From an optimization exercise on the open Yosys and OpenROAD flow, aimed at small area, a short achievable clock period and few clock cycles; shortcuts taken in it are not production practice. RTL that was checked went through simulation tests only; none was proved equivalent to the original. Some runs may be left out. An edit can pass the tests and still lose a function that they never use. The RTL of runs 2, 3, 5 and 6 was laid out without a check of its function.

<file path="run.sh">
#!/bin/bash
# synth_recipe.tcl (not shown) runs the flow's synth.tcl, then flattens the netlist and writes it again
# the make line also repeats each setting of config.mk as NAME=value (left out here)
make -C /OpenROAD-flow-scripts/flow DESIGN_CONFIG=/design/flow/config.mk WORK_HOME=/design/flow/orfs CLKGATE_MAP_FILE= SYNTH_SCRIPT=/design/flow/synth_recipe.tcl finish
</file>
<file path="config.mk">
export PLATFORM = sky130hd
export DESIGN_NAME = isb350c
export DESIGN_NICKNAME = isb350c
export VERILOG_FILES = /design/flow/design.v
export SDC_FILE = /design/flow/constraint.sdc
export NUM_CORES = 4
export LEC_CHECK = 0
export CAP_MARGIN = 20
export CORE_MARGIN = 2
export CORE_UTILIZATION = 35
export SLEW_MARGIN = 20
</file>
<file path="constraint.sdc">
create_clock -name core_clock -period 12.0 [get_ports {clk}]
set_input_delay 2.4000 -clock core_clock [delete_from_list [all_inputs] [get_ports {clk}]]
set_output_delay 2.4000 -clock core_clock [all_outputs]
set_load 0.01 [all_outputs]
</file>
<file path="design.v">
module isb350c(input clk, input rst,
    output fetchEnable, output [15:0]fetchAddr,
    input fetchReady, input [15:0]fetchData,
    output loadEnable, output [15:0]loadAddr,
    input loadReady, input [15:0]loadData,
    output done, output [255:0]regs_out);
    localparam S_START = 3'd0, S_EXEC = 3'd1, S_LDATA = 3'd2, S_LADDR = 3'd3, S_HALT = 3'd4;
    reg [2:0]st;
    reg [9:0]pc;       
    reg [3:0]tgt;      
    reg [9:0]areg;     
    reg redirect;      
    reg [9:0]jtgt;     
    reg halted;
    reg [15:0]r[0:15];
    wire [15:0]inst = fetchData;
    wire [2:0]op = inst[14:12];
    wire [3:0]ra = inst[11:8];
    wire [3:0]rb = inst[7:4];
    wire [3:0]rt = inst[3:0];
    wire [15:0]va = r[ra];
    wire [15:0]vb = r[rb];
    wire [15:0]sum = va + vb;
    wire [9:0]pc1 = pc + 10'd1;
    wire exec = st == S_EXEC && !redirect;
    reg [9:0]req;
    always @(*) begin
        req = pc1;
        case (st)
            S_START: req = 10'd0;
            S_LADDR: req = areg;
            S_EXEC: if (redirect) req = jtgt;
                    else case (op)
                        3'd2: req = inst[9:0];         
                        3'd4: req = {2'b00, inst[11:4]};  
                        default: req = pc1;
                    endcase
            default: req = pc1;
        endcase
    end
    reg we;
    reg [3:0]wt;
    reg [15:0]wd;
    always @(*) begin
        we = 0;
        wt = rt;
        wd = sum;
        if (st == S_LDATA) begin
            we = 1;
            wt = tgt;
            wd = fetchData;
        end else if (exec) begin
            we = op == 3'd0 || op == 3'd1;
            wd = op == 3'd0 ? {8'h00, inst[11:4]} : sum;
        end
    end
    integer k;
    always @(posedge clk) begin
        for (k = 0; k < 16; k = k + 1)
            if (rst)
                r[k] <= 16'h0000;
            else if (we && wt == k)
                r[k] <= wd;
    end
    always @(posedge clk) begin
        if (rst) begin
            st <= S_START;
            redirect <= 0;
            halted <= 0;
        end else begin
            case (st)
                S_START: begin
                    st <= S_EXEC;
                    pc <= 10'd0;
                end
                S_LADDR: st <= S_LDATA;
                S_LDATA: begin
                    st <= S_EXEC;
                    pc <= pc1;
                end
                S_EXEC: begin
                    redirect <= 0;
                    if (redirect) begin
                        pc <= jtgt;
                    end else case (op)
                        3'd0, 3'd1: pc <= pc1;
                        3'd2: pc <= inst[9:0];
                        3'd3: begin st <= S_HALT; halted <= 1; end
                        3'd4: st <= S_LDATA;
                        3'd5: st <= S_LADDR;
                        3'd6: begin
                            pc <= pc1;
                            redirect <= va == vb;
                        end
                        default: ;
                    endcase
                end
                default: ;
            endcase
        end
        if (st == S_EXEC) tgt <= rt;
        areg <= sum[9:0];
        jtgt <= pc + {6'd0, inst[3:0]};
    end
    assign fetchEnable = 1'b1;
    assign fetchAddr = {6'd0, req};
    assign loadEnable = 1'b0;
    assign loadAddr = 16'h0000;
    assign done = !rst && (halted || (exec && op == 3'd3));
    genvar g;
    generate
        for (g = 0; g < 16; g = g + 1) begin : regs_out_g
            assign regs_out[16*g +: 16] = r[g];
        end
    endgenerate
endmodule
</file>
Run 1, metal 1:
Bar = 50 um.
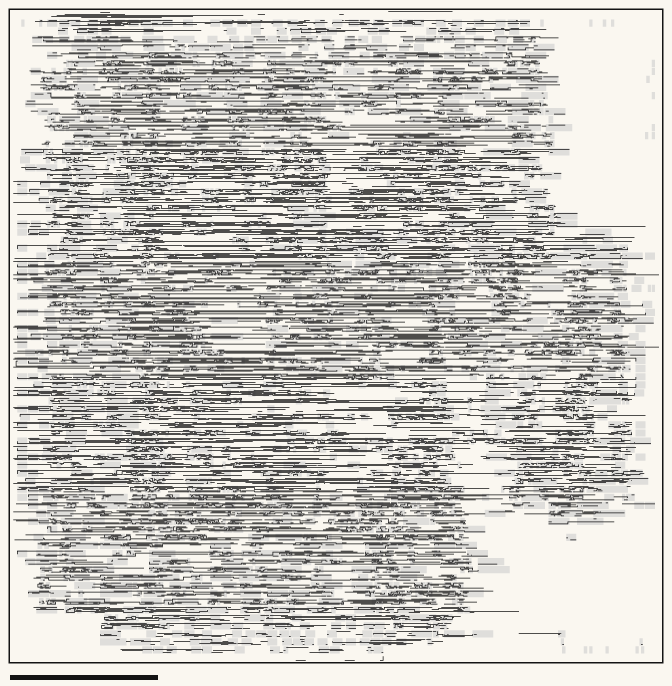
- longest straight run: 78.7 um
- wire length on this layer: 37.7 mm
- main direction: horizontal
- nets with wire on the layer: 2185
- share of all routed wire: 39%

Run 1, metal 2:
Bar = 50 um.
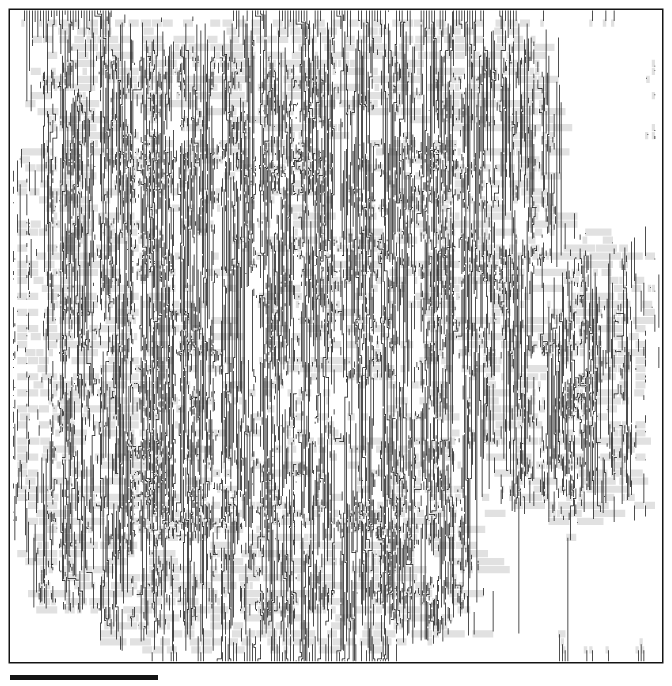
- wire length on this layer: 39.9 mm
- main direction: vertical
GR Util met2: 56.25%
total wire length: 96770 um
vias: 19570

Run 1, metal 3:
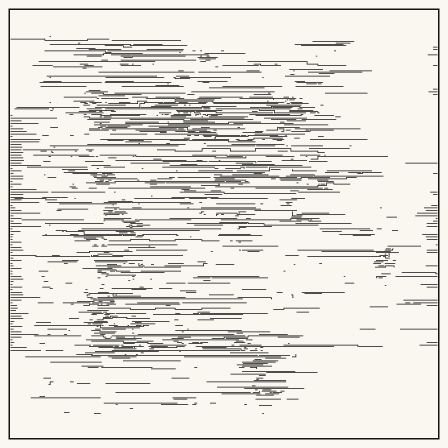
- share of all routed wire: 12%
- wire length on this layer: 11900 um
- nets with wire on the layer: 489
- main direction: horizontal
- longest straight run: 104 um
grt met3 use: 10.49%

==> metrics.cfg, run 1 <==
[floorplanning]
row_count=79
core_region_area_sq_um=46460
die_x_um=220.7
die_height_um=220.7
dieArea_sq_um=48710
start_util_pct=35.38
io_pins=327

[synth]
synth_compound_area_share_pct=31.63
async_flop_share_pct=0
synth_flop_cell=dfxtp_1
yosys.cell_types.count=85
synth_top_family_by_area=compound AO/OA/AOI/OAI gates
synth-adder-area-share_pct=1.766
syn_inst=2140
synth-edff-count=14
synth-xor-area-share_pct=1.279
yosysSeqAreaShare_pct=36.78
yosysWarnings=2
synth_area_per_cell_sq_um=7.681
syn_area_sq_um=16440
muxShareOfSynthArea_pct=2.527
synth_simple_gate_area_share_pct=19.63
ys_ff_latch=295

[setup_path]
start_kind=input port
worstSetupPathType=in -> reg
crit_path_end_kind=register
cp_cell_sequence=clkdlybuf4s50_1, clkinv_1, nand2_1, nor2_1, buf_4, a222oi_1, o21ai_0, nor3_1, nor2_1, ha_1, inv_1, fa_1, nor2b_1, o21ai_0, a21boi_1, o31ai_1, a21o_1, nor3b_1, o41a_1, a211oi_1
cp_slowest_cell=clkdlybuf4s50_1
critPathBufInv=4
critPathArrivalTime_ns=9.21
cp_data_required_time_ns=12.40
crit_path_max_fanout=16
critPathTopFamily=buffers and inverters
cp_slowest_stage_delay_ns=1.23

[global_route]
antenna_found_initial=1
grt_pass1_wl_um=134500
grt_max_degree=87
grt_pass1_vias=18090
grt_overflow=0
grt_usage_pct=38.75

[timing]
hold_ws_ns=0.4751
min_period_ns=8.812
fmax_mhz=113.5
worst_pin_slew_ns=1.204
fin_skew_ns=0.01349
rsz0062_at_grt=no
setup_viol=0
relSlewSlack_pct=19.45
fin_crit_sh_pct=73.43
setup_tns_ns=0
final_max_slew_viol_count=0
hold_viol_final=0

[final_layout]
final_common_cell=nand2_1
final_cell_mix=285 x nand2_1, 281 x dfxtp_1, 278 x clkdlybuf4s50_1, 252 x a21oi_1, 206 x nor2_1
drive_gt1_share_pct=8.084
multiInputGateArea_sq_um=9542
syn2layout_area_growth_pct=28.22
num-nets-final=2407
num-fill-cells=4640
design_area_sq_um=21080
seq_area_sq_um=6046

[placement]
hpwl_um=67210
portBuffers=284
gp_congestion=1.036
placed_cell_area_sq_um=19770

[drt]
drt_iter0_markers=3931
routed_via_density=6.559
wire_per_inst_um=32.44
ant_nets=0
drcViolationCount=0
dr.pass1.iters=7

[cts]
cts_buffers=35
hold_buffers=0
clockBufferDepth=3
clock_insertion_delay_worst_skew_ns=0.57
cts.clk_slew.worst_paths_ns=0.06
cts_setup_buffers=0
cts_htree_levels=2
cts_tree=built
cts.repair.resized=0
cts_sinks=295
cts_root_buf=clkbuf_16

[job]
cap_violations=0

[outcome]
outcome=timing/DRC/antenna clean

[min_path]
hold_class=reg -> reg

Testbench counts for the RTL of run 1, summed over its fixed seeds: cycles 20,718.
run 1: per-stage QoR:
stage	std cells	utilization, %	worst slack (ns)
global route	2982	45.36	2.985
CTS	2982	45.31	3.503
global placement	2917	42.48	2.949
floorplan	2162	-	5.708
finish	2983	45.36	3.188
detailed placement	2919	42.55	2.942
run 1: cells in the mapped netlist, types with 20 or more instances:
master	number	area (sq um)
nand2_1	285	1070
dfxtp_1	281	5625
a21oi_1	254	1271
nor2_1	222	833.3
o21ai_0	157	785.8
clkbuf_1	125	469.2
a22oi_1	97	728.2
nand3_1	85	425.4
buf_2	32	160.2
a211oi_1	31	232.7
mux2i_1	30	300.3
and3_1	28	175.2
buf_4	28	210.2
inv_1	26	97.59
a221oi_1	24	210.2
nand4_1	24	150.1
o211ai_1	22	165.2
a22o_1	21	183.9
nor3_1	21	105.1
a222oi_1	20	200.2
a31oi_1	20	125.1
ha_1	20	250.2
run 1: path summary, 6_finish.rpt:
kind,cells past startpoint,endpoint,slack (ns),startpoint
setup / recovery,20,r[13][10],3.19,fetchData[6]
hold / removal,2,halted,0.48,halted
setup reg to reg,15,r[15][15],7.48,r[5][1]
hold reg to reg,2,halted,0.48,halted
run 1: cells by family after synthesis:
logic type	Yosys count
flops	295
buf+inv	231
simple gates	730
compound gates	796
other cells	2
xor+xnor	24
mux	40
fa+ha+maj	22
run 1: layout make-up:
cell class	instances	area share [%]
Clock inverter	15	1.164
Timing Repair Buffer	351	15.80
Tap cell	607	3.604
Multi-Input combinational cell	1636	45.27
Clock buffer	48	4.922
Inverter	30	0.5403
Sequential cell	295	28.69
Antenna cell	1	0.01187
run 1: routing by layer:
metal  vias up  global-route usage, %  share of wire, %
li1       8257                      -                 -
met5         -                      0             0.012
met3       421                  10.49                12
met2      1627                  56.25                41
met1      9258                  51.05                39
met4         2                  23.53               7.5
run 1: registers in the layout (all words and copies together) (netlist names):
register	cells
r	256
areg	10
jtgt	10
pc	10
tgt	4
st	3
halted	1
redirect	1
==> run 2: changes to the inputs <==
==> design.v (replaced) <==
module isb350c(input clk, input rst,
    output fetchEnable, output [15:0]fetchAddr,
    input fetchReady, input [15:0]fetchData,
    output loadEnable, output [15:0]loadAddr,
    input loadReady, input [15:0]loadData,
    output done, output [255:0]regs_out);
    localparam K_NONE = 2'd0, K_INSTR = 2'd1, K_DATA = 2'd2;
    reg [9:0]faddr;
    reg [1:0]fkind;
    reg [3:0]ftgt;
    reg [9:0]apc;
    reg [1:0]akind;
    reg [3:0]atgt;
    reg [9:0]lpc;
    reg jv;
    reg [9:0]jpc, jtgt;
    reg irv;
    reg [15:0]ir;
    reg [9:0]irpc;
    reg ldv;
    reg [15:0]ldd;
    reg [3:0]ldtgt;
    reg halted;
    reg [15:0]r[0:15];
    wire [2:0]op = ir[14:12];
    wire [3:0]ra = ir[11:8];
    wire [3:0]rb = ir[7:4];
    wire [3:0]rt = ir[3:0];
    wire [15:0]va = r[ra];
    wire [15:0]vb = r[rb];
    wire [15:0]sum = va + vb;
    wire is_mov = op == 3'd0;
    wire is_add = op == 3'd1;
    wire is_hlt = op == 3'd3;
    wire is_ld  = op == 3'd4;
    wire is_ldr = op == 3'd5;
    wire is_jeq = op == 3'd6;
    wire fbusy = fkind == K_DATA;
    wire abusy = akind == K_DATA;
    wire busy_a = (fbusy && ftgt == ra) || (abusy && atgt == ra);
    wire busy_b = (fbusy && ftgt == rb) || (abusy && atgt == rb);
    wire busy_t = (fbusy && ftgt == rt) || (abusy && atgt == rt);
    wire ev = irv && !halted;
    wire hazard = ((is_add || is_ldr || is_jeq) && (busy_a || busy_b)) ||
                  ((is_mov || is_add) && busy_t);
    wire taken = is_jeq && va == vb;
    wire eredir = ev && (hazard || taken);
    wire [9:0]etarget = hazard ? irpc : irpc + {6'd0, ir[3:0]};
    wire eload = ev && !hazard && (is_ld || is_ldr);
    wire [9:0]laddr = is_ld ? {2'b00, ir[11:4]} : sum[9:0];
    wire ehalt = ev && !hazard && is_hlt;
    wire ewrite = ev && !hazard && (is_mov || is_add);
    wire aok = akind == K_INSTR && !eredir && !ehalt && !halted;
    wire djmp = aok && fetchData[14:12] == 3'd2;
    wire [9:0]jtarget = fetchData[9:0];
    wire kill = eredir || djmp || ehalt || halted;
    wire [9:0]seq = lpc + 10'd1;
    wire [9:0]seqf = (jv && seq == jpc) ? jtgt : seq;
    wire we = ldv || ewrite;
    wire [3:0]wt = ldv ? ldtgt : rt;
    wire [15:0]wd = ldv ? ldd : is_mov ? {8'h00, ir[11:4]} : sum;
    wire [15:0]wdr = rst ? 16'h0000 : wd;
    integer k;
    always @(posedge clk) begin
        for (k = 0; k < 16; k = k + 1)
            if (rst || (we && wt == k))
                r[k] <= wdr;
    end
    always @(posedge clk) begin
        if (rst) begin
            faddr <= 10'd0;
            fkind <= K_INSTR;
            lpc <= 10'd0;
            jv <= 0;
            akind <= K_NONE;
            irv <= 0;
            ldv <= 0;
            halted <= 0;
        end else begin
            if (halted || ehalt) begin
                fkind <= K_NONE;
            end else if (eredir) begin
                faddr <= etarget;
                fkind <= K_INSTR;
                lpc <= etarget;
            end else if (eload) begin
                faddr <= laddr;
                fkind <= K_DATA;
                if (djmp) lpc <= irpc;
            end else if (djmp) begin
                faddr <= jtarget;
                fkind <= K_INSTR;
                lpc <= jtarget;
            end else begin
                faddr <= seqf;
                fkind <= K_INSTR;
                lpc <= seqf;
            end
            if (djmp && !eload) begin
                jv <= 1;
                jpc <= apc;
                jtgt <= jtarget;
            end
            akind <= (kill && fkind == K_INSTR) ? K_NONE : fkind;
            irv <= aok && !djmp;
            ldv <= akind == K_DATA;
            if (ehalt) halted <= 1;
        end
        ftgt <= rt;
        apc <= faddr;
        atgt <= ftgt;
        ir <= fetchData;
        irpc <= apc;
        ldd <= fetchData;
        ldtgt <= atgt;
    end
    assign fetchEnable = 1'b1;
    assign fetchAddr = {6'd0, faddr};
    assign loadEnable = 1'b0;
    assign loadAddr = 16'h0000;
    assign done = halted && !fbusy && !abusy && !ldv;
    genvar g;
    generate
        for (g = 0; g < 16; g = g + 1) begin : regs_out_g
            assign regs_out[16*g +: 16] = r[g];
        end
    endgenerate
endmodule
--- a/config.mk
+++ b/config.mk
@@ -6,4 +6,5 @@
 export NUM_CORES = 4
 export LEC_CHECK = 0
+export ABC_CLOCK_PERIOD_IN_PS = 3000
 export CAP_MARGIN = 20
 export CORE_MARGIN = 2
Run 2, the whole layout, all layers:
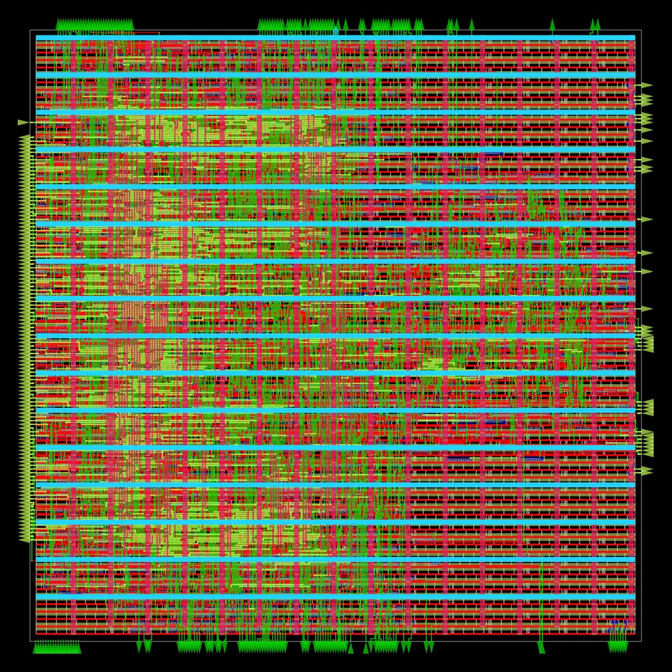
# IOs: 327
Final Instance Area: 21880 sq um
Layout Cells excl Fill: 2334

Run 2, the metal 4 layer:
Bar = 50 um.
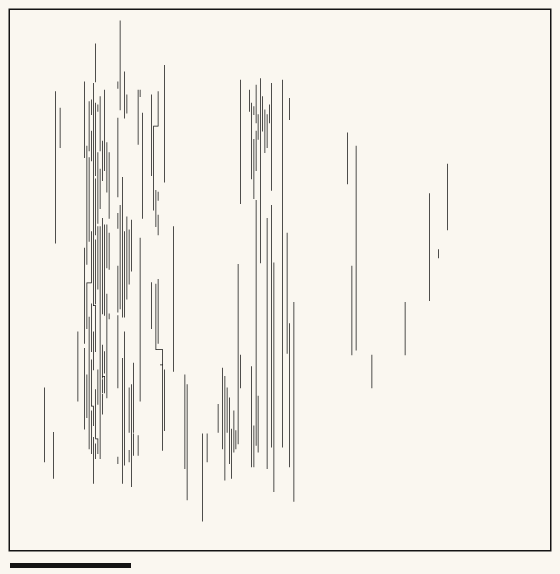
- longest straight run: 152 um
- wire length on this layer: 4240 um
- share of all routed wire: 5.8%
- nets with wire on the layer: 78
vias: 14930
total wire length: 73010 um

Run 2, cell outlines without signal wires:
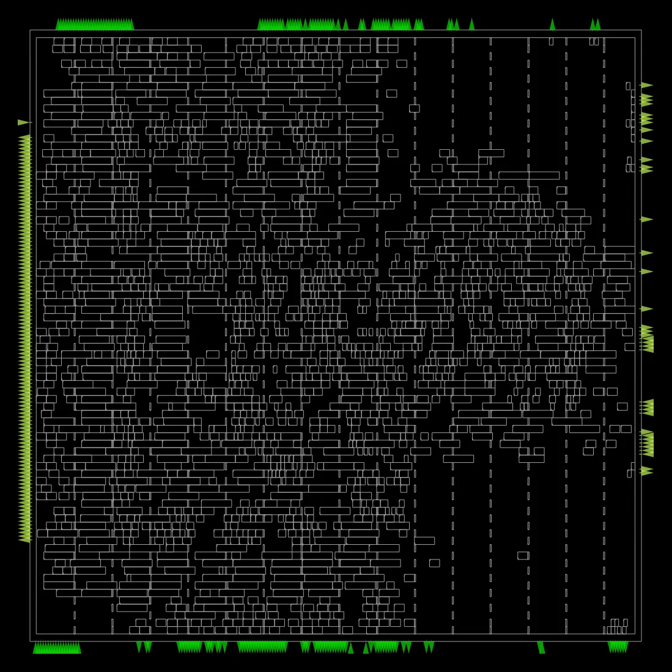
sequential cell count: 352
sequential cell area share: 44.83%
Tapcells: 615
Layout fillers: 4234

Run 2, metal 3:
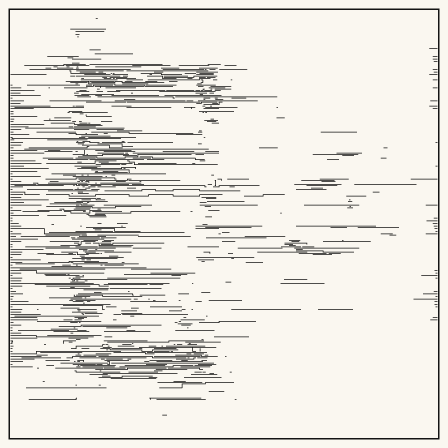
- longest straight run: 95.9 um
- nets with wire on the layer: 416
grt met3 use: 8.086%

==> metrics.cfg, run 2 <==
[cts]
cts_htree_levels=2
cts.clk_slew.worst_paths_ns=0.06
clock_insertion_delay_worst_skew_ns=0.58
cts_root_buf=clkbuf_16
cts_setup_buffers=0
cts.repair.resized=0

[synth]
yosys.cell_types.count=84
yosysMostFrequentCell=edfxtp_1
ys_top_cells_by_count=276 x edfxtp_1, 140 x a22oi_1, 76 x dfxtp_1
synth_area_per_cell_sq_um=12.17
synth-edff-count=276
synth_top_area_share_pct=49.31
ys_ff_latch=352
syn_area_sq_um=16810
synth_flop_cell=edfxtp_1

[final_layout]
num-nets-final=1745
drive_gt1_share_pct=10.24
largestRegisters=r x256, ldd x16
largest_reg_flops=256
final_common_cell=clkdlybuf4s50_1

[outcome]
outcome=timing/DRC/antenna clean

[timing]
fmax_mhz=159.9
layout_setup_ws_ns=5.747

[global_route]
grt_use_met2_pct=43.96
grt_util_met1_pct=37.04
grt_pass1_vias=14320

[placement]
hpwl_um=48890
preCtsSetupSlack_ns=5.924
dp_cells=2258

[drt]
ant_nets=0
routed_via_density=6.397
dr.pass1.iters=10
drcViolationCount=0

[floorplanning]
row_count=80
start_util_pct=35.35

[setup_path]
r2r_end=r[14][12]
critPathArrivalTime_ns=6.48
reg2reg_from=ldd[6]
crit_path_end=r[14][12]

run 2: cell count changes after synthesis, sizes merged, moves of 20 or more:
| cell | delta |
|---|---|
| nand2 | -225 |
| dfxtp | -205 |
| edfxtp | +262 |
| a22oi | +43 |
| nand3 | -31 |
| a22o | +20 |
| nor2 | -159 |
| buf | -28 |
| o21ai | -136 |
| o211ai | -23 |
| xnor2 | +24 |
| clkbuf | -67 |
| a211oi | -23 |
| a21oi | -202 |
run 2: layout make-up:
class / count / area [sq um] / area share [%]
Sequential cell: 352 / 9809 / 44.83
Multi-Input combinational cell: 929 / 6554 / 29.95
Timing Repair Buffer: 347 / 3314 / 15.15
Clock buffer: 56 / 1154 / 5.272
Tap cell: 615 / 769.5 / 3.517
Clock inverter: 19 / 221.5 / 1.012
Inverter: 16 / 60.06 / 0.2745
run 2: metal layers:
metal / part of all wire (%) / vias to the layer above
li1: - / 6104
met1: 37 / 7143
met2: 44 / 1366
met3: 13 / 318
met4: 5.8 / 0
met5: 0 / -
run 2: worst min-delay path by stage:
stage | end | start | depth (start not counted)
3_3_place_gp | irpc[5] | apc[5] | 0
3_5_place_dp | irpc[8] | apc[8] | 0
5_1_grt | irpc[3] | apc[3] | 0
6_report | irpc[3] | apc[3] | 0
4_1_cts | irpc[5] | apc[5] | 0
2_1_floorplan | irpc[0] | apc[0] | 0
run 2: worst max-delay path: stages, from the launching register on:
cell      delay [ns]
dfxtp_1         1.01
inv_1           0.36
nand2_1         0.24
nor2_1          0.19
buf_4           0.27
a22o_1          0.25
a221oi_1        0.22
nand3_1         0.10
o22a_1          0.24
ha_1            0.29
fa_1            0.48
a21o_1          0.17
a21oi_1         0.28
nand2b_1        0.18
a211oi_1        0.11
o31ai_1         0.42
xnor2_1         0.18
a22oi_1         0.09
nor2_1          0.81
run 2: kinds of logic after synthesis:
| kind of cell | after synthesis | share of synthesized area (%) |
|---|---|---|
| muxes | 29 | 1.928 |
| other | 2 | 0.04468 |
| and+or+nand+nor | 362 | 11.61 |
| buffers and inverters | 122 | 3.633 |
| DFF | 352 | 58.36 |
| adders and majority gates | 22 | 1.727 |
| xor gates and xnor gates | 61 | 3.261 |
| AOI/OAI and AO/OA | 431 | 19.43 |
==> run 3: changes to the inputs <==
--- a/design.v
+++ b/design.v
@@ -14,5 +14,5 @@
     reg [9:0]lpc;
     reg jv;
-    reg [9:0]jpc, jtgt;
+    reg [9:0]jpcm1, jtgt;    
     reg irv;
     reg [15:0]ir;
@@ -22,4 +22,5 @@
     reg [3:0]ldtgt;
     reg halted;
+    reg done_r;
     reg [15:0]r[0:15];
     wire [2:0]op = ir[14:12];
@@ -56,5 +57,5 @@
     wire kill = eredir || djmp || ehalt || halted;
     wire [9:0]seq = lpc + 10'd1;
-    wire [9:0]seqf = (jv && seq == jpc) ? jtgt : seq;
+    wire [9:0]seqf = (jv && lpc == jpcm1) ? jtgt : seq;
     wire we = ldv || ewrite;
     wire [3:0]wt = ldv ? ldtgt : rt;
@@ -77,4 +78,5 @@
             ldv <= 0;
             halted <= 0;
+            done_r <= 0;
         end else begin
             if (halted || ehalt) begin
@@ -99,5 +101,5 @@
             if (djmp && !eload) begin
                 jv <= 1;
-                jpc <= apc;
+                jpcm1 <= apc - 10'd1;
                 jtgt <= jtarget;
             end
@@ -106,4 +108,5 @@
             ldv <= akind == K_DATA;
             if (ehalt) halted <= 1;
+            done_r <= (halted || ehalt) && fkind != K_DATA && akind != K_DATA;
         end
         ftgt <= rt;
@@ -119,5 +122,5 @@
     assign loadEnable = 1'b0;
     assign loadAddr = 16'h0000;
-    assign done = halted && !fbusy && !abusy && !ldv;
+    assign done = done_r;
     genvar g;
     generate
==> flow/run.sh (new file) <==
#!/bin/bash
export SETUP_SLACK_MARGIN=8.5
export BUFFER_PORTS_ARGS="-buffer_cell sky130_fd_sc_hd__buf_1"
bash standard.sh > standard.log 2>&1
==> standard.sh (new file) <==
#!/bin/bash
# synth_recipe.tcl (not shown) runs the flow's synth.tcl, then flattens the netlist and writes it again
# the make line also repeats each setting of config.mk as NAME=value (left out here)
make -C /OpenROAD-flow-scripts/flow DESIGN_CONFIG=/design/flow/config.mk WORK_HOME=/design/flow/orfs CLKGATE_MAP_FILE= SYNTH_SCRIPT=/design/flow/synth_recipe.tcl "${@:-finish}"
--- a/config.mk
+++ b/config.mk
@@ -6,7 +6,7 @@
 export NUM_CORES = 4
 export LEC_CHECK = 0
-export ABC_CLOCK_PERIOD_IN_PS = 3000
 export CAP_MARGIN = 20
 export CORE_MARGIN = 2
 export CORE_UTILIZATION = 35
 export SLEW_MARGIN = 20
+export TNS_END_PERCENT = 0
removed: run.sh
Run 3, cell outlines without signal wires:
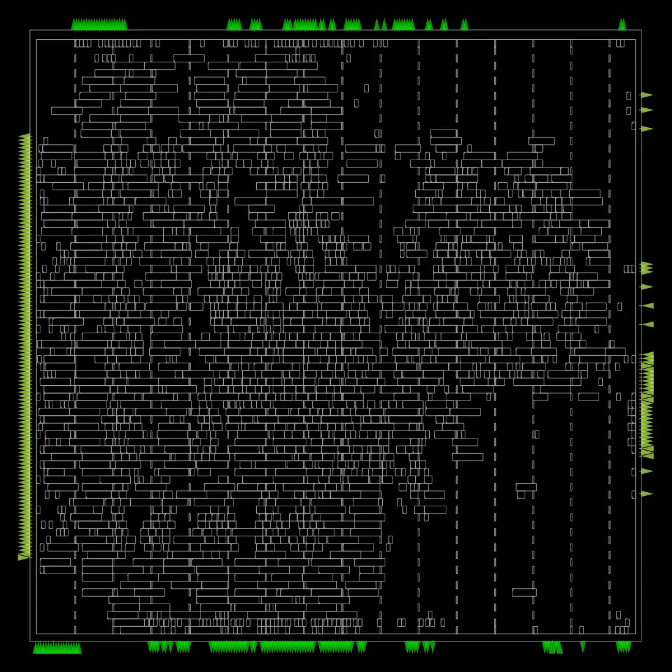
sequential cell area share: 44.76%
Tapcells: 607
Layout Cells excl Fill: 2443
Cell Rows: 79

Run 3, metal 2:
Bar = 50 um.
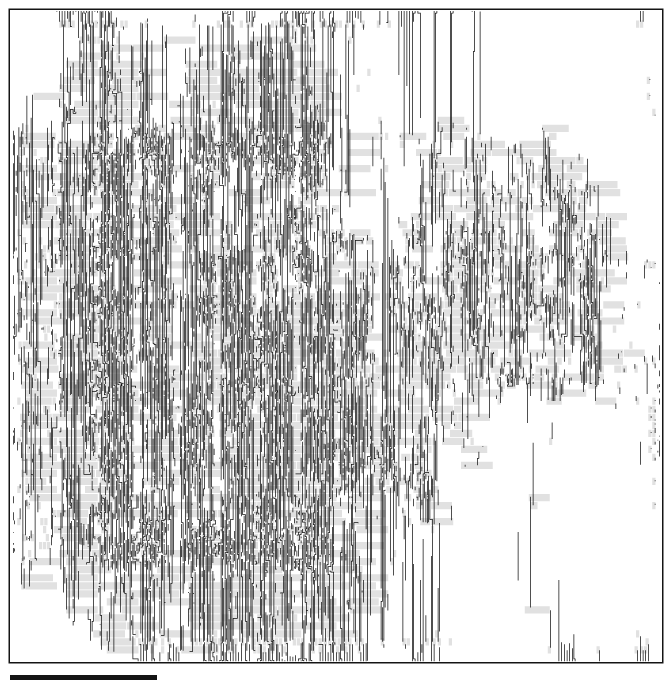
- main direction: vertical
- wire length on this layer: 32.6 mm
- share of all routed wire: 43%
- nets with wire on the layer: 1655
- longest straight run: 87.4 um
total wire length: 75240 um
vias: 15510
GR Util met2: 45.28%

==> metrics.cfg, run 3 <==
[outcome]
outcome=timing/DRC/antenna clean

[global_route]
grt_overflow=0
grt_pass1_wl_um=107000
grt_usage_pct=29.74
antenna_found_initial=1
grt_pass1_vias=14970

[cts]
hold_buffers=0
cts_htree_levels=2
cts_tree=built
clock_insertion_delay_worst_skew_ns=0.60
cts_root_buf=clkbuf_16
cts.repair.resized=189
cts_sinks=353

[setup_path]
reg2reg_from=ldd[7]
reg2reg_slack_ns=7.68
cp_data_required_time_ns=12.47
critPathLaunch=ldd[7]
crit_path_max_fanout=8
reg2regPathDepth=22
start_kind=register
critPathArrivalTime_ns=4.79
crit_path_end_kind=register

[synth]
synth_top_area_share_pct=50.27
synth_top_area_cell=edfxtp_1
yosysSeqAreaShare_pct=59.62
yosys.cell_types.count=69
syn_inst=1367
synth-edff-count=276
yosysMostFrequentCell=edfxtp_1
synth_area_per_cell_sq_um=12.06

[final_layout]
final_common_cell=buf_1
regMostFlops=r
num-nets-final=1863
multiInputGateArea_sq_um=6902
largestRegisters=r x256, ldd x16
num-fill-cells=4113
final_cell_mix=283 x buf_1, 276 x edfxtp_1, 151 x a22oi_1, 129 x buf_4, 69 x dfxtp_1
largest_reg_flops=256

[job]
cap_violations=0

[timing]
final_max_slew_viol_count=0
fin_crit_sh_pct=36.02
min_period_ns=4.322
worst_pin_slew_ns=1.106
hold_viol_final=0
rsz0062_at_grt=yes
setup_tns_ns=0
relSlewSlack_pct=26.16

[min_path]
hold_class=reg -> reg

[drt]
drcViolationCount=0
ant_nets=0
wire_per_inst_um=30.80

[floorplanning]
dieArea_sq_um=48850
io_pins=327
start_util_pct=35.41
core_region_area_sq_um=46560

[placement]
gp_congestion=0.9911
placed_cell_area_sq_um=18490
portBuffers=284

Run 3, the metal 4 layer:
Bar = 50 um.
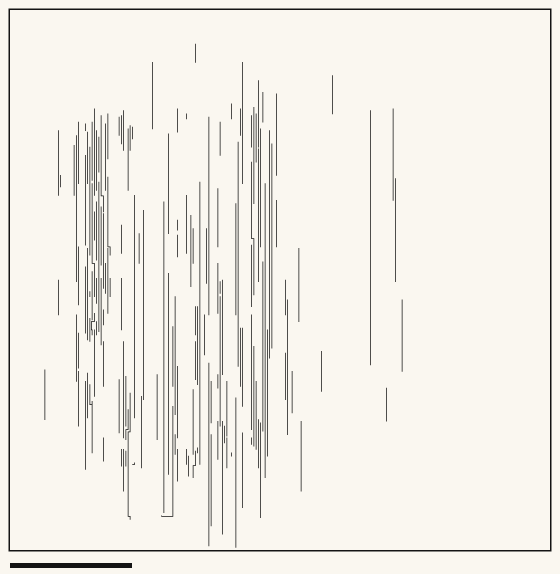
- nets with wire on the layer: 104
- main direction: vertical
- longest straight run: 127 um
- share of all routed wire: 6.2%
- wire length on this layer: 4650 um

Run 3, metal 1:
Bar = 50 um.
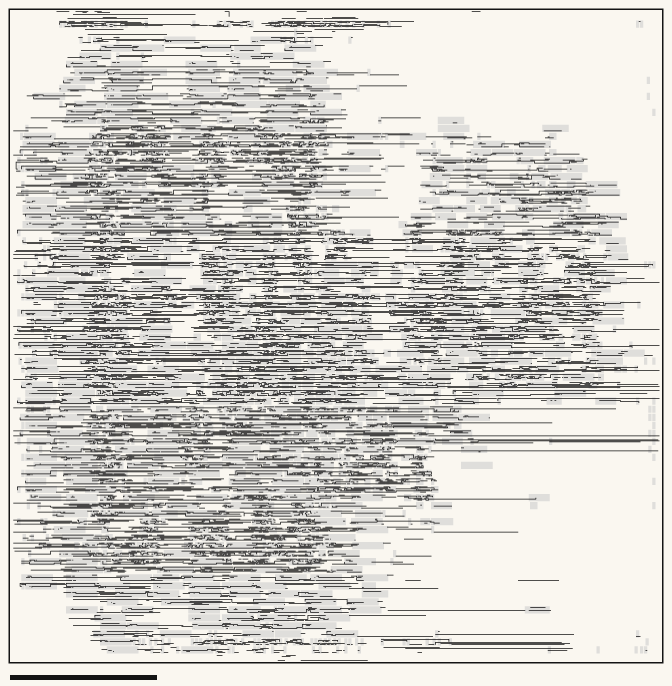
Global Route met1 Usage: 37.87%

[run 3: area by class of cell]
type / count / area share, %
multi-input combinational: 909 / 31.35
timing repair buffer: 471 / 13.88
inverter: 29 / 0.5286
clock inverter: 20 / 1.017
clock buffer: 54 / 5.013
sequential: 353 / 44.76
tap: 607 / 3.450
[run 3: critical path: stages (launching register included)]
cell and delay [ns]:
dfxtp_2 0.35, buf_12 0.13, nand2b_4 0.18, nor3_4 0.07
buf_12 0.15, buf_4 0.17, a21oi_1 0.18, nand4_1 0.10
o22a_1 0.25, ha_4 0.19, fa_2 0.41, a21o_1 0.18
a21oi_2 0.20, o21ai_2 0.10, a211oi_2 0.28, o21bai_1 0.11
a21oi_2 0.16, o21ai_2 0.08, xnor2_1 0.13, or3_4 0.35
a21oi_4 0.21, buf_12 0.14, buf_16 0.11
[run 3: stage by stage]
stage | worst slack [ns] | hold WS, ns | instances
finish | 7.678 | 0.3646 | 2443
detailed placement | 6.215 | 0.3597 | 2246
CTS | 7.809 | 0.3681 | 2428
global route | 7.515 | 0.3758 | 2443
global placement | 6.201 | 0.3565 | 2246
floorplan | 7.847 | 0.3501 | 1389
[run 3: metal layers]
layer  part of all wire [%]  routed length, um  GRT usage [%]  up-vias
li1                       -                  -              -     6256
met1                     37              27510          37.87     7429
met2                     43              32630          45.28     1466
met3                     14              10460          10.01      363
met4                    6.2               4652          14.61        0
met5                      0                  0              0        -
[run 3: kinds of logic (layout without fill, tap and decap cells)]
| logic type | count (synthesis) | in the layout | synth area share, % |
|---|---|---|---|
| buffers and inverters | 129 | 574 | 3.893 |
| and+or+nand+nor | 342 | 343 | 10.16 |
| muxes | 22 | 22 | 1.427 |
| other | 2 | 24 | 0.04555 |
| adders and majority gates | 23 | 23 | 1.837 |
| xor gates and xnor gates | 71 | 71 | 3.772 |
| DFF | 353 | 353 | 59.62 |
| AOI/OAI and AO/OA | 425 | 426 | 19.24 |
==> run 4: changes to the inputs <==
--- a/design.v
+++ b/design.v
@@ -12,7 +12,5 @@
     reg [1:0]akind;
     reg [3:0]atgt;
-    reg [9:0]lpc;
-    reg jv;
-    reg [9:0]jpcm1, jtgt;    
+    reg [9:0]fpc;
     reg irv;
     reg [15:0]ir;
@@ -22,5 +20,4 @@
     reg [3:0]ldtgt;
     reg halted;
-    reg done_r;
     reg [15:0]r[0:15];
     wire [2:0]op = ir[14:12];
@@ -56,15 +53,14 @@
     wire [9:0]jtarget = fetchData[9:0];
     wire kill = eredir || djmp || ehalt || halted;
-    wire [9:0]seq = lpc + 10'd1;
-    wire [9:0]seqf = (jv && lpc == jpcm1) ? jtgt : seq;
     wire we = ldv || ewrite;
     wire [3:0]wt = ldv ? ldtgt : rt;
     wire [15:0]wd = ldv ? ldd : is_mov ? {8'h00, ir[11:4]} : sum;
-    wire [15:0]wdr = rst ? 16'h0000 : wd;
     integer k;
     always @(posedge clk) begin
         for (k = 0; k < 16; k = k + 1)
-            if (rst || (we && wt == k))
-                r[k] <= wdr;
+            if (rst)
+                r[k] <= 16'h0000;
+            else if (we && wt == k)
+                r[k] <= wd;
     end
     always @(posedge clk) begin
@@ -72,11 +68,9 @@
             faddr <= 10'd0;
             fkind <= K_INSTR;
-            lpc <= 10'd0;
-            jv <= 0;
+            fpc <= 10'd1;
             akind <= K_NONE;
             irv <= 0;
             ldv <= 0;
             halted <= 0;
-            done_r <= 0;
         end else begin
             if (halted || ehalt) begin
@@ -85,22 +79,17 @@
                 faddr <= etarget;
                 fkind <= K_INSTR;
-                lpc <= etarget;
+                fpc <= etarget + 10'd1;
             end else if (eload) begin
                 faddr <= laddr;
                 fkind <= K_DATA;
-                if (djmp) lpc <= irpc;
+                if (djmp) fpc <= jtarget;
             end else if (djmp) begin
                 faddr <= jtarget;
                 fkind <= K_INSTR;
-                lpc <= jtarget;
+                fpc <= jtarget + 10'd1;
             end else begin
-                faddr <= seqf;
+                faddr <= fpc;
                 fkind <= K_INSTR;
-                lpc <= seqf;
-            end
-            if (djmp && !eload) begin
-                jv <= 1;
-                jpcm1 <= apc - 10'd1;
-                jtgt <= jtarget;
+                fpc <= fpc + 10'd1;
             end
             akind <= (kill && fkind == K_INSTR) ? K_NONE : fkind;
@@ -108,5 +97,4 @@
             ldv <= akind == K_DATA;
             if (ehalt) halted <= 1;
-            done_r <= (halted || ehalt) && fkind != K_DATA && akind != K_DATA;
         end
         ftgt <= rt;
@@ -122,5 +110,5 @@
     assign loadEnable = 1'b0;
     assign loadAddr = 16'h0000;
-    assign done = done_r;
+    assign done = halted && !fbusy && !abusy && !ldv;
     genvar g;
     generate
==> run.sh (new file) <==
#!/bin/bash
# synth_recipe.tcl (not shown) runs the flow's synth.tcl, then flattens the netlist and writes it again
# the make line also repeats each setting of config.mk as NAME=value (left out here)
make -C /OpenROAD-flow-scripts/flow DESIGN_CONFIG=/design/flow/config.mk WORK_HOME=/design/flow/orfs CLKGATE_MAP_FILE= SYNTH_SCRIPT=/design/flow/synth_recipe.tcl finish
--- a/config.mk
+++ b/config.mk
@@ -10,3 +10,2 @@
 export CORE_UTILIZATION = 35
 export SLEW_MARGIN = 20
-export TNS_END_PERCENT = 0
removed: flow/run.sh
removed: standard.sh
Run 4, cell outlines without signal wires:
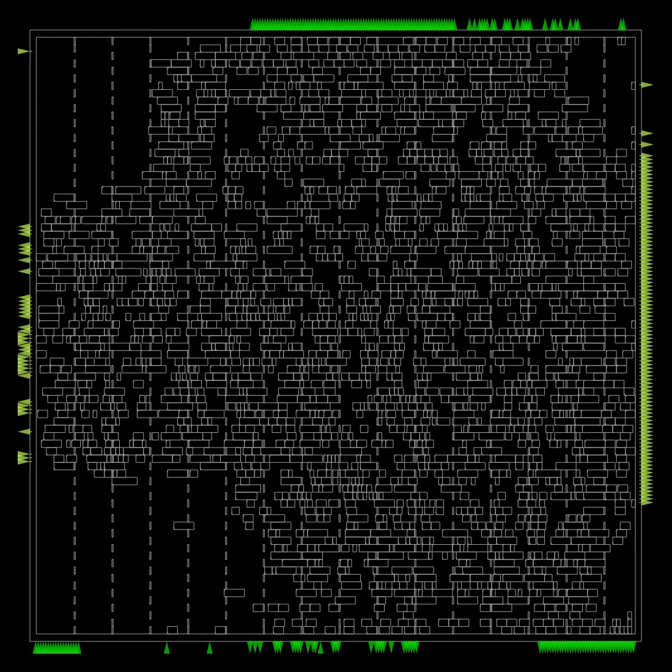
sequential cell count: 331
Tapcells: 615

Run 4, metal 3:
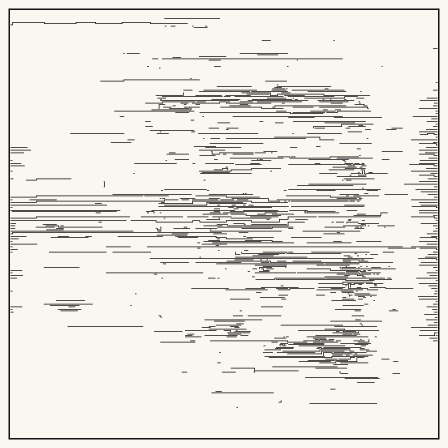
total wire length: 78870 um
grt met3 use: 8.165%
vias: 17400

Run 4, the whole layout, all layers:
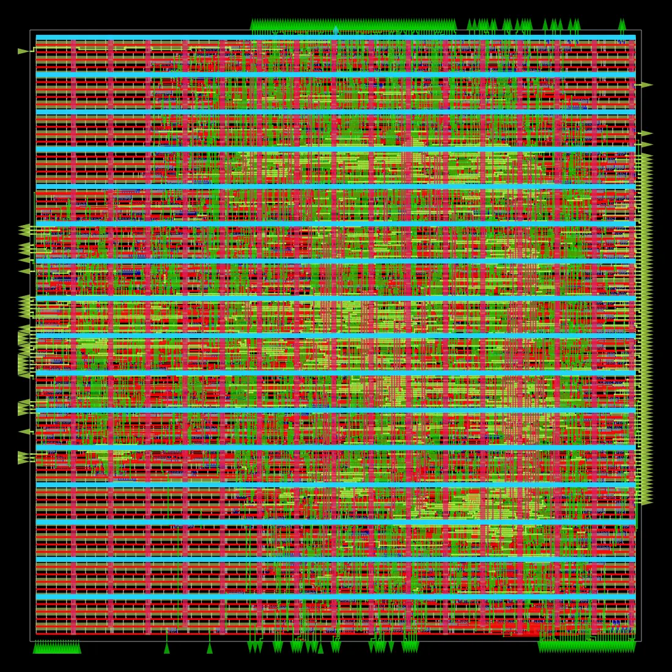
Die W: 223.0 um
Cell Rows: 80
Die Span Y: 223.0 um
Core Util, Final: 45.14%
Final Instance Area: 21460 sq um

Run 4, metal 1:
Bar = 50 um.
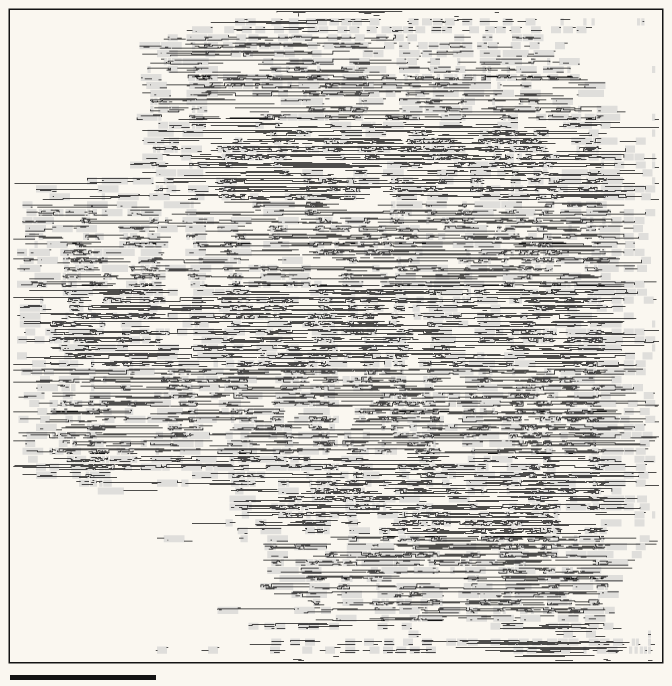
- longest straight run: 74.1 um
- share of all routed wire: 39%
- main direction: horizontal

==> metrics.cfg, run 4 <==
[timing]
setup_viol=0
hold_ws_ns=0.3241
worst_pin_slew_ns=1.217
fin_crit_sh_pct=51.20
fmax_mhz=162.8
rsz0062_at_grt=no
min_period_ns=6.144
hold_viol_final=0
final_max_slew_viol_count=0
fin_skew_ns=0.03033
setup_tns_ns=0

[synth]
ys_top_cells_by_count=331 x dfxtp_1, 303 x nor2_1, 157 x mux2i_1
ys_ff_latch=331
yosysSeqAreaShare_pct=39.47
synth_top_area_cell=dfxtp_1
synth_top_area_share_pct=39.47
synth.area.top_cells=dfxtp_1 39%, mux2i_1 9.4%, a22oi_1 7.0%
async_flop_share_pct=0
yosysMostFrequentCell=dfxtp_1
synth_area_per_cell_sq_um=8.734
syn_inst=1922

[placement]
dp_cells=2732
portBuffers=284
hpwl_um=54680
gp_congestion=0.9773

[cts]
cts_setup_buffers=0
cts_sinks=331
cts.clk_slew.worst_paths_ns=0.06
cts_root_buf=clkbuf_16
cts_htree_levels=2
hold_buffers=0
clock_insertion_delay_worst_skew_ns=0.57
cts_tree=built
cts_buffers=38

[final_layout]
final_cell_mix=331 x dfxtp_1, 299 x nor2_1, 283 x clkdlybuf4s50_1, 157 x mux2i_1, 156 x a22oi_1
largest_reg_flops=256
syn2layout_area_growth_pct=27.85
num-nets-final=2216
drive_gt1_share_pct=8.200
stdcell_count=2799
regMostFlops=r
final_common_cell=dfxtp_1

[drt]
drcViolationCount=0
dr.pass1.iters=9
wire_per_inst_um=28.18
ant_nets=0

[global_route]
grt_overflow=0
grt_usage_pct=30.74
antenna_found_initial=0
grt_pass1_wl_um=113900
grt_max_degree=97
grt_pass1_vias=16300

[floorplanning]
core_region_area_sq_um=47550
dieArea_sq_um=49730
start_util_pct=35.31

[setup_path]
worstSetupPathType=reg -> reg
cp_data_required_time_ns=12.37
critPathArrivalTime_ns=6.51
critPathLaunch=ldd[8]
start_kind=register
crit_path_end=r[9][15]
reg2regPathDepth=19

[min_path]
hold_depth=0
hold_end=irpc[2]

[outcome]
outcome=timing/DRC/antenna clean

[job]
cap_violations=0

Testbench counts for the RTL of run 4, summed over its fixed seeds: cycles 19,779.
## run 4: cell types whose count changed in the layout (fill, tap and decap cells not counted), sizes merged, moves of 30 or more
cell / before / now
mux2i: 13 / 157
buf: 463 / 66
dfxtp: 77 / 331
clkdlybuf4s50: 0 / 283
nor2: 79 / 316
edfxtp: 276 / 0
a211oi: 24 / 101
nand2: 78 / 108
## run 4: worst max-delay path: stages (launching register included)
cell and delay, ns:
dfxtp_1 0.30, buf_4 0.29, nand2b_1 0.25, nor2_1 0.87, buf_4 0.41, a22o_1 0.17, a221oi_1 0.05, nand3_1 0.20
o22a_1 0.18, ha_1 0.32, a21oi_1 0.36, o21ai_1 0.14, or4_1 0.44, a41o_1 0.30, a21oi_2 0.19, o21ai_1 0.11
o31ai_1 0.39, xnor2_1 0.14, a22oi_2 0.67, a211oi_1 0.17
## run 4: layout make-up
type	instances	area (sq um)	area share [%]
multi-input combinational	1421	9420	43.89
sequential	331	6626	30.88
timing repair buffer	350	3349	15.61
clock buffer	52	1065	4.961
tap	615	769.5	3.585
clock inverter	13	168.9	0.7870
inverter	16	60.06	0.2798
antenna	1	2.502	0.01166
## run 4: cells by family (layout without fill, tap and decap cells)
logic type	Yosys count	after routing	synth area share, %
AO/OA/AOI/OAI	529	529	23.13
XOR/XNOR	61	61	3.183
adder cells (fa/ha/maj)	22	22	1.729
buffers and inverters	192	431	5.582
flip-flops	331	331	39.47
multiplexers	162	162	9.697
other	2	25	0.04474
AND/OR/NAND/NOR	623	623	17.16
## run 4: layer usage
layer	vias up	routed length (um)	track usage (%)
met2	1254	34560	48.18
met3	305	8904	8.165
li1	7525	-	-
met1	8317	31060	39.25
met4	0	4339	14.81
met5	-	0	0
## run 4: through the flow
step | instance area, sq um | setup WS, ns
floorplan | 16870 | 7.453
global placement | 20200 | 6.109
detailed placement | 20210 | 6.155
CTS | 21440 | 6.146
global route | 21460 | 5.803
finish | 21460 | 5.856
==> run 5: a larger rewrite; changed files in full <==
removed: run.sh
==> design.v <==
module isb350c(input clk, input rst,
    output fetchEnable, output [15:0]fetchAddr,
    input fetchReady, input [15:0]fetchData,
    output loadEnable, output [15:0]loadAddr,
    input loadReady, input [15:0]loadData,
    output done, output [255:0]regs_out);
    localparam K_NONE = 2'd0, K_INSTR = 2'd1, K_DATA = 2'd2;
    reg [9:0]faddr;
    reg [1:0]fkind;
    reg [3:0]ftgt;
    reg [9:0]npc;           
    reg jv;                 
    reg [9:0]jpc, jtgt;
    reg [9:0]apc;
    reg [1:0]akind;
    reg [3:0]atgt;
    reg irv;                
    reg irl;                
    reg [15:0]ir;
    reg [9:0]irpc;
    reg [3:0]irt;
    reg e2v;                
    reg e2w;                
    reg e2ld, e2jeq, e2hlt;
    reg [3:0]e2rt;
    reg [15:0]va, vb;
    reg [9:0]e2tgt;         
    reg halted;
    reg done_r;
    reg [15:0]r[0:15];
    wire [15:0]sum = va + vb;
    wire e2we = e2w;
    wire e2redir = e2v && e2jeq && va == vb;
    wire e2load = e2v && e2ld;
    wire e2halt = e2v && e2hlt;
    wire stop = halted || e2halt;
    wire [2:0]op = ir[14:12];
    wire [3:0]ra = ir[11:8];
    wire [3:0]rb = ir[7:4];
    wire [3:0]rt = ir[3:0];
    wire is_imm = op == 3'd0 || op == 3'd4;    
    wire rd_ab = op == 3'd1 || op == 3'd5 || op == 3'd6;    
    wire wr_t = op == 3'd0 || op == 3'd1;     
    wire p2 = e2load;
    wire pf = fkind == K_DATA;
    wire pa = akind == K_DATA;
    function pend(input [3:0]x);
        pend = (p2 && e2rt == x) || (pf && ftgt == x) || (pa && atgt == x);
    endfunction
    wire hazard = (rd_ab && (pend(ra) || pend(rb))) || (wr_t && pend(rt));
    wire e1ok = irv && !e2redir && !stop;
    wire e1replay = e1ok && hazard;
    wire e1go = e1ok && !hazard;
    wire fwd_a = e2we && e2rt == ra;
    wire fwd_b = e2we && e2rt == rb;
    wire [15:0]rva = fwd_a ? sum : r[ra];
    wire [15:0]rvb = fwd_b ? sum : r[rb];
    wire aok = akind == K_INSTR && !e2redir && !e1replay && !stop;
    wire djmp = aok && fetchData[14:12] == 3'd2;
    wire [9:0]jtarget = fetchData[9:0];
    wire kill = e2redir || e1replay || djmp || stop;
    wire [15:0]wdr = rst ? 16'h0000 : sum;
    integer k;
    always @(posedge clk) begin
        for (k = 0; k < 16; k = k + 1)
            if (rst || (e2we && e2rt == k))
                r[k] <= wdr;
    end
    wire fold = jv && npc == jpc;
    always @(posedge clk) begin
        if (rst) begin
            faddr <= 10'd0;
            fkind <= K_INSTR;
            npc <= 10'd1;
            jv <= 0;
            akind <= K_NONE;
            irv <= 0;
            irl <= 0;
            e2v <= 0;
            e2w <= 0;
            halted <= 0;
            done_r <= 0;
        end else begin
            if (stop) begin
                fkind <= K_NONE;
            end else if (e2redir) begin
                faddr <= e2tgt;
                fkind <= K_INSTR;
                npc <= e2tgt + 10'd1;
            end else if (e2load) begin
                faddr <= sum[9:0];
                fkind <= K_DATA;
                if (e1replay) npc <= irpc;
                else if (djmp) npc <= jtarget;
            end else if (e1replay) begin
                faddr <= irpc;
                fkind <= K_INSTR;
                npc <= irpc + 10'd1;
            end else if (djmp) begin
                faddr <= jtarget;
                fkind <= K_INSTR;
                npc <= jtarget + 10'd1;
            end else if (fold) begin
                faddr <= jtgt;
                fkind <= K_INSTR;
                npc <= jtgt + 10'd1;
            end else begin
                faddr <= npc;
                fkind <= K_INSTR;
                npc <= npc + 10'd1;
            end
            if (djmp) begin
                jv <= 1;
                jpc <= apc;
                jtgt <= jtarget;
            end
            akind <= (kill && fkind == K_INSTR) ? K_NONE : fkind;
            irv <= aok && !djmp;
            irl <= akind == K_DATA;
            e2v <= e1go;
            e2w <= irl || (e1go && wr_t);
            if (e2halt) halted <= 1;
            done_r <= stop && fkind != K_DATA && akind != K_DATA && !irl;
        end
        ftgt <= e2rt;
        apc <= faddr;
        atgt <= ftgt;
        ir <= fetchData;
        irpc <= apc;
        irt <= atgt;
        e2ld <= !irl && (op == 3'd4 || op == 3'd5);
        e2jeq <= !irl && op == 3'd6;
        e2hlt <= !irl && op == 3'd3;
        e2rt <= irl ? irt : rt;
        va <= irl ? ir : is_imm ? {8'h00, ir[11:4]} : rva;
        vb <= (irl || is_imm) ? 16'h0000 : rvb;
        e2tgt <= irpc + {6'd0, ir[3:0]};
    end
    assign fetchEnable = 1'b1;
    assign fetchAddr = {6'd0, faddr};
    assign loadEnable = 1'b0;
    assign loadAddr = 16'h0000;
    assign done = done_r;
    genvar g;
    generate
        for (g = 0; g < 16; g = g + 1) begin : regs_out_g
            assign regs_out[16*g +: 16] = r[g];
        end
    endgenerate
endmodule
==> flow/run.sh <==
#!/bin/bash
export SETUP_SLACK_MARGIN=8.5
export BUFFER_PORTS_ARGS="-buffer_cell sky130_fd_sc_hd__buf_1"
bash standard.sh > standard.log 2>&1
==> standard.sh <==
#!/bin/bash
# synth_recipe.tcl (not shown) runs the flow's synth.tcl, then flattens the netlist and writes it again
# the make line also repeats each setting of config.mk as NAME=value (left out here)
make -C /OpenROAD-flow-scripts/flow DESIGN_CONFIG=/design/flow/config.mk WORK_HOME=/design/flow/orfs CLKGATE_MAP_FILE= SYNTH_SCRIPT=/design/flow/synth_recipe.tcl "${@:-finish}"
==> config.mk <==
export PLATFORM = sky130hd
export DESIGN_NAME = isb350c
export DESIGN_NICKNAME = isb350c
export VERILOG_FILES = /design/flow/design.v
export SDC_FILE = /design/flow/constraint.sdc
export NUM_CORES = 4
export LEC_CHECK = 0
export CAP_MARGIN = 20
export CORE_MARGIN = 2
export CORE_UTILIZATION = 35
export SLEW_MARGIN = 20
export TNS_END_PERCENT = 0
==> metrics.cfg, run 5 <==
[setup_path]
cp_cell_sequence=buf_1, or3b_4, or3_4, a21o_4, a31oi_4, nand2_1, mux2_4, or4_4, o22ai_2, nor3_1, a32o_1
worstSetupPathType=in -> reg
cp_data_required_time_ns=12.47
cp_slowest_cell=or4_4
crit_path_end_kind=register
critPathTopFamily=simple AND/OR/NAND/NOR gates
cp_slowest_stage_delay_ns=0.53
crit_path_max_fanout=5
reg2regPathDepth=13
cp_num_cells=11
critPathBufInv=1
start_kind=input port
critPathArrivalTime_ns=5.09

[outcome]
outcome=timing/DRC/antenna clean

[drt]
wire_per_inst_um=31.74
dr.pass1.iters=9
routed_via_density=6.474
drt_iter0_markers=2510
drcViolationCount=0
ant_nets=0

[synth]
synth-xor-area-share_pct=3.904
syn_area_sq_um=18170
synth_compound_area_share_pct=19.24
synth.area.top_cells=edfxtp_1 46%, dfxtp_1 14%, a22oi_1 5.7%
synth_area_per_cell_sq_um=11.85
synth_flop_cell=edfxtp_1
ys_top_cells_by_count=276 x edfxtp_1, 138 x a22oi_1, 128 x dfxtp_1
syn_inst=1533
synth_top_family_by_area=compound AO/OA/AOI/OAI gates
ys_ff_latch=404
synth_top_area_cell=edfxtp_1
synth_top_area_share_pct=45.61
muxShareOfSynthArea_pct=1.763
synth-edff-count=276
yosysSeqAreaShare_pct=59.72
yosysWarnings=2
async_flop_share_pct=0
synth_simple_gate_area_share_pct=10.54
yosys.cell_types.count=73
yosysMostFrequentCell=edfxtp_1
synth-adder-area-share_pct=1.598

[floorplanning]
start_util_pct=35.42
die_height_um=231.8
io_pins=327
die_x_um=231.8

[cts]
cts_htree_levels=2
cts.clk_slew.worst_paths_ns=0.06
cts_buffers=43
cts_root_buf=clkbuf_16
cts_tree=built
clock_insertion_delay_worst_skew_ns=0.61
clockBufferDepth=3
hold_buffers=0
cts_sinks=404

[timing]
fmax_mhz=216.8
hold_viol_final=0
fin_skew_ns=0.03454
setup_tns_ns=0
fin_crit_sh_pct=38.44
rsz0062_at_grt=yes
relSlewSlack_pct=18.78
min_period_ns=4.613
worst_pin_slew_ns=1.214
final_max_slew_viol_count=0
setup_viol=0

[global_route]
grt_overflow=0
grt_pass1_vias=15640
grt_pass1_wl_um=112800
grt_usage_pct=29.28
antenna_found_initial=0
grt_max_degree=38

[min_path]
hold_depth=0
hold_class=reg -> reg

[final_layout]
drive_gt1_share_pct=10.64
final_cell_mix=283 x buf_1, 276 x edfxtp_1, 138 x a22oi_1, 128 x dfxtp_1, 84 x nor2_1
largest_reg_flops=256
diodes=0
regMostFlops=r
final_common_cell=buf_1
syn2layout_area_growth_pct=20.36
num-nets-final=1894

[placement]
hpwl_um=53160
gp_congestion=0.9612
portBuffers=284

[job]
cap_violations=0

==> run 5: kinds of logic (layout without fill, tap and decap cells) <==
group	count (synthesis)	count (layout)
multiplexers	30	30
buffers and inverters	127	443
AND/OR/NAND/NOR	374	374
AO/OA/AOI/OAI	493	493
adder cells (fa/ha/maj)	22	22
XOR/XNOR	81	81
flip-flops	404	404
other	2	24
==> run 5: cell type report <==
| class | instances | area (sq um) |
|---|---|---|
| Timing Repair Buffer | 347 | 1540 |
| Multi-Input combinational cell | 1024 | 7161 |
| Clock buffer | 56 | 1155 |
| Tap cell | 680 | 850.8 |
| Inverter | 16 | 60.06 |
| Fill cell | 4809 | 29430 |
| Clock inverter | 24 | 252.7 |
| Sequential cell | 404 | 10850 |
==> run 5: final timing paths <==
path                                     from      end  slack (ns)
worst max-delay path            fetchData[14]   npc[5]        7.39
worst min-delay path                   apc[2]  irpc[2]        0.35
worst max register to register          va[9]   npc[5]        7.86
worst min register to register         apc[2]  irpc[2]        0.35
==> run 5: repair_timing <==
action                                  CTS  global route
pin swaps                                 8             2
endpoints found under the setup margin  708           758
setup buffers                            12             4
endpoints found under the hold margin     0             0
gates resized for setup                   8             4
==> run 5: stage by stage <==
step | setup slack [ns] | area (sq um) | std cells | hold slack [ns]
after global placement | 6.396 | 20280 | 2455 | 0.3320
after detailed placement | 6.372 | 20280 | 2455 | 0.3383
after floorplan | 6.851 | 18320 | 1555 | 0.3265
after CTS | 7.365 | 21820 | 2547 | 0.3514
after global routing | 7.296 | 21870 | 2551 | 0.3585
final | 7.387 | 21870 | 2551 | 0.3522
==> run 5: layer usage <==
layer,share of wire [%],GRT usage [%]
met1,36,36.89
met2,43,44.10
met3,14,9.971
met4,6.7,15.93
met5,0,0.3676
Run 5, cell outlines without signal wires:
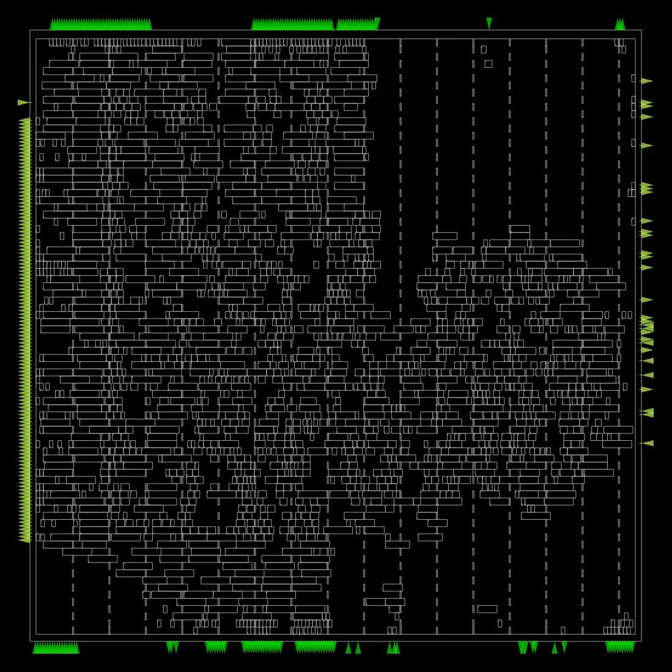
Tapcells: 680
Layout fillers: 4809
Layout Cells excl Fill: 2551
Cell Rows: 83
Core Region: 51300 sq um

Run 5, metal 3:
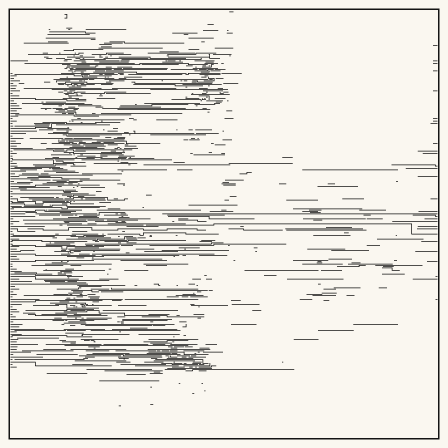
- wire length on this layer: 11600 um
- share of all routed wire: 14%
- nets with wire on the layer: 433

Run 5, the metal 4 layer:
Bar = 50 um.
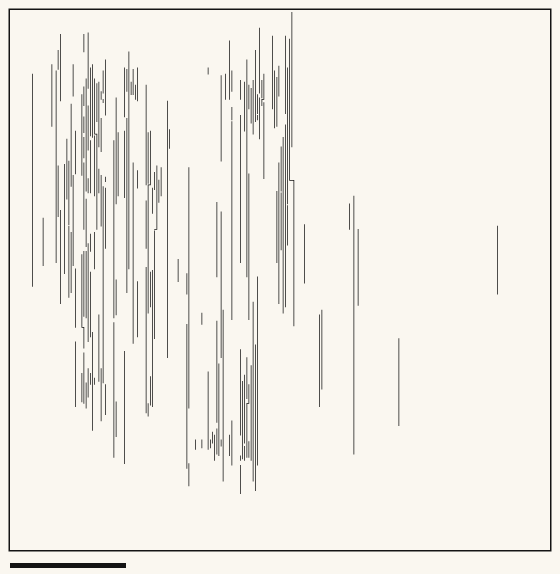
- wire length on this layer: 5420 um
- longest straight run: 111 um
- share of all routed wire: 6.7%
- main direction: vertical
vias: 16520
total wire length: 80960 um

Run 5, the whole layout, all layers:
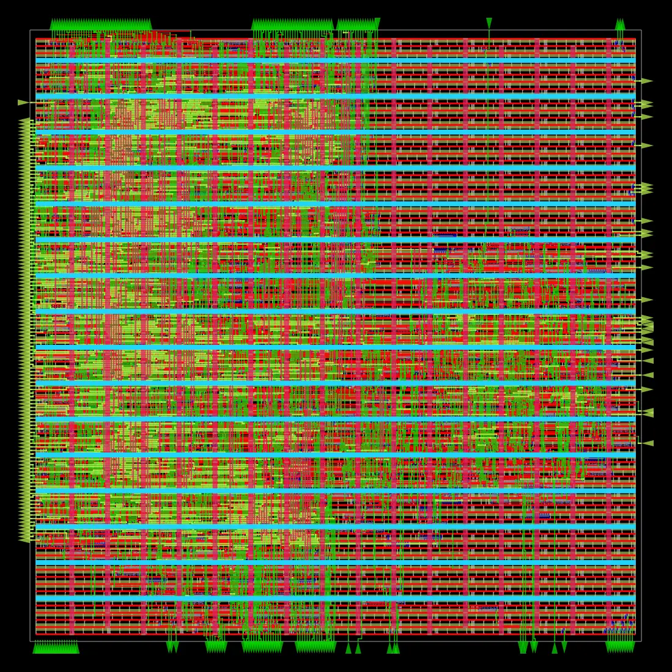
Final Instance Area: 21870 sq um
Core Util, Final: 42.63%
total die area: 53750 sq um

Run 5, metal 2:
Bar = 50 um.
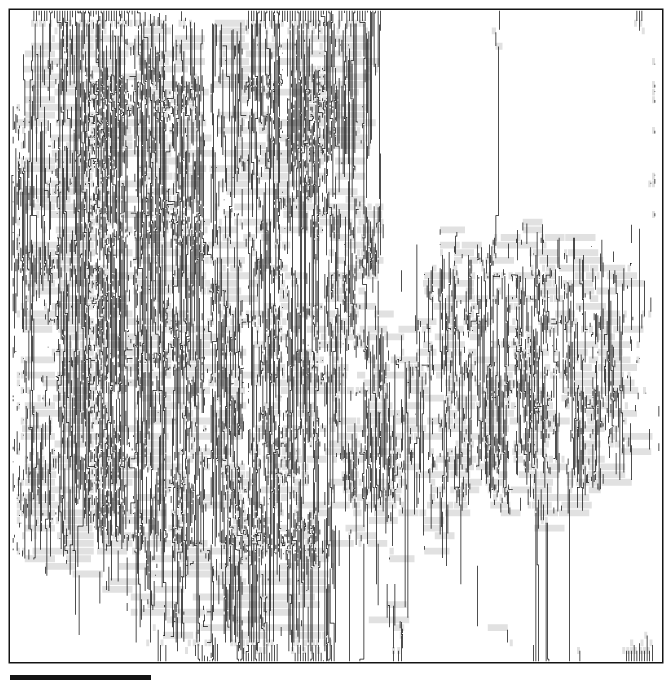

==> run 6: changes to the inputs <==
==> flow/run.sh (replaced) <==
#!/bin/bash
export SETUP_SLACK_MARGIN=8.5
bash standard.sh > standard.log 2>&1
Run 6, metal 2:
Bar = 50 um.
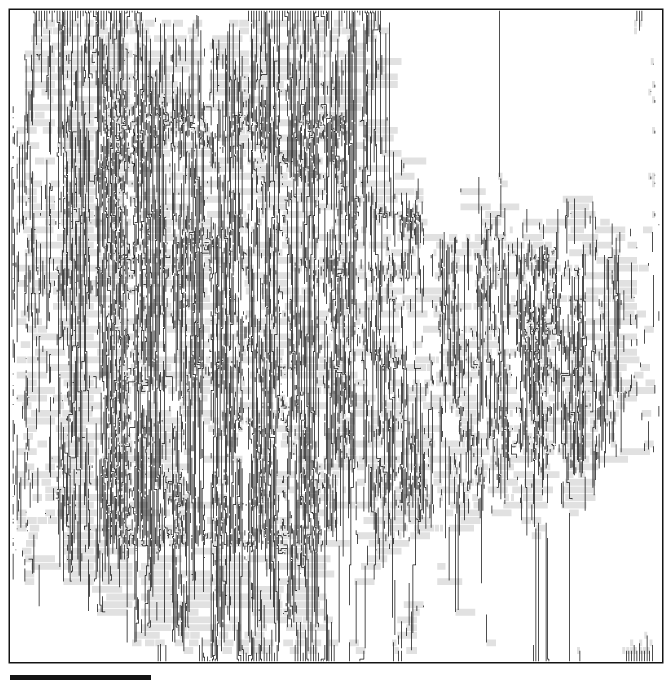
- main direction: vertical
- wire length on this layer: 35.8 mm
- longest straight run: 119 um
- share of all routed wire: 44%
- nets with wire on the layer: 1650

Run 6, metal 3:
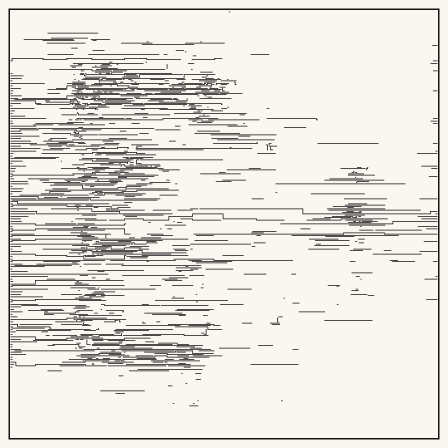
- wire length on this layer: 11300 um
- nets with wire on the layer: 455
- main direction: horizontal
- longest straight run: 81.2 um
- share of all routed wire: 14%
grt met3 use: 9.614%
vias: 16400
total wire length: 81970 um

==> metrics.cfg, run 6 <==
[outcome]
outcome=timing/DRC/antenna clean

[global_route]
grt-busiest-layer=met2
grt_pass1_vias=15970
grt_overflow=0
grt_max_degree=38
grt_use_met2_pct=45.71
grt_usage_pct=29.65
grt_pass1_wl_um=115000
antenna_found_initial=0

[setup_path]
worstSetupPathType=in -> reg
crit_path_max_fanout=5
reg2regPathDepth=12
start_kind=input port
reg2reg_from=va[9]
r2r_end=npc[5]
cp_data_required_time_ns=12.46
critPathArrivalTime_ns=5.12
reg2reg_slack_ns=7.74
crit_path_end_kind=register

[synth]
synth_flop_cell=edfxtp_1
syn_inst=1533
synth_top_area_share_pct=45.61
async_flop_share_pct=0
synth-edff-count=276
synth_area_per_cell_sq_um=11.85
synth.area.top_cells=edfxtp_1 46%, dfxtp_1 14%, a22oi_1 5.7%
yosysSeqAreaShare_pct=59.72
synth_top_area_cell=edfxtp_1
ys_ff_latch=404
syn_area_sq_um=18170
yosysMostFrequentCell=edfxtp_1
yosysWarnings=2
yosys.cell_types.count=73
ys_top_cells_by_count=276 x edfxtp_1, 138 x a22oi_1, 128 x dfxtp_1

[min_path]
hold_depth=0
hold_end=irpc[2]
hold_class=reg -> reg
hold_start=apc[2]

[timing]
hold_viol_final=0
min_period_ns=4.660
setup_tns_ns=0
layout_setup_ws_ns=7.340
fmax_mhz=214.6
fin_skew_ns=0.04767
final_max_slew_viol_count=0
setup_viol=0
fin_crit_sh_pct=38.84
rsz0062_at_grt=yes
relSlewSlack_pct=16.06
worst_pin_slew_ns=1.254

[drt]
routed_via_density=6.424
dr.pass1.iters=8
ant_nets=0
drcViolationCount=0
wire_per_inst_um=32.12
drt_iter0_markers=2872

[job]
cap_violations=0

[final_layout]
final_cell_mix=280 x clkdlybuf4s50_1, 276 x edfxtp_1, 138 x a22oi_1, 128 x dfxtp_1, 87 x nor2_1
diodes=0
num-fill-cells=4681
syn2layout_area_growth_pct=30.02
num-nets-final=1896
final_common_cell=clkdlybuf4s50_1
seq_area_sq_um=10850
multiInputGateArea_sq_um=7154
drive_gt1_share_pct=10.58
largest_reg_flops=256
regMostFlops=r

[placement]
hpwl_um=53750
gp_congestion=0.9260
portBuffers=284
preCtsSetupSlack_ns=6.011
placed_cell_area_sq_um=22050

[cts]
hold_buffers=0
clock_insertion_delay_worst_skew_ns=0.61
cts.clk_slew.worst_paths_ns=0.06
cts_sinks=404
cts_tree=built
cts_root_buf=clkbuf_16
cts_htree_levels=2
clockBufferDepth=3
cts_buffers=43

[floorplanning]
core_region_area_sq_um=51300
die_x_um=231.8
row_count=83
dieArea_sq_um=53750
start_util_pct=35.42
io_pins=327

Run 6, the whole layout, all layers:
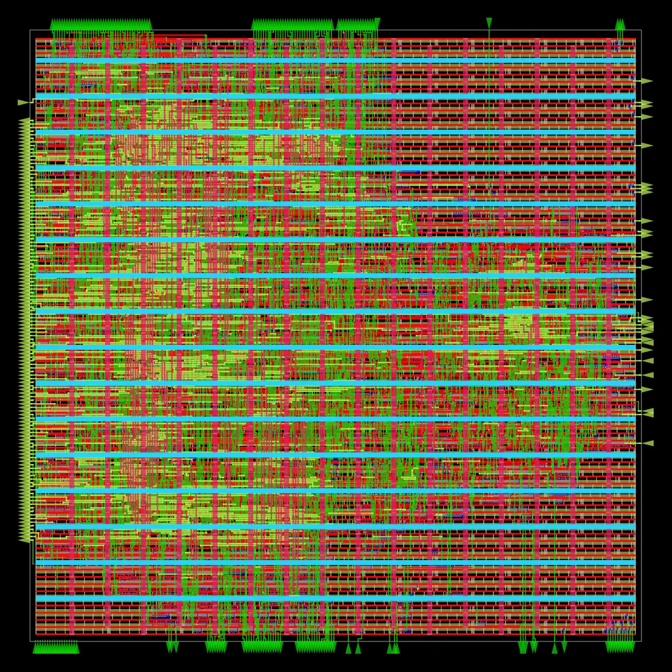
Final Instance Area: 23620 sq um
Die Span Y: 231.8 um
Core Util, Final: 46.05%
Layout Cells excl Fill: 2552

Run 6, metal 1:
Bar = 50 um.
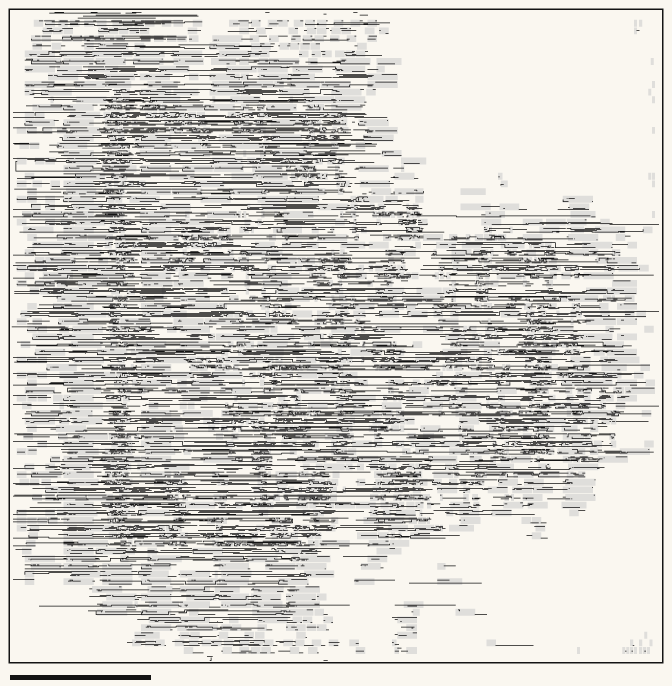
- nets with wire on the layer: 1737
- share of all routed wire: 37%
- main direction: horizontal
- longest straight run: 52.0 um
Global Route met1 Usage: 38.01%

[run 6: cell counts after synthesis]
No cell type changed its count.
[run 6: timing repair]
item,CTS,global route
pin swaps,10,4
setup buffers,11,5
setup endpoints to repair,675,762
gates resized for setup,21,2
[run 6: worst max-delay path, cell delays in order]
cell      delay, ns
buf_6          0.09
or3b_4         0.41
or3_4          0.38
a21o_4         0.24
a31oi_4        0.17
o211ai_1       0.12
mux2_4         0.31
or4_4          0.54
o22ai_2        0.17
nor3_2         0.07
a32o_1         0.23
[run 6: cell type report]
| type | instances | area share (%) |
|---|---|---|
| Clock inverter | 22 | 1.070 |
| Timing Repair Buffer | 349 | 14.04 |
| Clock buffer | 57 | 4.820 |
| Inverter | 16 | 0.2542 |
| Sequential cell | 404 | 45.93 |
| Multi-Input combinational cell | 1024 | 30.28 |
| Tap cell | 680 | 3.602 |
[run 6: metrics by stage]
stage / instances / hold slack (ns) / utilization [%]
after floorplan: 1555 / 0.3265 / -
after global placement: 2457 / 0.3302 / 42.98
after detailed placement: 2457 / 0.3358 / 42.99
after CTS: 2547 / 0.3539 / 45.94
after global routing: 2552 / 0.3607 / 46.05
final: 2552 / 0.3520 / 46.05
[run 6: cell families (layout without fill, tap and decap cells)]
kind of cell,count (synthesis),in the layout,synth area share [%]
adder cells (fa/ha/maj),22,22,1.598
AND/OR/NAND/NOR,374,374,10.54
AO/OA/AOI/OAI,493,493,19.24
other,2,24,0.04133
buffers and inverters,127,444,3.195
multiplexers,30,30,1.763
flip-flops,404,404,59.72
XOR/XNOR,81,81,3.904
[run 6: layer usage]
| layer | vias up | routed length, um |
|---|---|---|
| met5 | - | 0 |
| met4 | 0 | 4700 |
| met3 | 392 | 11260 |
| met2 | 1487 | 35760 |
| met1 | 7895 | 30250 |
| li1 | 6621 | - |
[run 6: worst max path at each step]
stage	slack (ns)	to	depth (start not counted)	from
after detailed placement	6.01	npc[8]	11	fetchData[13]
after CTS	7.32	npc[5]	11	fetchData[14]
after global placement	5.65	npc[5]	11	fetchData[13]
after floorplan	6.85	npc[5]	12	fetchData[12]
after global routing	7.27	npc[6]	11	fetchData[12]
final	7.34	npc[5]	11	fetchData[14]
==> run 7: changes to the inputs <==
--- a/design.v
+++ b/design.v
@@ -9,5 +9,6 @@
     reg [1:0]fkind;
     reg [3:0]ftgt;
-    reg [9:0]npc;           
+    reg [9:0]lpc;           
+    reg lx;                 
     reg jv;                 
     reg [9:0]jpc, jtgt;
@@ -67,10 +68,41 @@
                 r[k] <= wdr;
     end
-    wire fold = jv && npc == jpc;
+    wire [9:0]seq = lpc + {9'd0, !lx};
+    wire fold = jv && seq == jpc;
+    reg [9:0]oaddr, olpc;
+    reg [1:0]okind;
+    reg olx;
+    always @(*) begin
+        oaddr = seq;
+        okind = K_INSTR;
+        olpc = seq;
+        olx = 0;
+        if (stop) begin
+            okind = K_NONE;
+            olpc = lpc;
+            olx = lx;
+        end else if (e2redir) begin
+            oaddr = e2tgt;
+            olpc = e2tgt;
+        end else if (e2load) begin
+            oaddr = sum[9:0];
+            okind = K_DATA;
+            olpc = e1replay ? irpc : lpc;
+            olx = e1replay ? 1'b1 : lx;
+        end else if (e1replay) begin
+            oaddr = irpc;
+            olpc = irpc;
+        end else if (fold) begin
+            oaddr = jtgt;
+            olpc = jtgt;
+        end
+    end
+    wire jsel = djmp && !e2load;
     always @(posedge clk) begin
         if (rst) begin
             faddr <= 10'd0;
             fkind <= K_INSTR;
-            npc <= 10'd1;
+            lpc <= 10'd0;
+            lx <= 0;
             jv <= 0;
             akind <= K_NONE;
@@ -82,32 +114,8 @@
             done_r <= 0;
         end else begin
-            if (stop) begin
-                fkind <= K_NONE;
-            end else if (e2redir) begin
-                faddr <= e2tgt;
-                fkind <= K_INSTR;
-                npc <= e2tgt + 10'd1;
-            end else if (e2load) begin
-                faddr <= sum[9:0];
-                fkind <= K_DATA;
-                if (e1replay) npc <= irpc;
-                else if (djmp) npc <= jtarget;
-            end else if (e1replay) begin
-                faddr <= irpc;
-                fkind <= K_INSTR;
-                npc <= irpc + 10'd1;
-            end else if (djmp) begin
-                faddr <= jtarget;
-                fkind <= K_INSTR;
-                npc <= jtarget + 10'd1;
-            end else if (fold) begin
-                faddr <= jtgt;
-                fkind <= K_INSTR;
-                npc <= jtgt + 10'd1;
-            end else begin
-                faddr <= npc;
-                fkind <= K_INSTR;
-                npc <= npc + 10'd1;
-            end
+            faddr <= jsel ? jtarget : oaddr;
+            fkind <= jsel ? K_INSTR : okind;
+            lpc <= djmp ? jtarget : olpc;
+            lx <= djmp ? e2load : olx;
             if (djmp) begin
                 jv <= 1;
==> flow/run.sh (replaced) <==
#!/bin/bash
export SETUP_SLACK_MARGIN=8.5
export BUFFER_PORTS_ARGS="-buffer_cell sky130_fd_sc_hd__buf_1"
bash standard.sh > standard.log 2>&1
Run 7, metal 3:
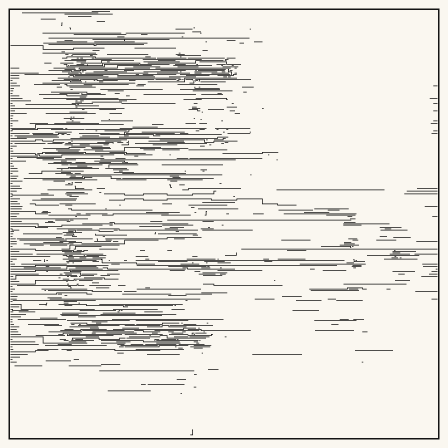
- longest straight run: 113 um
- main direction: horizontal
- share of all routed wire: 14%

Run 7, the metal 4 layer:
Bar = 50 um.
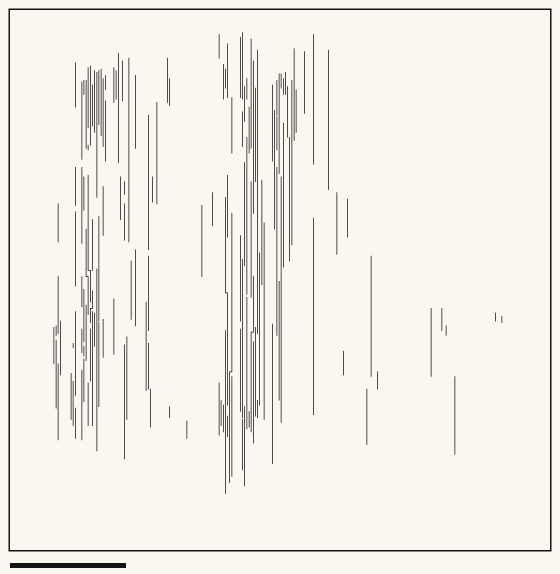
vias: 16050
total wire length: 79130 um

==> metrics.cfg, run 7 <==
[final_layout]
drive_gt1_share_pct=11.75
fin_util_pct=42.73
stdcell_count=2501
largest_reg_flops=256
final_common_cell=buf_1
regMostFlops=r
final_cell_mix=278 x buf_1, 276 x edfxtp_1, 156 x a22oi_1, 129 x dfxtp_1, 79 x nand2_1
syn2layout_area_growth_pct=20.75
num-nets-final=1844
diodes=0
num-fill-cells=4840

[synth]
synth_top_area_share_pct=45.65
synth_area_per_cell_sq_um=12.20
yosysWarnings=2
ys_top_cells_by_count=276 x edfxtp_1, 156 x a22oi_1, 129 x dfxtp_1
synth-edff-count=276
ys_ff_latch=405
synth_top_area_cell=edfxtp_1
muxShareOfSynthArea_pct=1.199
synth.area.top_cells=edfxtp_1 46%, dfxtp_1 14%, a22oi_1 6.5%
synth-adder-area-share_pct=1.737
synth_compound_area_share_pct=18.63
synth_flop_cell=edfxtp_1
yosysMostFrequentCell=edfxtp_1
synth_simple_gate_area_share_pct=11.15
syn_inst=1488

[setup_path]
critPathArrivalTime_ns=3.99
cp_cell_sequence=buf_1, buf_4, inv_2, clkbuf_8, o31ai_4, buf_4
crit_path_end_kind=register
worstSetupPathType=in -> reg
cp_slowest_stage_delay_ns=0.38
crit_path_max_fanout=49
critPathBufInv=5
start_kind=input port
cp_common_cell=buf_4
cp_data_required_time_ns=12.26
critPathTopFamily=buffers and inverters

[global_route]
grt_overflow=0
antenna_found_initial=0
grt_pass1_vias=15350
grt_pass1_wl_um=110100
grt_usage_pct=28.50
grt_max_degree=50

[cts]
clock_insertion_delay_worst_skew_ns=0.61
cts_sinks=405
cts_htree_levels=2
cts_tree=built
cts_buffers=45
clockBufferDepth=3
cts_root_buf=clkbuf_16
cts.clk_slew.worst_paths_ns=0.06

[placement]
gp_congestion=0.9453
hpwl_um=50740
portBuffers=284
dp_cells=2403

[floorplanning]
io_pins=327
start_util_pct=35.39
row_count=83

[timing]
final_max_slew_viol_count=0
setup_tns_ns=0
rsz0062_at_grt=yes
hold_viol_final=0
fin_skew_ns=0.04388
hold_ws_ns=0.3441
min_period_ns=3.728
relSlewSlack_pct=20.31

[drt]
routed_via_density=6.417
drt_iter0_markers=2524
drcViolationCount=0
ant_nets=0
wire_per_inst_um=31.64

[outcome]
outcome=timing/DRC/antenna clean

[job]
cap_violations=0

[min_path]
hold_class=reg -> reg

Testbench counts for the RTL of run 7, summed over its fixed seeds: cycles 18,133.
Run 7, metal 1:
Bar = 50 um.
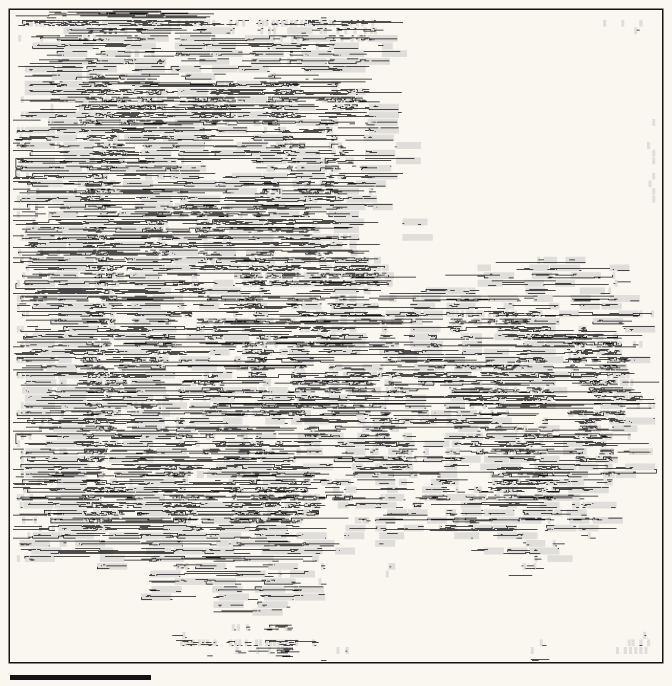
- share of all routed wire: 36%
- wire length on this layer: 28.3 mm
Global Route met1 Usage: 36.31%

Run 7, metal 2:
Bar = 50 um.
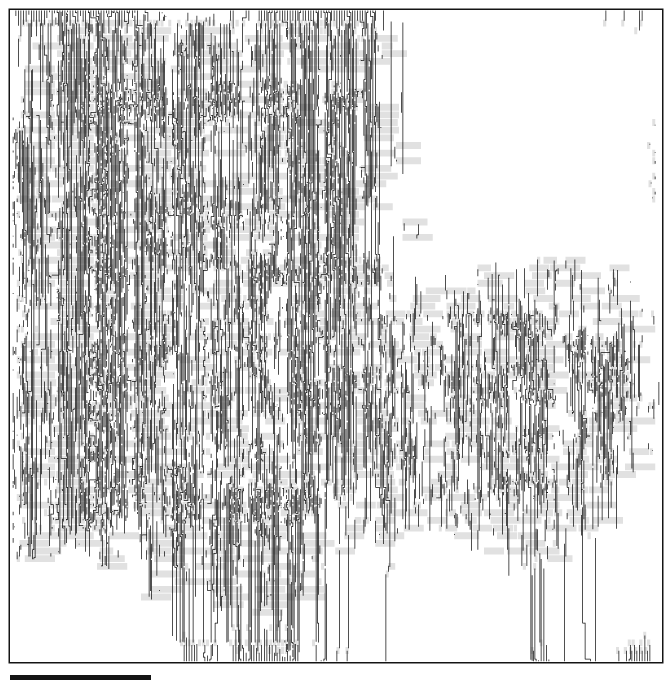
- nets with wire on the layer: 1618
- longest straight run: 114 um
- wire length on this layer: 34.6 mm
- main direction: vertical
- share of all routed wire: 44%

run 7: cell count changes after synthesis, sizes merged, moves of 17 or more:
cell / change
o221ai: +23
clkbuf: -17
a22oi: +19
buf: +24
xnor2: -21
a21oi: -25
nor2: -32
run 7: final cells by class:
| class | instances | area, sq um | share of cell area, % |
|---|---|---|---|
| Sequential cell | 405 | 10870 | 49.58 |
| Multi-Input combinational cell | 973 | 7057 | 32.19 |
| Timing Repair Buffer | 344 | 1555 | 7.094 |
| Clock buffer | 63 | 1319 | 6.015 |
| Tap cell | 680 | 850.8 | 3.881 |
| Clock inverter | 21 | 215.2 | 0.9816 |
| Inverter | 15 | 56.30 | 0.2568 |
run 7: logic make-up (layout without fill, tap and decap cells):
| group | after synthesis | count (layout) |
|---|---|---|
| other | 2 | 24 |
| muxes | 20 | 20 |
| DFF | 405 | 405 |
| and+or+nand+nor | 367 | 368 |
| AOI/OAI and AO/OA | 461 | 461 |
| adders and majority gates | 24 | 24 |
| xor gates and xnor gates | 76 | 76 |
| buffers and inverters | 133 | 443 |
run 7: path summary, 6_finish.rpt:
path                            startpoint   endpoint  slack, ns  depth (start not counted)
worst max-delay path                   rst  r[12][13]       8.27                          6
worst max register to register          lx   faddr[9]       8.48                         11
worst min register to register      apc[5]    irpc[5]       0.34                          0
worst min-delay path                apc[5]    irpc[5]       0.34                          0
run 7: timing repair:
| action | in CTS | in global routing |
|---|---|---|
| pin swaps | 1 | 2 |
| hold buffers | 0 | 0 |
| buffers inserted | 0 | 12 |
| gates cloned | 1 | 0 |
| resized for setup | 10 | 6 |
| setup endpoints to repair | 652 | 618 |
run 7: per-layer routing:
metal | global-route usage [%] | up-vias | part of all wire, %
met1 | 36.31 | 7773 | 36
met4 | 14.26 | 0 | 6.0
met3 | 9.295 | 348 | 14
li1 | - | 6452 | -
met2 | 43.41 | 1476 | 44
met5 | 0 | - | 0
run 7: stage by stage:
step / cell area (sq um) / setup WS [ns]
after floorplan: 18380 / 8.292
after global placement: 20210 / 7.487
after detailed placement: 20210 / 7.477
after CTS: 21790 / 8.303
after global routing: 21920 / 8.300
final: 21920 / 8.272
Run 7, cell outlines without signal wires:
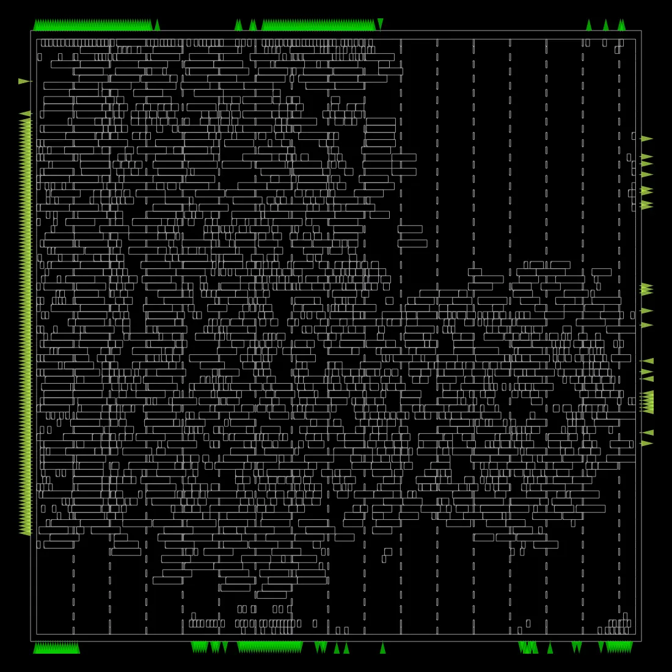

==> run 8: changes to the inputs <==
--- a/design.v
+++ b/design.v
@@ -61,9 +61,11 @@
     wire [9:0]jtarget = fetchData[9:0];
     wire kill = e2redir || e1replay || djmp || stop;
-    wire [15:0]wdr = rst ? 16'h0000 : sum;
+    reg rst_r;
+    always @(posedge clk) rst_r <= rst;
+    wire [15:0]wdr = rst_r ? 16'h0000 : sum;
     integer k;
     always @(posedge clk) begin
         for (k = 0; k < 16; k = k + 1)
-            if (rst || (e2we && e2rt == k))
+            if (rst_r || (e2we && e2rt == k))
                 r[k] <= wdr;
     end
--- a/config.mk
+++ b/config.mk
@@ -9,4 +9,6 @@
 export CORE_MARGIN = 2
 export CORE_UTILIZATION = 35
+export CTS_CLUSTER_DIAMETER = 60
+export CTS_CLUSTER_SIZE = 24
 export SLEW_MARGIN = 20
 export TNS_END_PERCENT = 0
Run 8, cell outlines without signal wires:
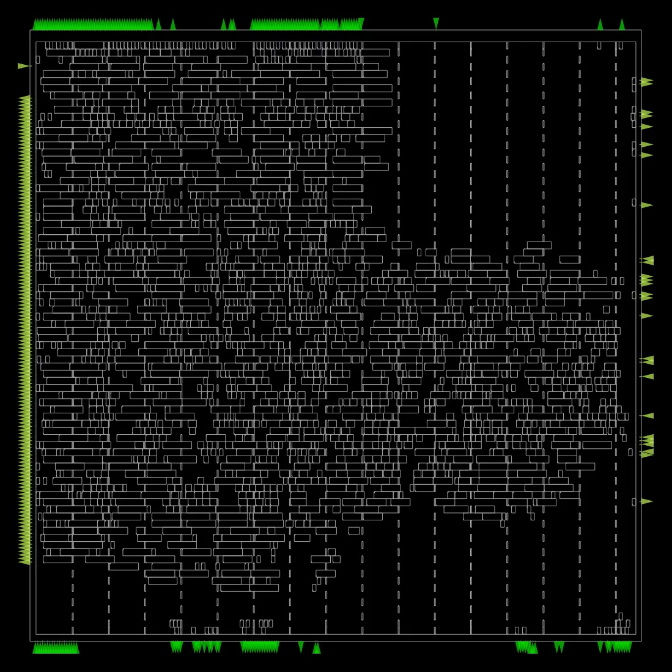
sequential cell area share: 50.03%
Core Util, Final: 42.18%

Run 8, metal 2:
Bar = 50 um.
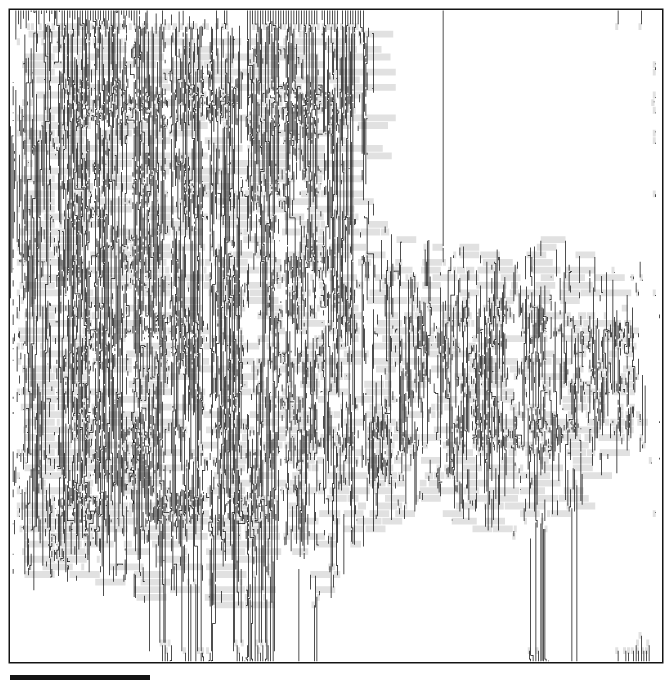
vias: 16220
total wire length: 79170 um
GR Util met2: 42.29%

Run 8, the metal 4 layer:
Bar = 50 um.
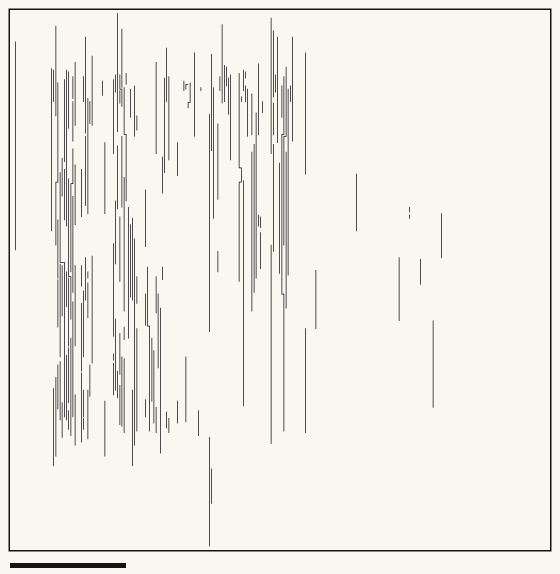

Run 8, metal 3:
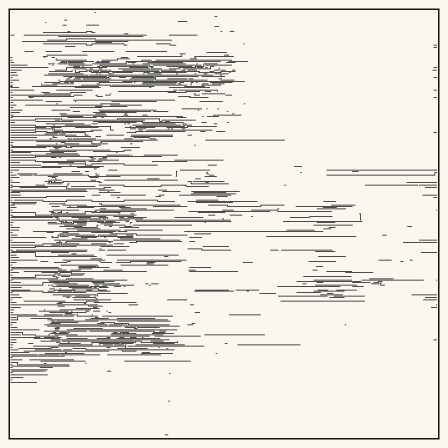
- share of all routed wire: 15%
- longest straight run: 79.8 um
- nets with wire on the layer: 412
- main direction: horizontal
- wire length on this layer: 11900 um
grt met3 use: 11.13%

==> metrics.cfg, run 8 <==
[outcome]
outcome=timing/DRC/antenna clean

[floorplanning]
start_util_pct=35.57
row_count=83
die_x_um=233.0
dieArea_sq_um=54300
core_region_area_sq_um=51610
io_pins=327

[timing]
worst_pin_slew_ns=1.158
setup_tns_ns=0
hold_viol_final=0
final_max_slew_viol_count=0
setup_viol=0
fin_skew_ns=0.05721
fin_crit_sh_pct=31.20
relSlewSlack_pct=22.79
fmax_mhz=267.1
layout_setup_ws_ns=8.256

[synth]
syn_inst=1527
yosysSeqAreaShare_pct=59.32
synth-adder-area-share_pct=1.717
yosysWarnings=2
ys_top_cells_by_count=276 x edfxtp_1, 152 x a22oi_1, 130 x dfxtp_1
synth_top_family_by_area=compound AO/OA/AOI/OAI gates
synth_simple_gate_area_share_pct=11.55
yosysMostFrequentCell=edfxtp_1
synth_flop_cell=edfxtp_1
synth_compound_area_share_pct=19.44
synth_top_area_share_pct=45.14
yosys.cell_types.count=88
ys_ff_latch=406
synth.area.top_cells=edfxtp_1 45%, dfxtp_1 14%, a22oi_1 6.2%
synth_area_per_cell_sq_um=12.02
synth-edff-count=276
async_flop_share_pct=0
syn_area_sq_um=18360
synth-xor-area-share_pct=3.782
synth_top_area_cell=edfxtp_1

[placement]
portBuffers=284
placed_cell_area_sq_um=20560
dp_cells=2441
hpwl_um=51280
preCtsSetupSlack_ns=7.667
gp_congestion=0.9411

[drt]
wl_met1_um=28080
ant_nets=0
wl_met3_um=11860
dr.pass1.iters=7
drt_iter0_markers=2537
top_layer=met5
drcViolationCount=0
routed-wl-met2_um=34000
wire_per_inst_um=31.63
routed_via_density=6.481

[min_path]
hold_end=apc[1]
hold_start=faddr[1]
hold_class=reg -> reg
hold_depth=0

[final_layout]
final_cell_mix=276 x edfxtp_1, 267 x buf_1, 152 x a22oi_1, 130 x dfxtp_1, 68 x a21oi_1
largest_reg_flops=256
num-nets-final=1858
design_area_sq_um=21770
drive_gt1_share_pct=11.35
regMostFlops=r
final_common_cell=edfxtp_1
stdcell_count=2503

[setup_path]
critPathArrivalTime_ns=1.34
cp_cell_sequence=buf_1
cp_slowest_cell=edfxtp_1
crit_path_end_kind=output port
reg2reg_from=e2rt[1]
worstSetupPathType=reg -> out
reg2regPathDepth=8
crit_path_max_fanout=3
cp_data_required_time_ns=9.60
critPathTopFamily=flip-flops
start_kind=register
critPathBufInv=1

[cts]
cts_htree_levels=1
clockBufferDepth=3
clock_insertion_delay_worst_skew_ns=0.65
cts_sinks=406
cts.clk_slew.worst_paths_ns=0.09
cts_buffers=31
cts_root_buf=clkbuf_16
cts_tree=built

[job]
cap_violations=0

[global_route]
grt_max_degree=32
grt_util_met1_pct=35.13
grt_usage_pct=28.18
grt_pass1_vias=15400
grt_pass1_wl_um=110400
antenna_found_initial=3
grt_overflow=0

Testbench counts for the RTL of run 8, summed over its fixed seeds: cycles 18,133.
## run 8: cell count changes in the layout (fill, tap and decap cells not counted), moves of 10 or more
cell	delta
a21oi_1	+10
a31oi_1	-15
clkbuf_16	-18
clkbuf_1	-10
buf_2	+12
o221ai_1	-24
nand2_1	-15
o22ai_1	+24
buf_1	-11
## run 8: repair_timing
| item | CTS | global route |
|---|---|---|
| gates resized for setup | 20 | 3 |
| endpoints found under the hold margin | 0 | 0 |
| buffers inserted | 1 | 2 |
| hold buffers | 0 | 0 |
| endpoints found under the setup margin | 328 | 336 |
| pin swaps | 0 | 1 |
## run 8: final cells by class
| class | instances | area (sq um) |
|---|---|---|
| fill | 4856 | 29840 |
| clock inverter | 26 | 334.1 |
| multi-input combinational | 1002 | 7301 |
| sequential | 406 | 10890 |
| timing repair buffer | 345 | 1558 |
| tap | 680 | 850.8 |
| inverter | 12 | 45.04 |
| clock buffer | 32 | 789.5 |
## run 8: stage by stage
step	hold WS (ns)	utilization, %
floorplan	0.3265	-
finish	0.3531	42.18
global route	0.3594	42.18
global placement	0.3308	39.83
detailed placement	0.3405	39.83
CTS	0.3550	42.09
## run 8: cell families (layout without fill, tap and decap cells)
| logic type | count (synthesis) | count (layout) |
|---|---|---|
| AO/OA/AOI/OAI | 491 | 491 |
| XOR/XNOR | 76 | 76 |
| adder cells (fa/ha/maj) | 24 | 24 |
| buffers and inverters | 141 | 415 |
| flip-flops | 406 | 406 |
| multiplexers | 12 | 12 |
| other | 2 | 24 |
| AND/OR/NAND/NOR | 375 | 375 |
## run 8: worst max-delay path by stage
stage          slack, ns            end     startpoint  cells past startpoint
2_1_floorplan       7.98         jpc[0]  fetchData[12]                      3
3_3_place_gp        7.74       faddr[0]  fetchData[12]                      6
3_5_place_dp        7.67       faddr[0]  fetchData[14]                      6
4_1_cts             8.29  regs_out[154]       r[9][10]                      1
5_1_grt             8.25  regs_out[217]       r[13][9]                      1
6_report            8.26  regs_out[110]       r[6][14]                      1
==> run 9: changes to the inputs <==
--- a/config.mk
+++ b/config.mk
@@ -8,7 +8,7 @@
 export CAP_MARGIN = 20
 export CORE_MARGIN = 2
-export CORE_UTILIZATION = 35
+export CORE_UTILIZATION = 60
 export CTS_CLUSTER_DIAMETER = 60
-export CTS_CLUSTER_SIZE = 24
+export CTS_CLUSTER_SIZE = 30
 export SLEW_MARGIN = 20
 export TNS_END_PERCENT = 0
Run 9, the whole layout, all layers:
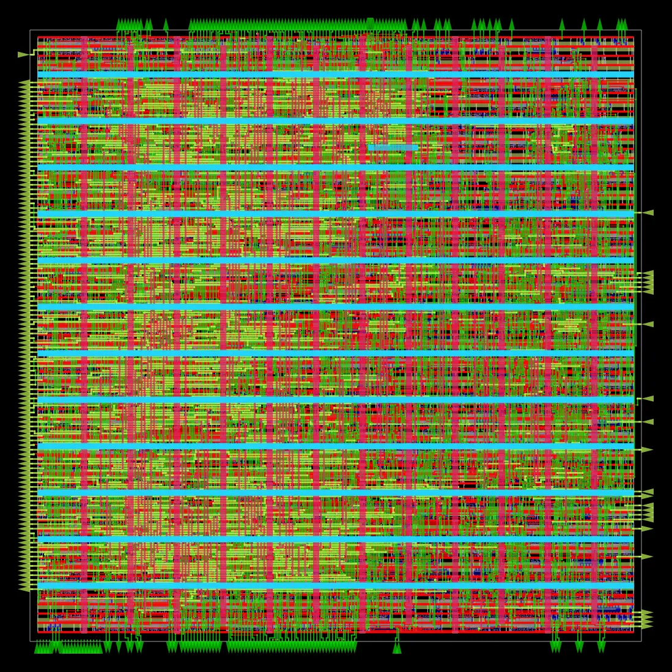
Cell Rows: 64
Layout Cells excl Fill: 2219
Die W: 178.9 um

Run 9, the metal 4 layer:
Bar = 50 um.
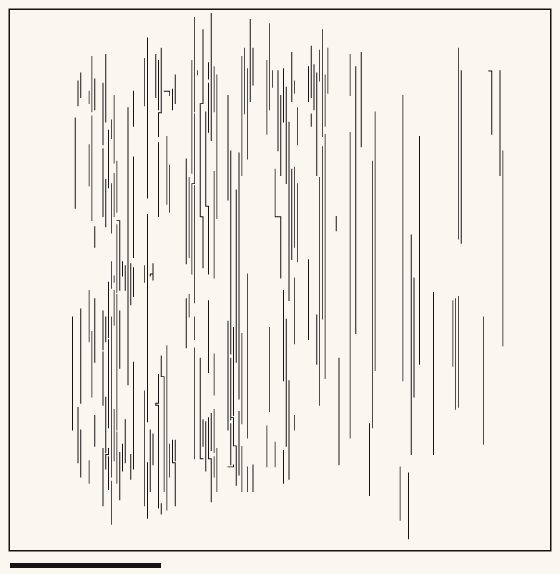
- nets with wire on the layer: 110
- share of all routed wire: 7.3%
- longest straight run: 101 um

==> metrics.cfg, run 9 <==
[global_route]
antenna_found_initial=1
grt_overflow=0
grt_max_degree=32
grt_usage_pct=44.36
grt_pass1_wl_um=101500
grt_pass1_vias=15310

[job]
cap_violations=0

[timing]
fin_skew_ns=0.02268
min_period_ns=3.685
setup_tns_ns=0
hold_viol_final=0
rsz0062_at_grt=yes
final_max_slew_viol_count=0
setup_viol=0
fin_crit_sh_pct=30.71
relSlewSlack_pct=15.88
fmax_mhz=271.4
worst_pin_slew_ns=1.259

[synth]
yosys.cell_types.count=88
synth_top_area_cell=edfxtp_1
yosysWarnings=2
syn_inst=1527
ys_ff_latch=406
synth-edff-count=276
synth_area_per_cell_sq_um=12.02
synth_flop_cell=edfxtp_1
synth.area.top_cells=edfxtp_1 45%, dfxtp_1 14%, a22oi_1 6.2%
synth_top_area_share_pct=45.14
yosysMostFrequentCell=edfxtp_1
ys_top_cells_by_count=276 x edfxtp_1, 152 x a22oi_1, 130 x dfxtp_1
yosysSeqAreaShare_pct=59.32
async_flop_share_pct=0
syn_area_sq_um=18360

[drt]
via_count=16310
drcViolationCount=0
routed_wl_um=72470
ant_nets=0
wire_per_inst_um=32.66
routed_via_density=7.349
dr.pass1.iters=9
drt_iter0_markers=2763

[setup_path]
reg2reg_slack_ns=8.47
reg2regPathDepth=9
r2r_end=faddr[8]
critPathBufInv=1
worstSetupPathType=reg -> out
cp_slowest_cell=edfxtp_1
cp_slowest_stage_delay_ns=0.40
start_kind=register
critPathArrivalTime_ns=1.28
crit_path_end_kind=output port
crit_path_max_fanout=3
cp_num_cells=1
cp_cell_sequence=buf_1
critPathTopFamily=flip-flops
cp_data_required_time_ns=9.60
reg2reg_from=lpc[1]

[cts]
cts_setup_buffers=2
hold_buffers=0
cts_htree_levels=1
cts.clk_slew.worst_paths_ns=0.10
clock_insertion_delay_worst_skew_ns=0.61
cts_sinks=406
clockBufferDepth=3
cts.repair.resized=3
cts_root_buf=clkbuf_16
cts_buffers=30
cts_tree=built

[final_layout]
num-fill-cells=2209
syn2layout_area_growth_pct=16.51
final_cell_mix=277 x buf_1, 276 x edfxtp_1, 152 x a22oi_1, 128 x dfxtp_1, 68 x a21oi_1
design_area_sq_um=21390
drive_gt1_share_pct=10.76
regMostFlops=r
largest_reg_flops=256
num-nets-final=1858
final_common_cell=buf_1

[outcome]
outcome=timing/DRC/antenna clean

[floorplanning]
start_util_pct=60.49
dieArea_sq_um=32010
io_pins=327

[placement]
placed_cell_area_sq_um=20180
portBuffers=284
gp_congestion=0.9687
hpwl_um=46550

[min_path]
hold_depth=0
hold_start=apc[9]
hold_class=reg -> reg
hold_end=irpc[9]

Run 9, cell outlines without signal wires:
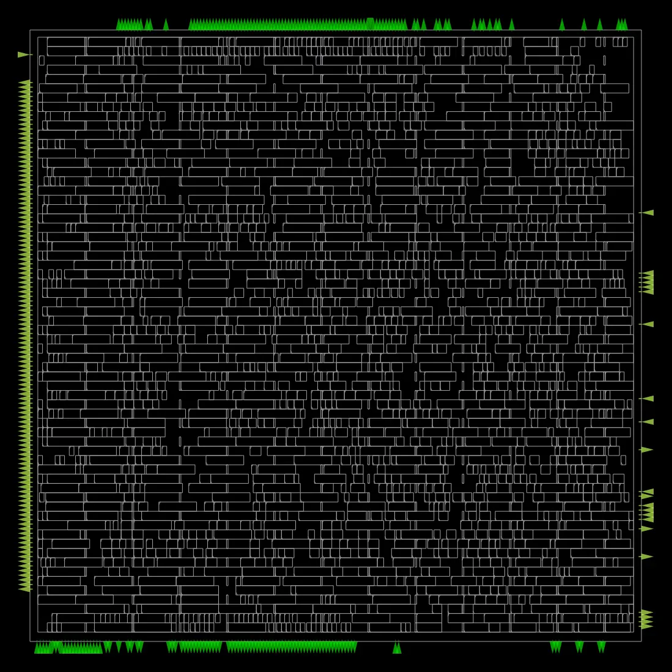
Core Region: 30350 sq um
Core Util, Final: 70.48%
Tapcells: 396

Run 9, metal 2:
Bar = 50 um.
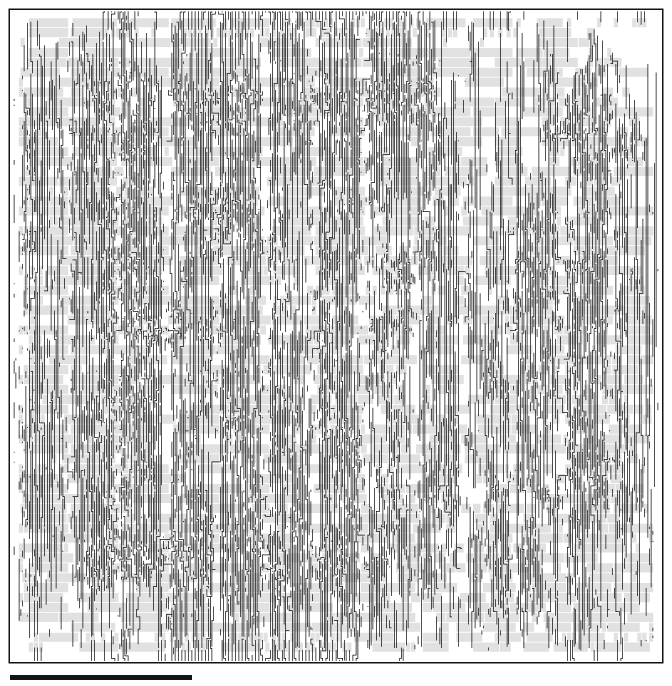
- wire length on this layer: 32.1 mm
- nets with wire on the layer: 1633
- share of all routed wire: 44%

run 9: worst max path at each step:
| stage | startpoint | to | slack, ns |
|---|---|---|---|
| after floorplan | fetchData[12] | jpc[0] | 7.98 |
| after global placement | fetchData[12] | faddr[5] | 7.54 |
| after detailed placement | fetchData[12] | faddr[1] | 7.58 |
| after CTS | r[2][14] | regs_out[46] | 8.34 |
| after global routing | r[2][15] | regs_out[47] | 8.32 |
| final | r[15][9] | regs_out[249] | 8.32 |
run 9: cell families (layout without fill, tap and decap cells):
group | after synthesis | in the layout | share of synthesized area [%]
AND/OR/NAND/NOR | 375 | 375 | 11.55
other | 2 | 25 | 0.04091
AO/OA/AOI/OAI | 491 | 491 | 19.44
adder cells (fa/ha/maj) | 24 | 24 | 1.717
multiplexers | 12 | 12 | 0.6951
flip-flops | 406 | 406 | 59.32
XOR/XNOR | 76 | 76 | 3.782
buffers and inverters | 141 | 414 | 3.448
run 9: final cells by class:
| cell class | count | area (sq um) | share of cell area [%] |
|---|---|---|---|
| flip-flops and latches | 406 | 10890 | 50.93 |
| multi-input cells | 1002 | 7282 | 34.04 |
| repair buffers | 346 | 1540 | 7.201 |
| clock buffers | 32 | 779.5 | 3.644 |
| well taps | 396 | 495.5 | 2.316 |
| clock inverters | 24 | 351.6 | 1.644 |
| inverters | 12 | 45.04 | 0.2106 |
| diodes | 1 | 2.502 | 0.01170 |
run 9: worst register-to-register path: stages (launching register included):
cell and delay, ns:
dfxtp_1 0.53, ha_2 0.40, xor2_1 0.29, xor2_1 0.24, nor4_1 0.38, nand4b_1 0.37
o21ba_2 0.33, nor4_2 0.27, nor3b_1 0.11, o41ai_2 0.46
run 9: through the flow:
stage          cells  hold slack (ns)  worst slack (ns)
4_1_cts         2214           0.3528             8.336
3_5_place_dp    2156           0.3340             7.581
3_3_place_gp    2156           0.3286             7.536
2_1_floorplan   1549           0.3265             7.978
5_1_grt         2218           0.3568             8.318
6_report        2219           0.3527             8.315
run 9: metal layers:
layer / vias to the layer above / wire (um) / global-route usage [%]
met4: 2 / 5295 / 24.19
met3: 445 / 11080 / 15.39
met5: - / 12 / 0
li1: 6560 / - / -
met1: 7657 / 23970 / 54.72
met2: 1643 / 32100 / 68.54
==> run 10: changes to the inputs <==
--- a/config.mk
+++ b/config.mk
@@ -8,6 +8,6 @@
 export CAP_MARGIN = 20
 export CORE_MARGIN = 2
-export CORE_UTILIZATION = 60
-export CTS_CLUSTER_DIAMETER = 60
+export CORE_UTILIZATION = 35
+export CTS_CLUSTER_DIAMETER = 70
 export CTS_CLUSTER_SIZE = 30
 export SLEW_MARGIN = 20
==> metrics.cfg, run 10 <==
[outcome]
outcome=timing/DRC/antenna clean

[timing]
relSlewSlack_pct=21.94
worst_pin_slew_ns=1.171
fin_skew_ns=0.04629
hold_viol_final=0
final_max_slew_viol_count=0
fin_crit_sh_pct=30.81
layout_setup_ws_ns=8.303
hold_ws_ns=0.3535
fmax_mhz=270.5
setup_viol=0
min_period_ns=3.697

[drt]
routed-wl-met2_um=33830
wire_per_inst_um=31.63
wl_met3_um=12180
dr.pass1.iters=7
drcViolationCount=0
wl_met1_um=27730
top_layer=met5
ant_nets=0

[synth]
ys_ff_latch=406
yosysMostFrequentCell=edfxtp_1
synth.area.top_cells=edfxtp_1 45%, dfxtp_1 14%, a22oi_1 6.2%
synth_area_per_cell_sq_um=12.02
yosysWarnings=2
async_flop_share_pct=0
ys_top_cells_by_count=276 x edfxtp_1, 152 x a22oi_1, 130 x dfxtp_1
yosys.cell_types.count=88
syn_inst=1527
synth-edff-count=276
synth_top_area_share_pct=45.14
synth_flop_cell=edfxtp_1

[setup_path]
start_kind=register
crit_path_end_kind=output port
worstSetupPathType=reg -> out
critPathArrivalTime_ns=1.30
reg2reg_slack_ns=8.52
critPathTopFamily=flip-flops
critPathBufInv=1
cp_cell_sequence=buf_1
cp_slowest_cell=edfxtp_1
reg2reg_from=va[4]

[global_route]
grt_usage_pct=28.20
antenna_found_initial=3
grt_pass1_vias=15330
grt_pass1_wl_um=110400
grt_overflow=0

[min_path]
hold_start=faddr[1]
hold_class=reg -> reg
hold_end=apc[1]

[final_layout]
final_cell_mix=276 x edfxtp_1, 249 x buf_1, 152 x a22oi_1, 128 x dfxtp_1, 69 x buf_4
syn2layout_area_growth_pct=17.94
num-nets-final=1860
drive_gt1_share_pct=12.20
largest_reg_flops=256

[placement]
portBuffers=284
hpwl_um=51280

[cts]
cts.clk_slew.worst_paths_ns=0.10
cts_buffers=25
cts_tree=built
clockBufferDepth=3
cts_root_buf=clkbuf_16
clock_insertion_delay_worst_skew_ns=0.62

[floorplanning]
io_pins=327
start_util_pct=35.57
core_region_area_sq_um=51610
dieArea_sq_um=54300

[job]
cap_violations=0

==> run 10: cell counts after synthesis <==
No cell type changed its count.
==> run 10: metrics by stage <==
step / util (%) / instance area, sq um
final: 41.95 / 21650
after detailed placement: 39.83 / 20560
after global placement: 39.83 / 20560
after global routing: 41.95 / 21650
after CTS: 41.70 / 21520
after floorplan: - / 18460
==> run 10: cell type report <==
class                      instances  area [sq um]
inverter                          12         45.04
clock inverter                    20         306.5
sequential                       406         10890
clock buffer                      26         629.4
fill                            4855         29960
timing repair buffer             353          1628
multi-input combinational       1002          7301
tap                              680         850.8
==> run 10: repair_timing <==
action	in CTS	in global routing
buffers inserted	2	9
gates resized for setup	6	34
setup endpoints to repair	327	331
pin swaps	0	0
hold buffers	0	0
==> run 10: logic make-up (layout without fill, tap and decap cells) <==
group,after synthesis,after routing,share of synthesized area [%]
buffers and inverters,141,411,3.448
AO/OA/AOI/OAI,491,491,19.44
XOR/XNOR,76,76,3.782
multiplexers,12,12,0.6951
adder cells (fa/ha/maj),24,24,1.717
flip-flops,406,406,59.32
other,2,24,0.04091
AND/OR/NAND/NOR,375,375,11.55
==> run 10: metal layers <==
metal | track usage, % | vias to the layer above
li1 | - | 6564
met1 | 35.35 | 7801
met2 | 42.35 | 1528
met3 | 10.61 | 410
met4 | 14.45 | 4
met5 | 0 | -
==> run 10: how the worst max path moves through the flow <==
| stage | depth (start not counted) | end | from | slack, ns |
|---|---|---|---|---|
| 3_5_place_dp | 6 | faddr[0] | fetchData[14] | 7.67 |
| 2_1_floorplan | 3 | jpc[0] | fetchData[12] | 7.98 |
| 3_3_place_gp | 6 | faddr[0] | fetchData[12] | 7.74 |
| 5_1_grt | 1 | regs_out[250] | r[15][10] | 8.31 |
| 6_report | 1 | regs_out[113] | r[7][1] | 8.30 |
| 4_1_cts | 1 | regs_out[217] | r[13][9] | 8.30 |
Run 10, metal 1:
Bar = 50 um.
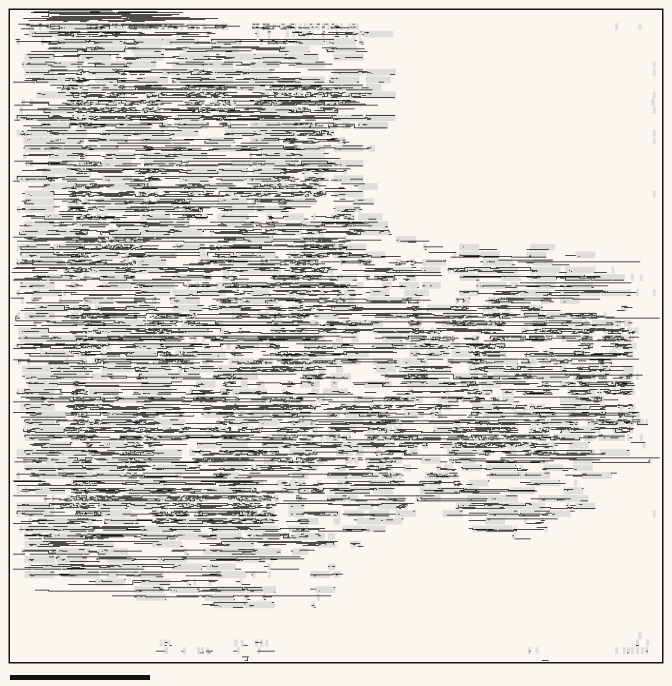
vias: 16310
total wire length: 79040 um
Global Route met1 Usage: 35.35%

Run 10, the metal 4 layer:
Bar = 50 um.
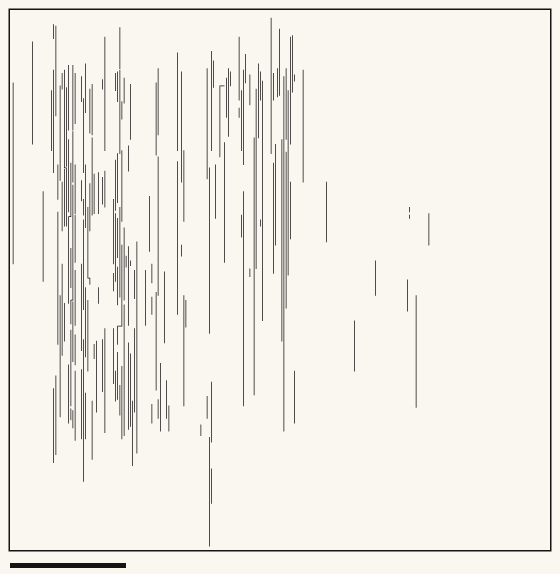
- nets with wire on the layer: 87
- longest straight run: 153 um
- main direction: vertical
- share of all routed wire: 6.7%

Run 10, the whole layout, all layers:
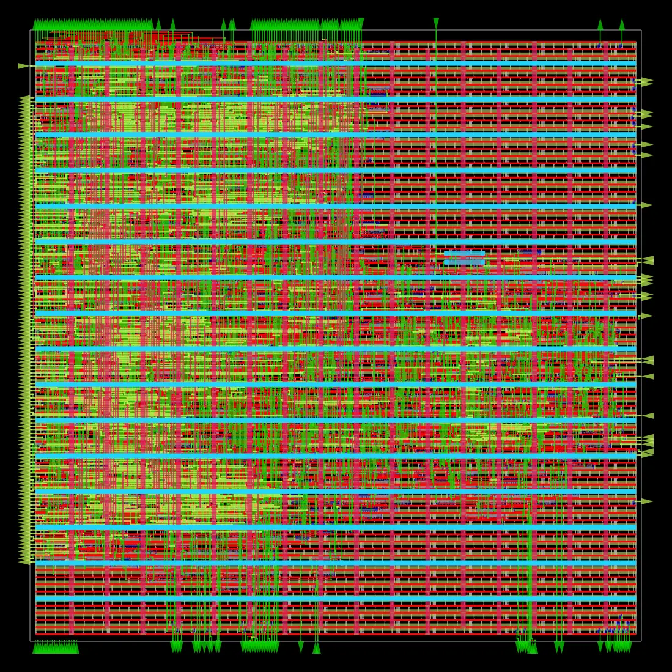
Layout Cells excl Fill: 2499
Cell Rows: 83
Die W: 233.0 um
Core Util, Final: 41.95%
Die Span Y: 233.0 um

Run 10, cell outlines without signal wires:
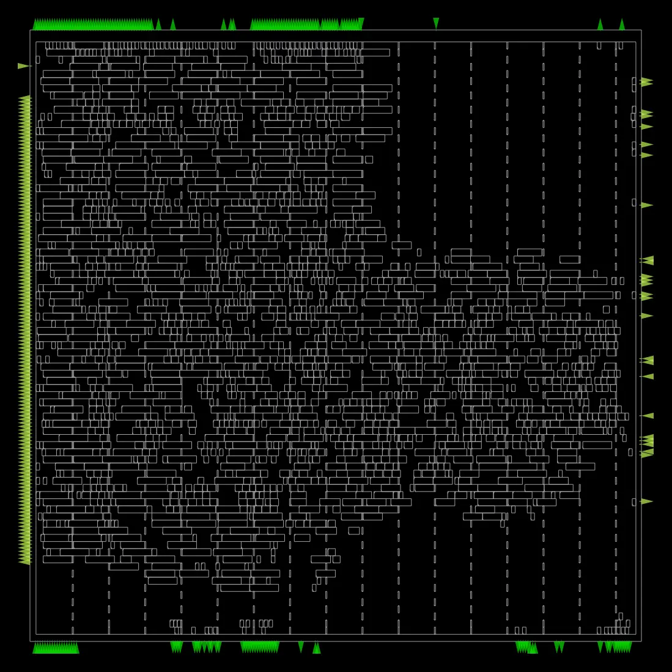
Layout fillers: 4855
Tapcells: 680
sequential cell area share: 50.31%

Run 10, metal 2:
Bar = 50 um.
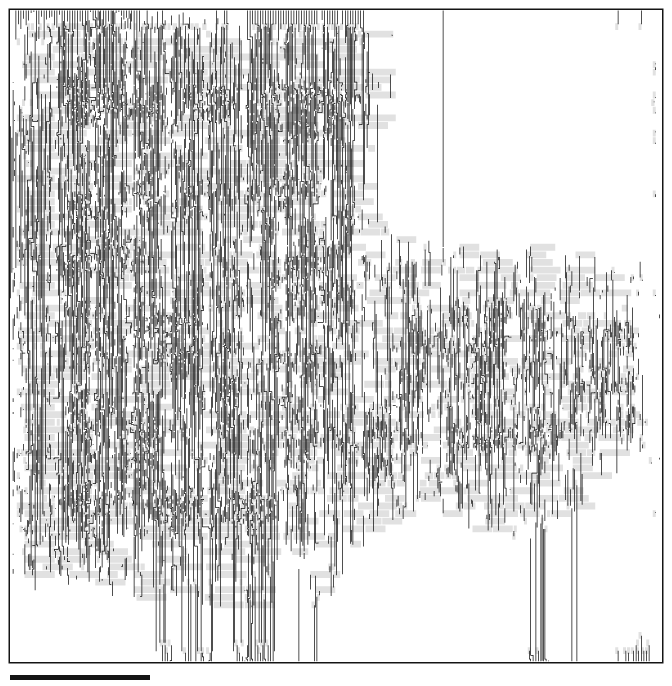

==> run 11: changes to the inputs <==
--- a/config.mk
+++ b/config.mk
@@ -8,6 +8,6 @@
 export CAP_MARGIN = 20
 export CORE_MARGIN = 2
-export CORE_UTILIZATION = 35
-export CTS_CLUSTER_DIAMETER = 70
+export CORE_UTILIZATION = 50
+export CTS_CLUSTER_DIAMETER = 80
 export CTS_CLUSTER_SIZE = 30
 export SLEW_MARGIN = 20
Run 11, metal 2:
Bar = 50 um.
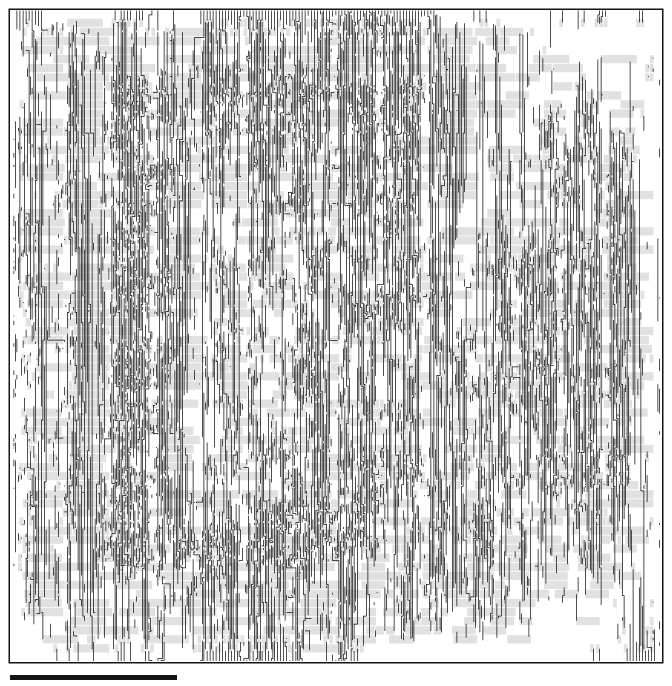
- longest straight run: 130 um
- share of all routed wire: 45%
GR Util met2: 60.38%
vias: 16050

Run 11, metal 3:
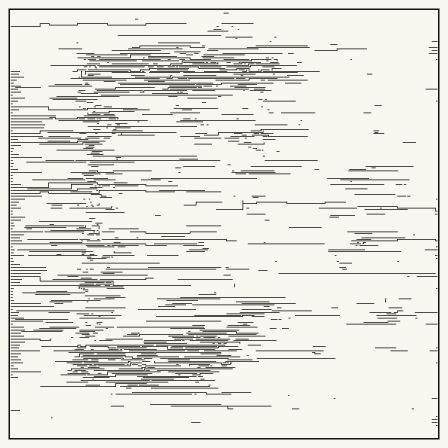
grt met3 use: 11.09%
total wire length: 74990 um

==> metrics.cfg, run 11 <==
[synth]
synth_top_area_cell=edfxtp_1
yosys.cell_types.count=88
ys_top_cells_by_count=276 x edfxtp_1, 152 x a22oi_1, 130 x dfxtp_1
yosysSeqAreaShare_pct=59.32
synth.area.top_cells=edfxtp_1 45%, dfxtp_1 14%, a22oi_1 6.2%
async_flop_share_pct=0
synth_top_area_share_pct=45.14
synth_top_family_by_area=compound AO/OA/AOI/OAI gates
syn_area_sq_um=18360
synth-xor-area-share_pct=3.782
yosysWarnings=2
synth_simple_gate_area_share_pct=11.55
yosysMostFrequentCell=edfxtp_1

[final_layout]
fin_util_pct=58.38
final_common_cell=edfxtp_1
num-fill-cells=3063
largest_reg_flops=256
final_cell_mix=276 x edfxtp_1, 272 x buf_1, 152 x a22oi_1, 130 x dfxtp_1, 68 x a21oi_1
drive_gt1_share_pct=10.61
regMostFlops=r
num-nets-final=1854

[placement]
gp_congestion=0.9662
portBuffers=284

[timing]
fin_skew_ns=0.05298
setup_tns_ns=0
worst_pin_slew_ns=1.166
hold_ws_ns=0.3532
fmax_mhz=270.7
setup_viol=0

[setup_path]
cp_data_required_time_ns=9.60
critPathTopFamily=flip-flops
crit_path_max_fanout=3
critPathBufInv=1
critPathArrivalTime_ns=1.29
cp_slowest_stage_delay_ns=0.52
crit_path_end_kind=output port
worstSetupPathType=reg -> out
cp_slowest_cell=edfxtp_1

[global_route]
antenna_found_initial=0
grt_max_degree=32
grt_usage_pct=38.46
grt_pass1_vias=15270

[floorplanning]
io_pins=327
start_util_pct=50.51
core_region_area_sq_um=36350
die_x_um=195.6

[cts]
cts_buffers=24
cts_htree_levels=1
cts_tree=built
clock_insertion_delay_worst_skew_ns=0.61
clockBufferDepth=3
cts_sinks=406
cts_root_buf=clkbuf_16

[outcome]
outcome=timing/DRC/antenna clean

[min_path]
hold_class=reg -> reg

[drt]
routed_via_density=7.046
drcViolationCount=0
wire_per_inst_um=32.92

Run 11, the metal 4 layer:
Bar = 50 um.
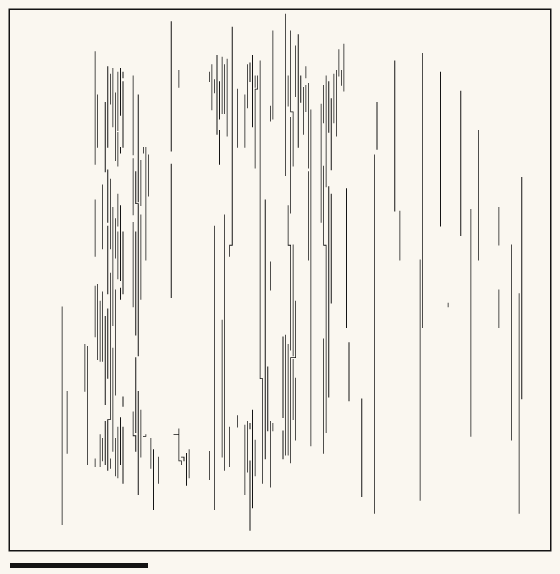
- nets with wire on the layer: 100
- main direction: vertical
- share of all routed wire: 6.7%

Run 11, metal 1:
Bar = 50 um.
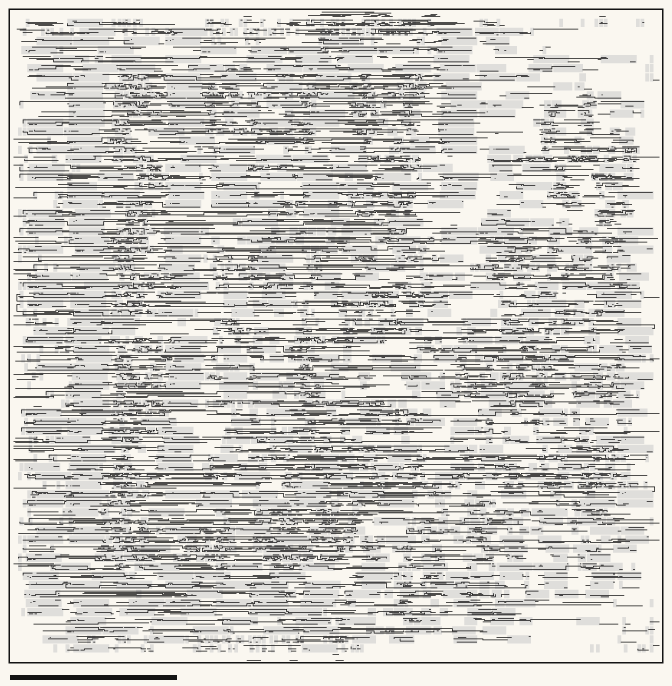
Global Route met1 Usage: 48.82%

==> run 11: final timing paths <==
path / start / endpoint / slack [ns] / depth (start not counted)
hold / removal: apc[0] / irpc[0] / 0.35 / 0
setup reg to reg: e2rt[1] / faddr[5] / 8.47 / 8
setup / recovery: r[1][13] / regs_out[29] / 8.31 / 1
hold reg to reg: apc[0] / irpc[0] / 0.35 / 0
==> run 11: layer usage <==
| metal | global-route usage, % | routed length, um |
|---|---|---|
| met1 | 48.82 | 27010 |
| met2 | 60.38 | 33460 |
| met3 | 11.09 | 9509 |
| met4 | 19.31 | 5011 |
| met5 | 0.3831 | 0 |
==> run 11: cell families (layout without fill, tap and decap cells) <==
logic type / Yosys count / after routing
xor+xnor: 76 / 76
simple gates: 375 / 375
buf+inv: 141 / 402
compound gates: 491 / 491
flops: 406 / 406
fa+ha+maj: 24 / 24
other cells: 2 / 24
mux: 12 / 12
==> run 11: through the flow <==
step / setup WS [ns] / instance area [sq um] / instances
final: 8.306 / 21220 / 2278
after CTS: 8.339 / 21190 / 2276
after floorplan: 7.978 / 18460 / 1549
after global routing: 8.291 / 21220 / 2278
after global placement: 7.430 / 20270 / 2231
after detailed placement: 7.421 / 20280 / 2231
==> run 11: final cells by class <==
type	instances	area [sq um]	area share, %
Clock buffer	25	625.6	2.948
Clock inverter	17	230.2	1.085
Inverter	12	45.04	0.2123
Multi-Input combinational cell	1002	7276	34.29
Sequential cell	406	10890	51.33
Tap cell	468	585.6	2.760
Timing Repair Buffer	348	1565	7.377
==> run 11: repair_timing <==
item / 4_1_cts / 5_1_grt
buffers inserted: 3 / 1
setup endpoints to repair: 328 / 330
pin swaps: 1 / 0
gates resized for setup: 14 / 3

-- static timing again, ports no longer ideal --
The flow's constraints put no driver on any port. The routed layouts listed below were extracted and timed again, unchanged, in two steps. Step 1 (the two cells are an assumption about what drives the block):
set clk [get_ports {clk}]
set_driving_cell -lib_cell sky130_fd_sc_hd__clkbuf_16 $clk
set_driving_cell -lib_cell sky130_fd_sc_hd__buf_2 [delete_from_list [all_inputs] $clk]
Step 2 moves the port delays by t, midway between the first and last clock arrival at a register: inputs arrive t later, outputs are due t later. That takes back most of the time a late clock gives input paths. Slacks: no drivers / after step 1 / after step 2; pairs: no drivers / after step 1.
run	t (ns)	setup slack, ns	worst hold slack (ns)	worst setup path after step 2	slew at the worst register clock pin (ns)
run 1	0.627	3.188 / 3.227 / 2.600	0.475 / 0.475 / 0.475	input to register	0.07 / 0.07
run 2	0.621	5.747 / 5.747 / 5.747	0.344 / 0.344 / 0.344	register to register	0.07 / 0.07
run 3	0.635	7.678 / 7.678 / 7.267	0.365 / 0.365 / 0.365	input to register	0.07 / 0.07
run 4	0.605	5.856 / 5.856 / 5.856	0.324 / 0.324 / 0.324	register to register	0.07 / 0.07
run 5	0.653	7.387 / 7.427 / 6.774	0.352 / 0.352 / 0.352	input to register	0.07 / 0.07
run 6	0.645	7.340 / 7.369 / 6.724	0.352 / 0.352 / 0.352	input to register	0.07 / 0.07
run 7	0.649	8.272 / 8.216 / 7.646	0.344 / 0.344 / 0.344	input to register	0.07 / 0.07
run 8	0.688	8.256 / 8.193 / 7.746	0.353 / 0.353 / 0.353	input to register	0.09 / 0.09
run 9	0.653	8.315 / 8.261 / 7.845	0.353 / 0.353 / 0.353	input to register	0.11 / 0.11
run 10	0.657	8.303 / 8.241 / 7.806	0.354 / 0.354 / 0.354	input to register	0.11 / 0.11
run 11	0.637	8.306 / 8.251 / 7.748	0.353 / 0.353 / 0.353	input to register	0.12 / 0.12
After both steps every run listed still meets setup and hold. The setup slack of run 7, which loses most, moves by -0.056 ns with the drivers and by -0.626 ns with both steps.
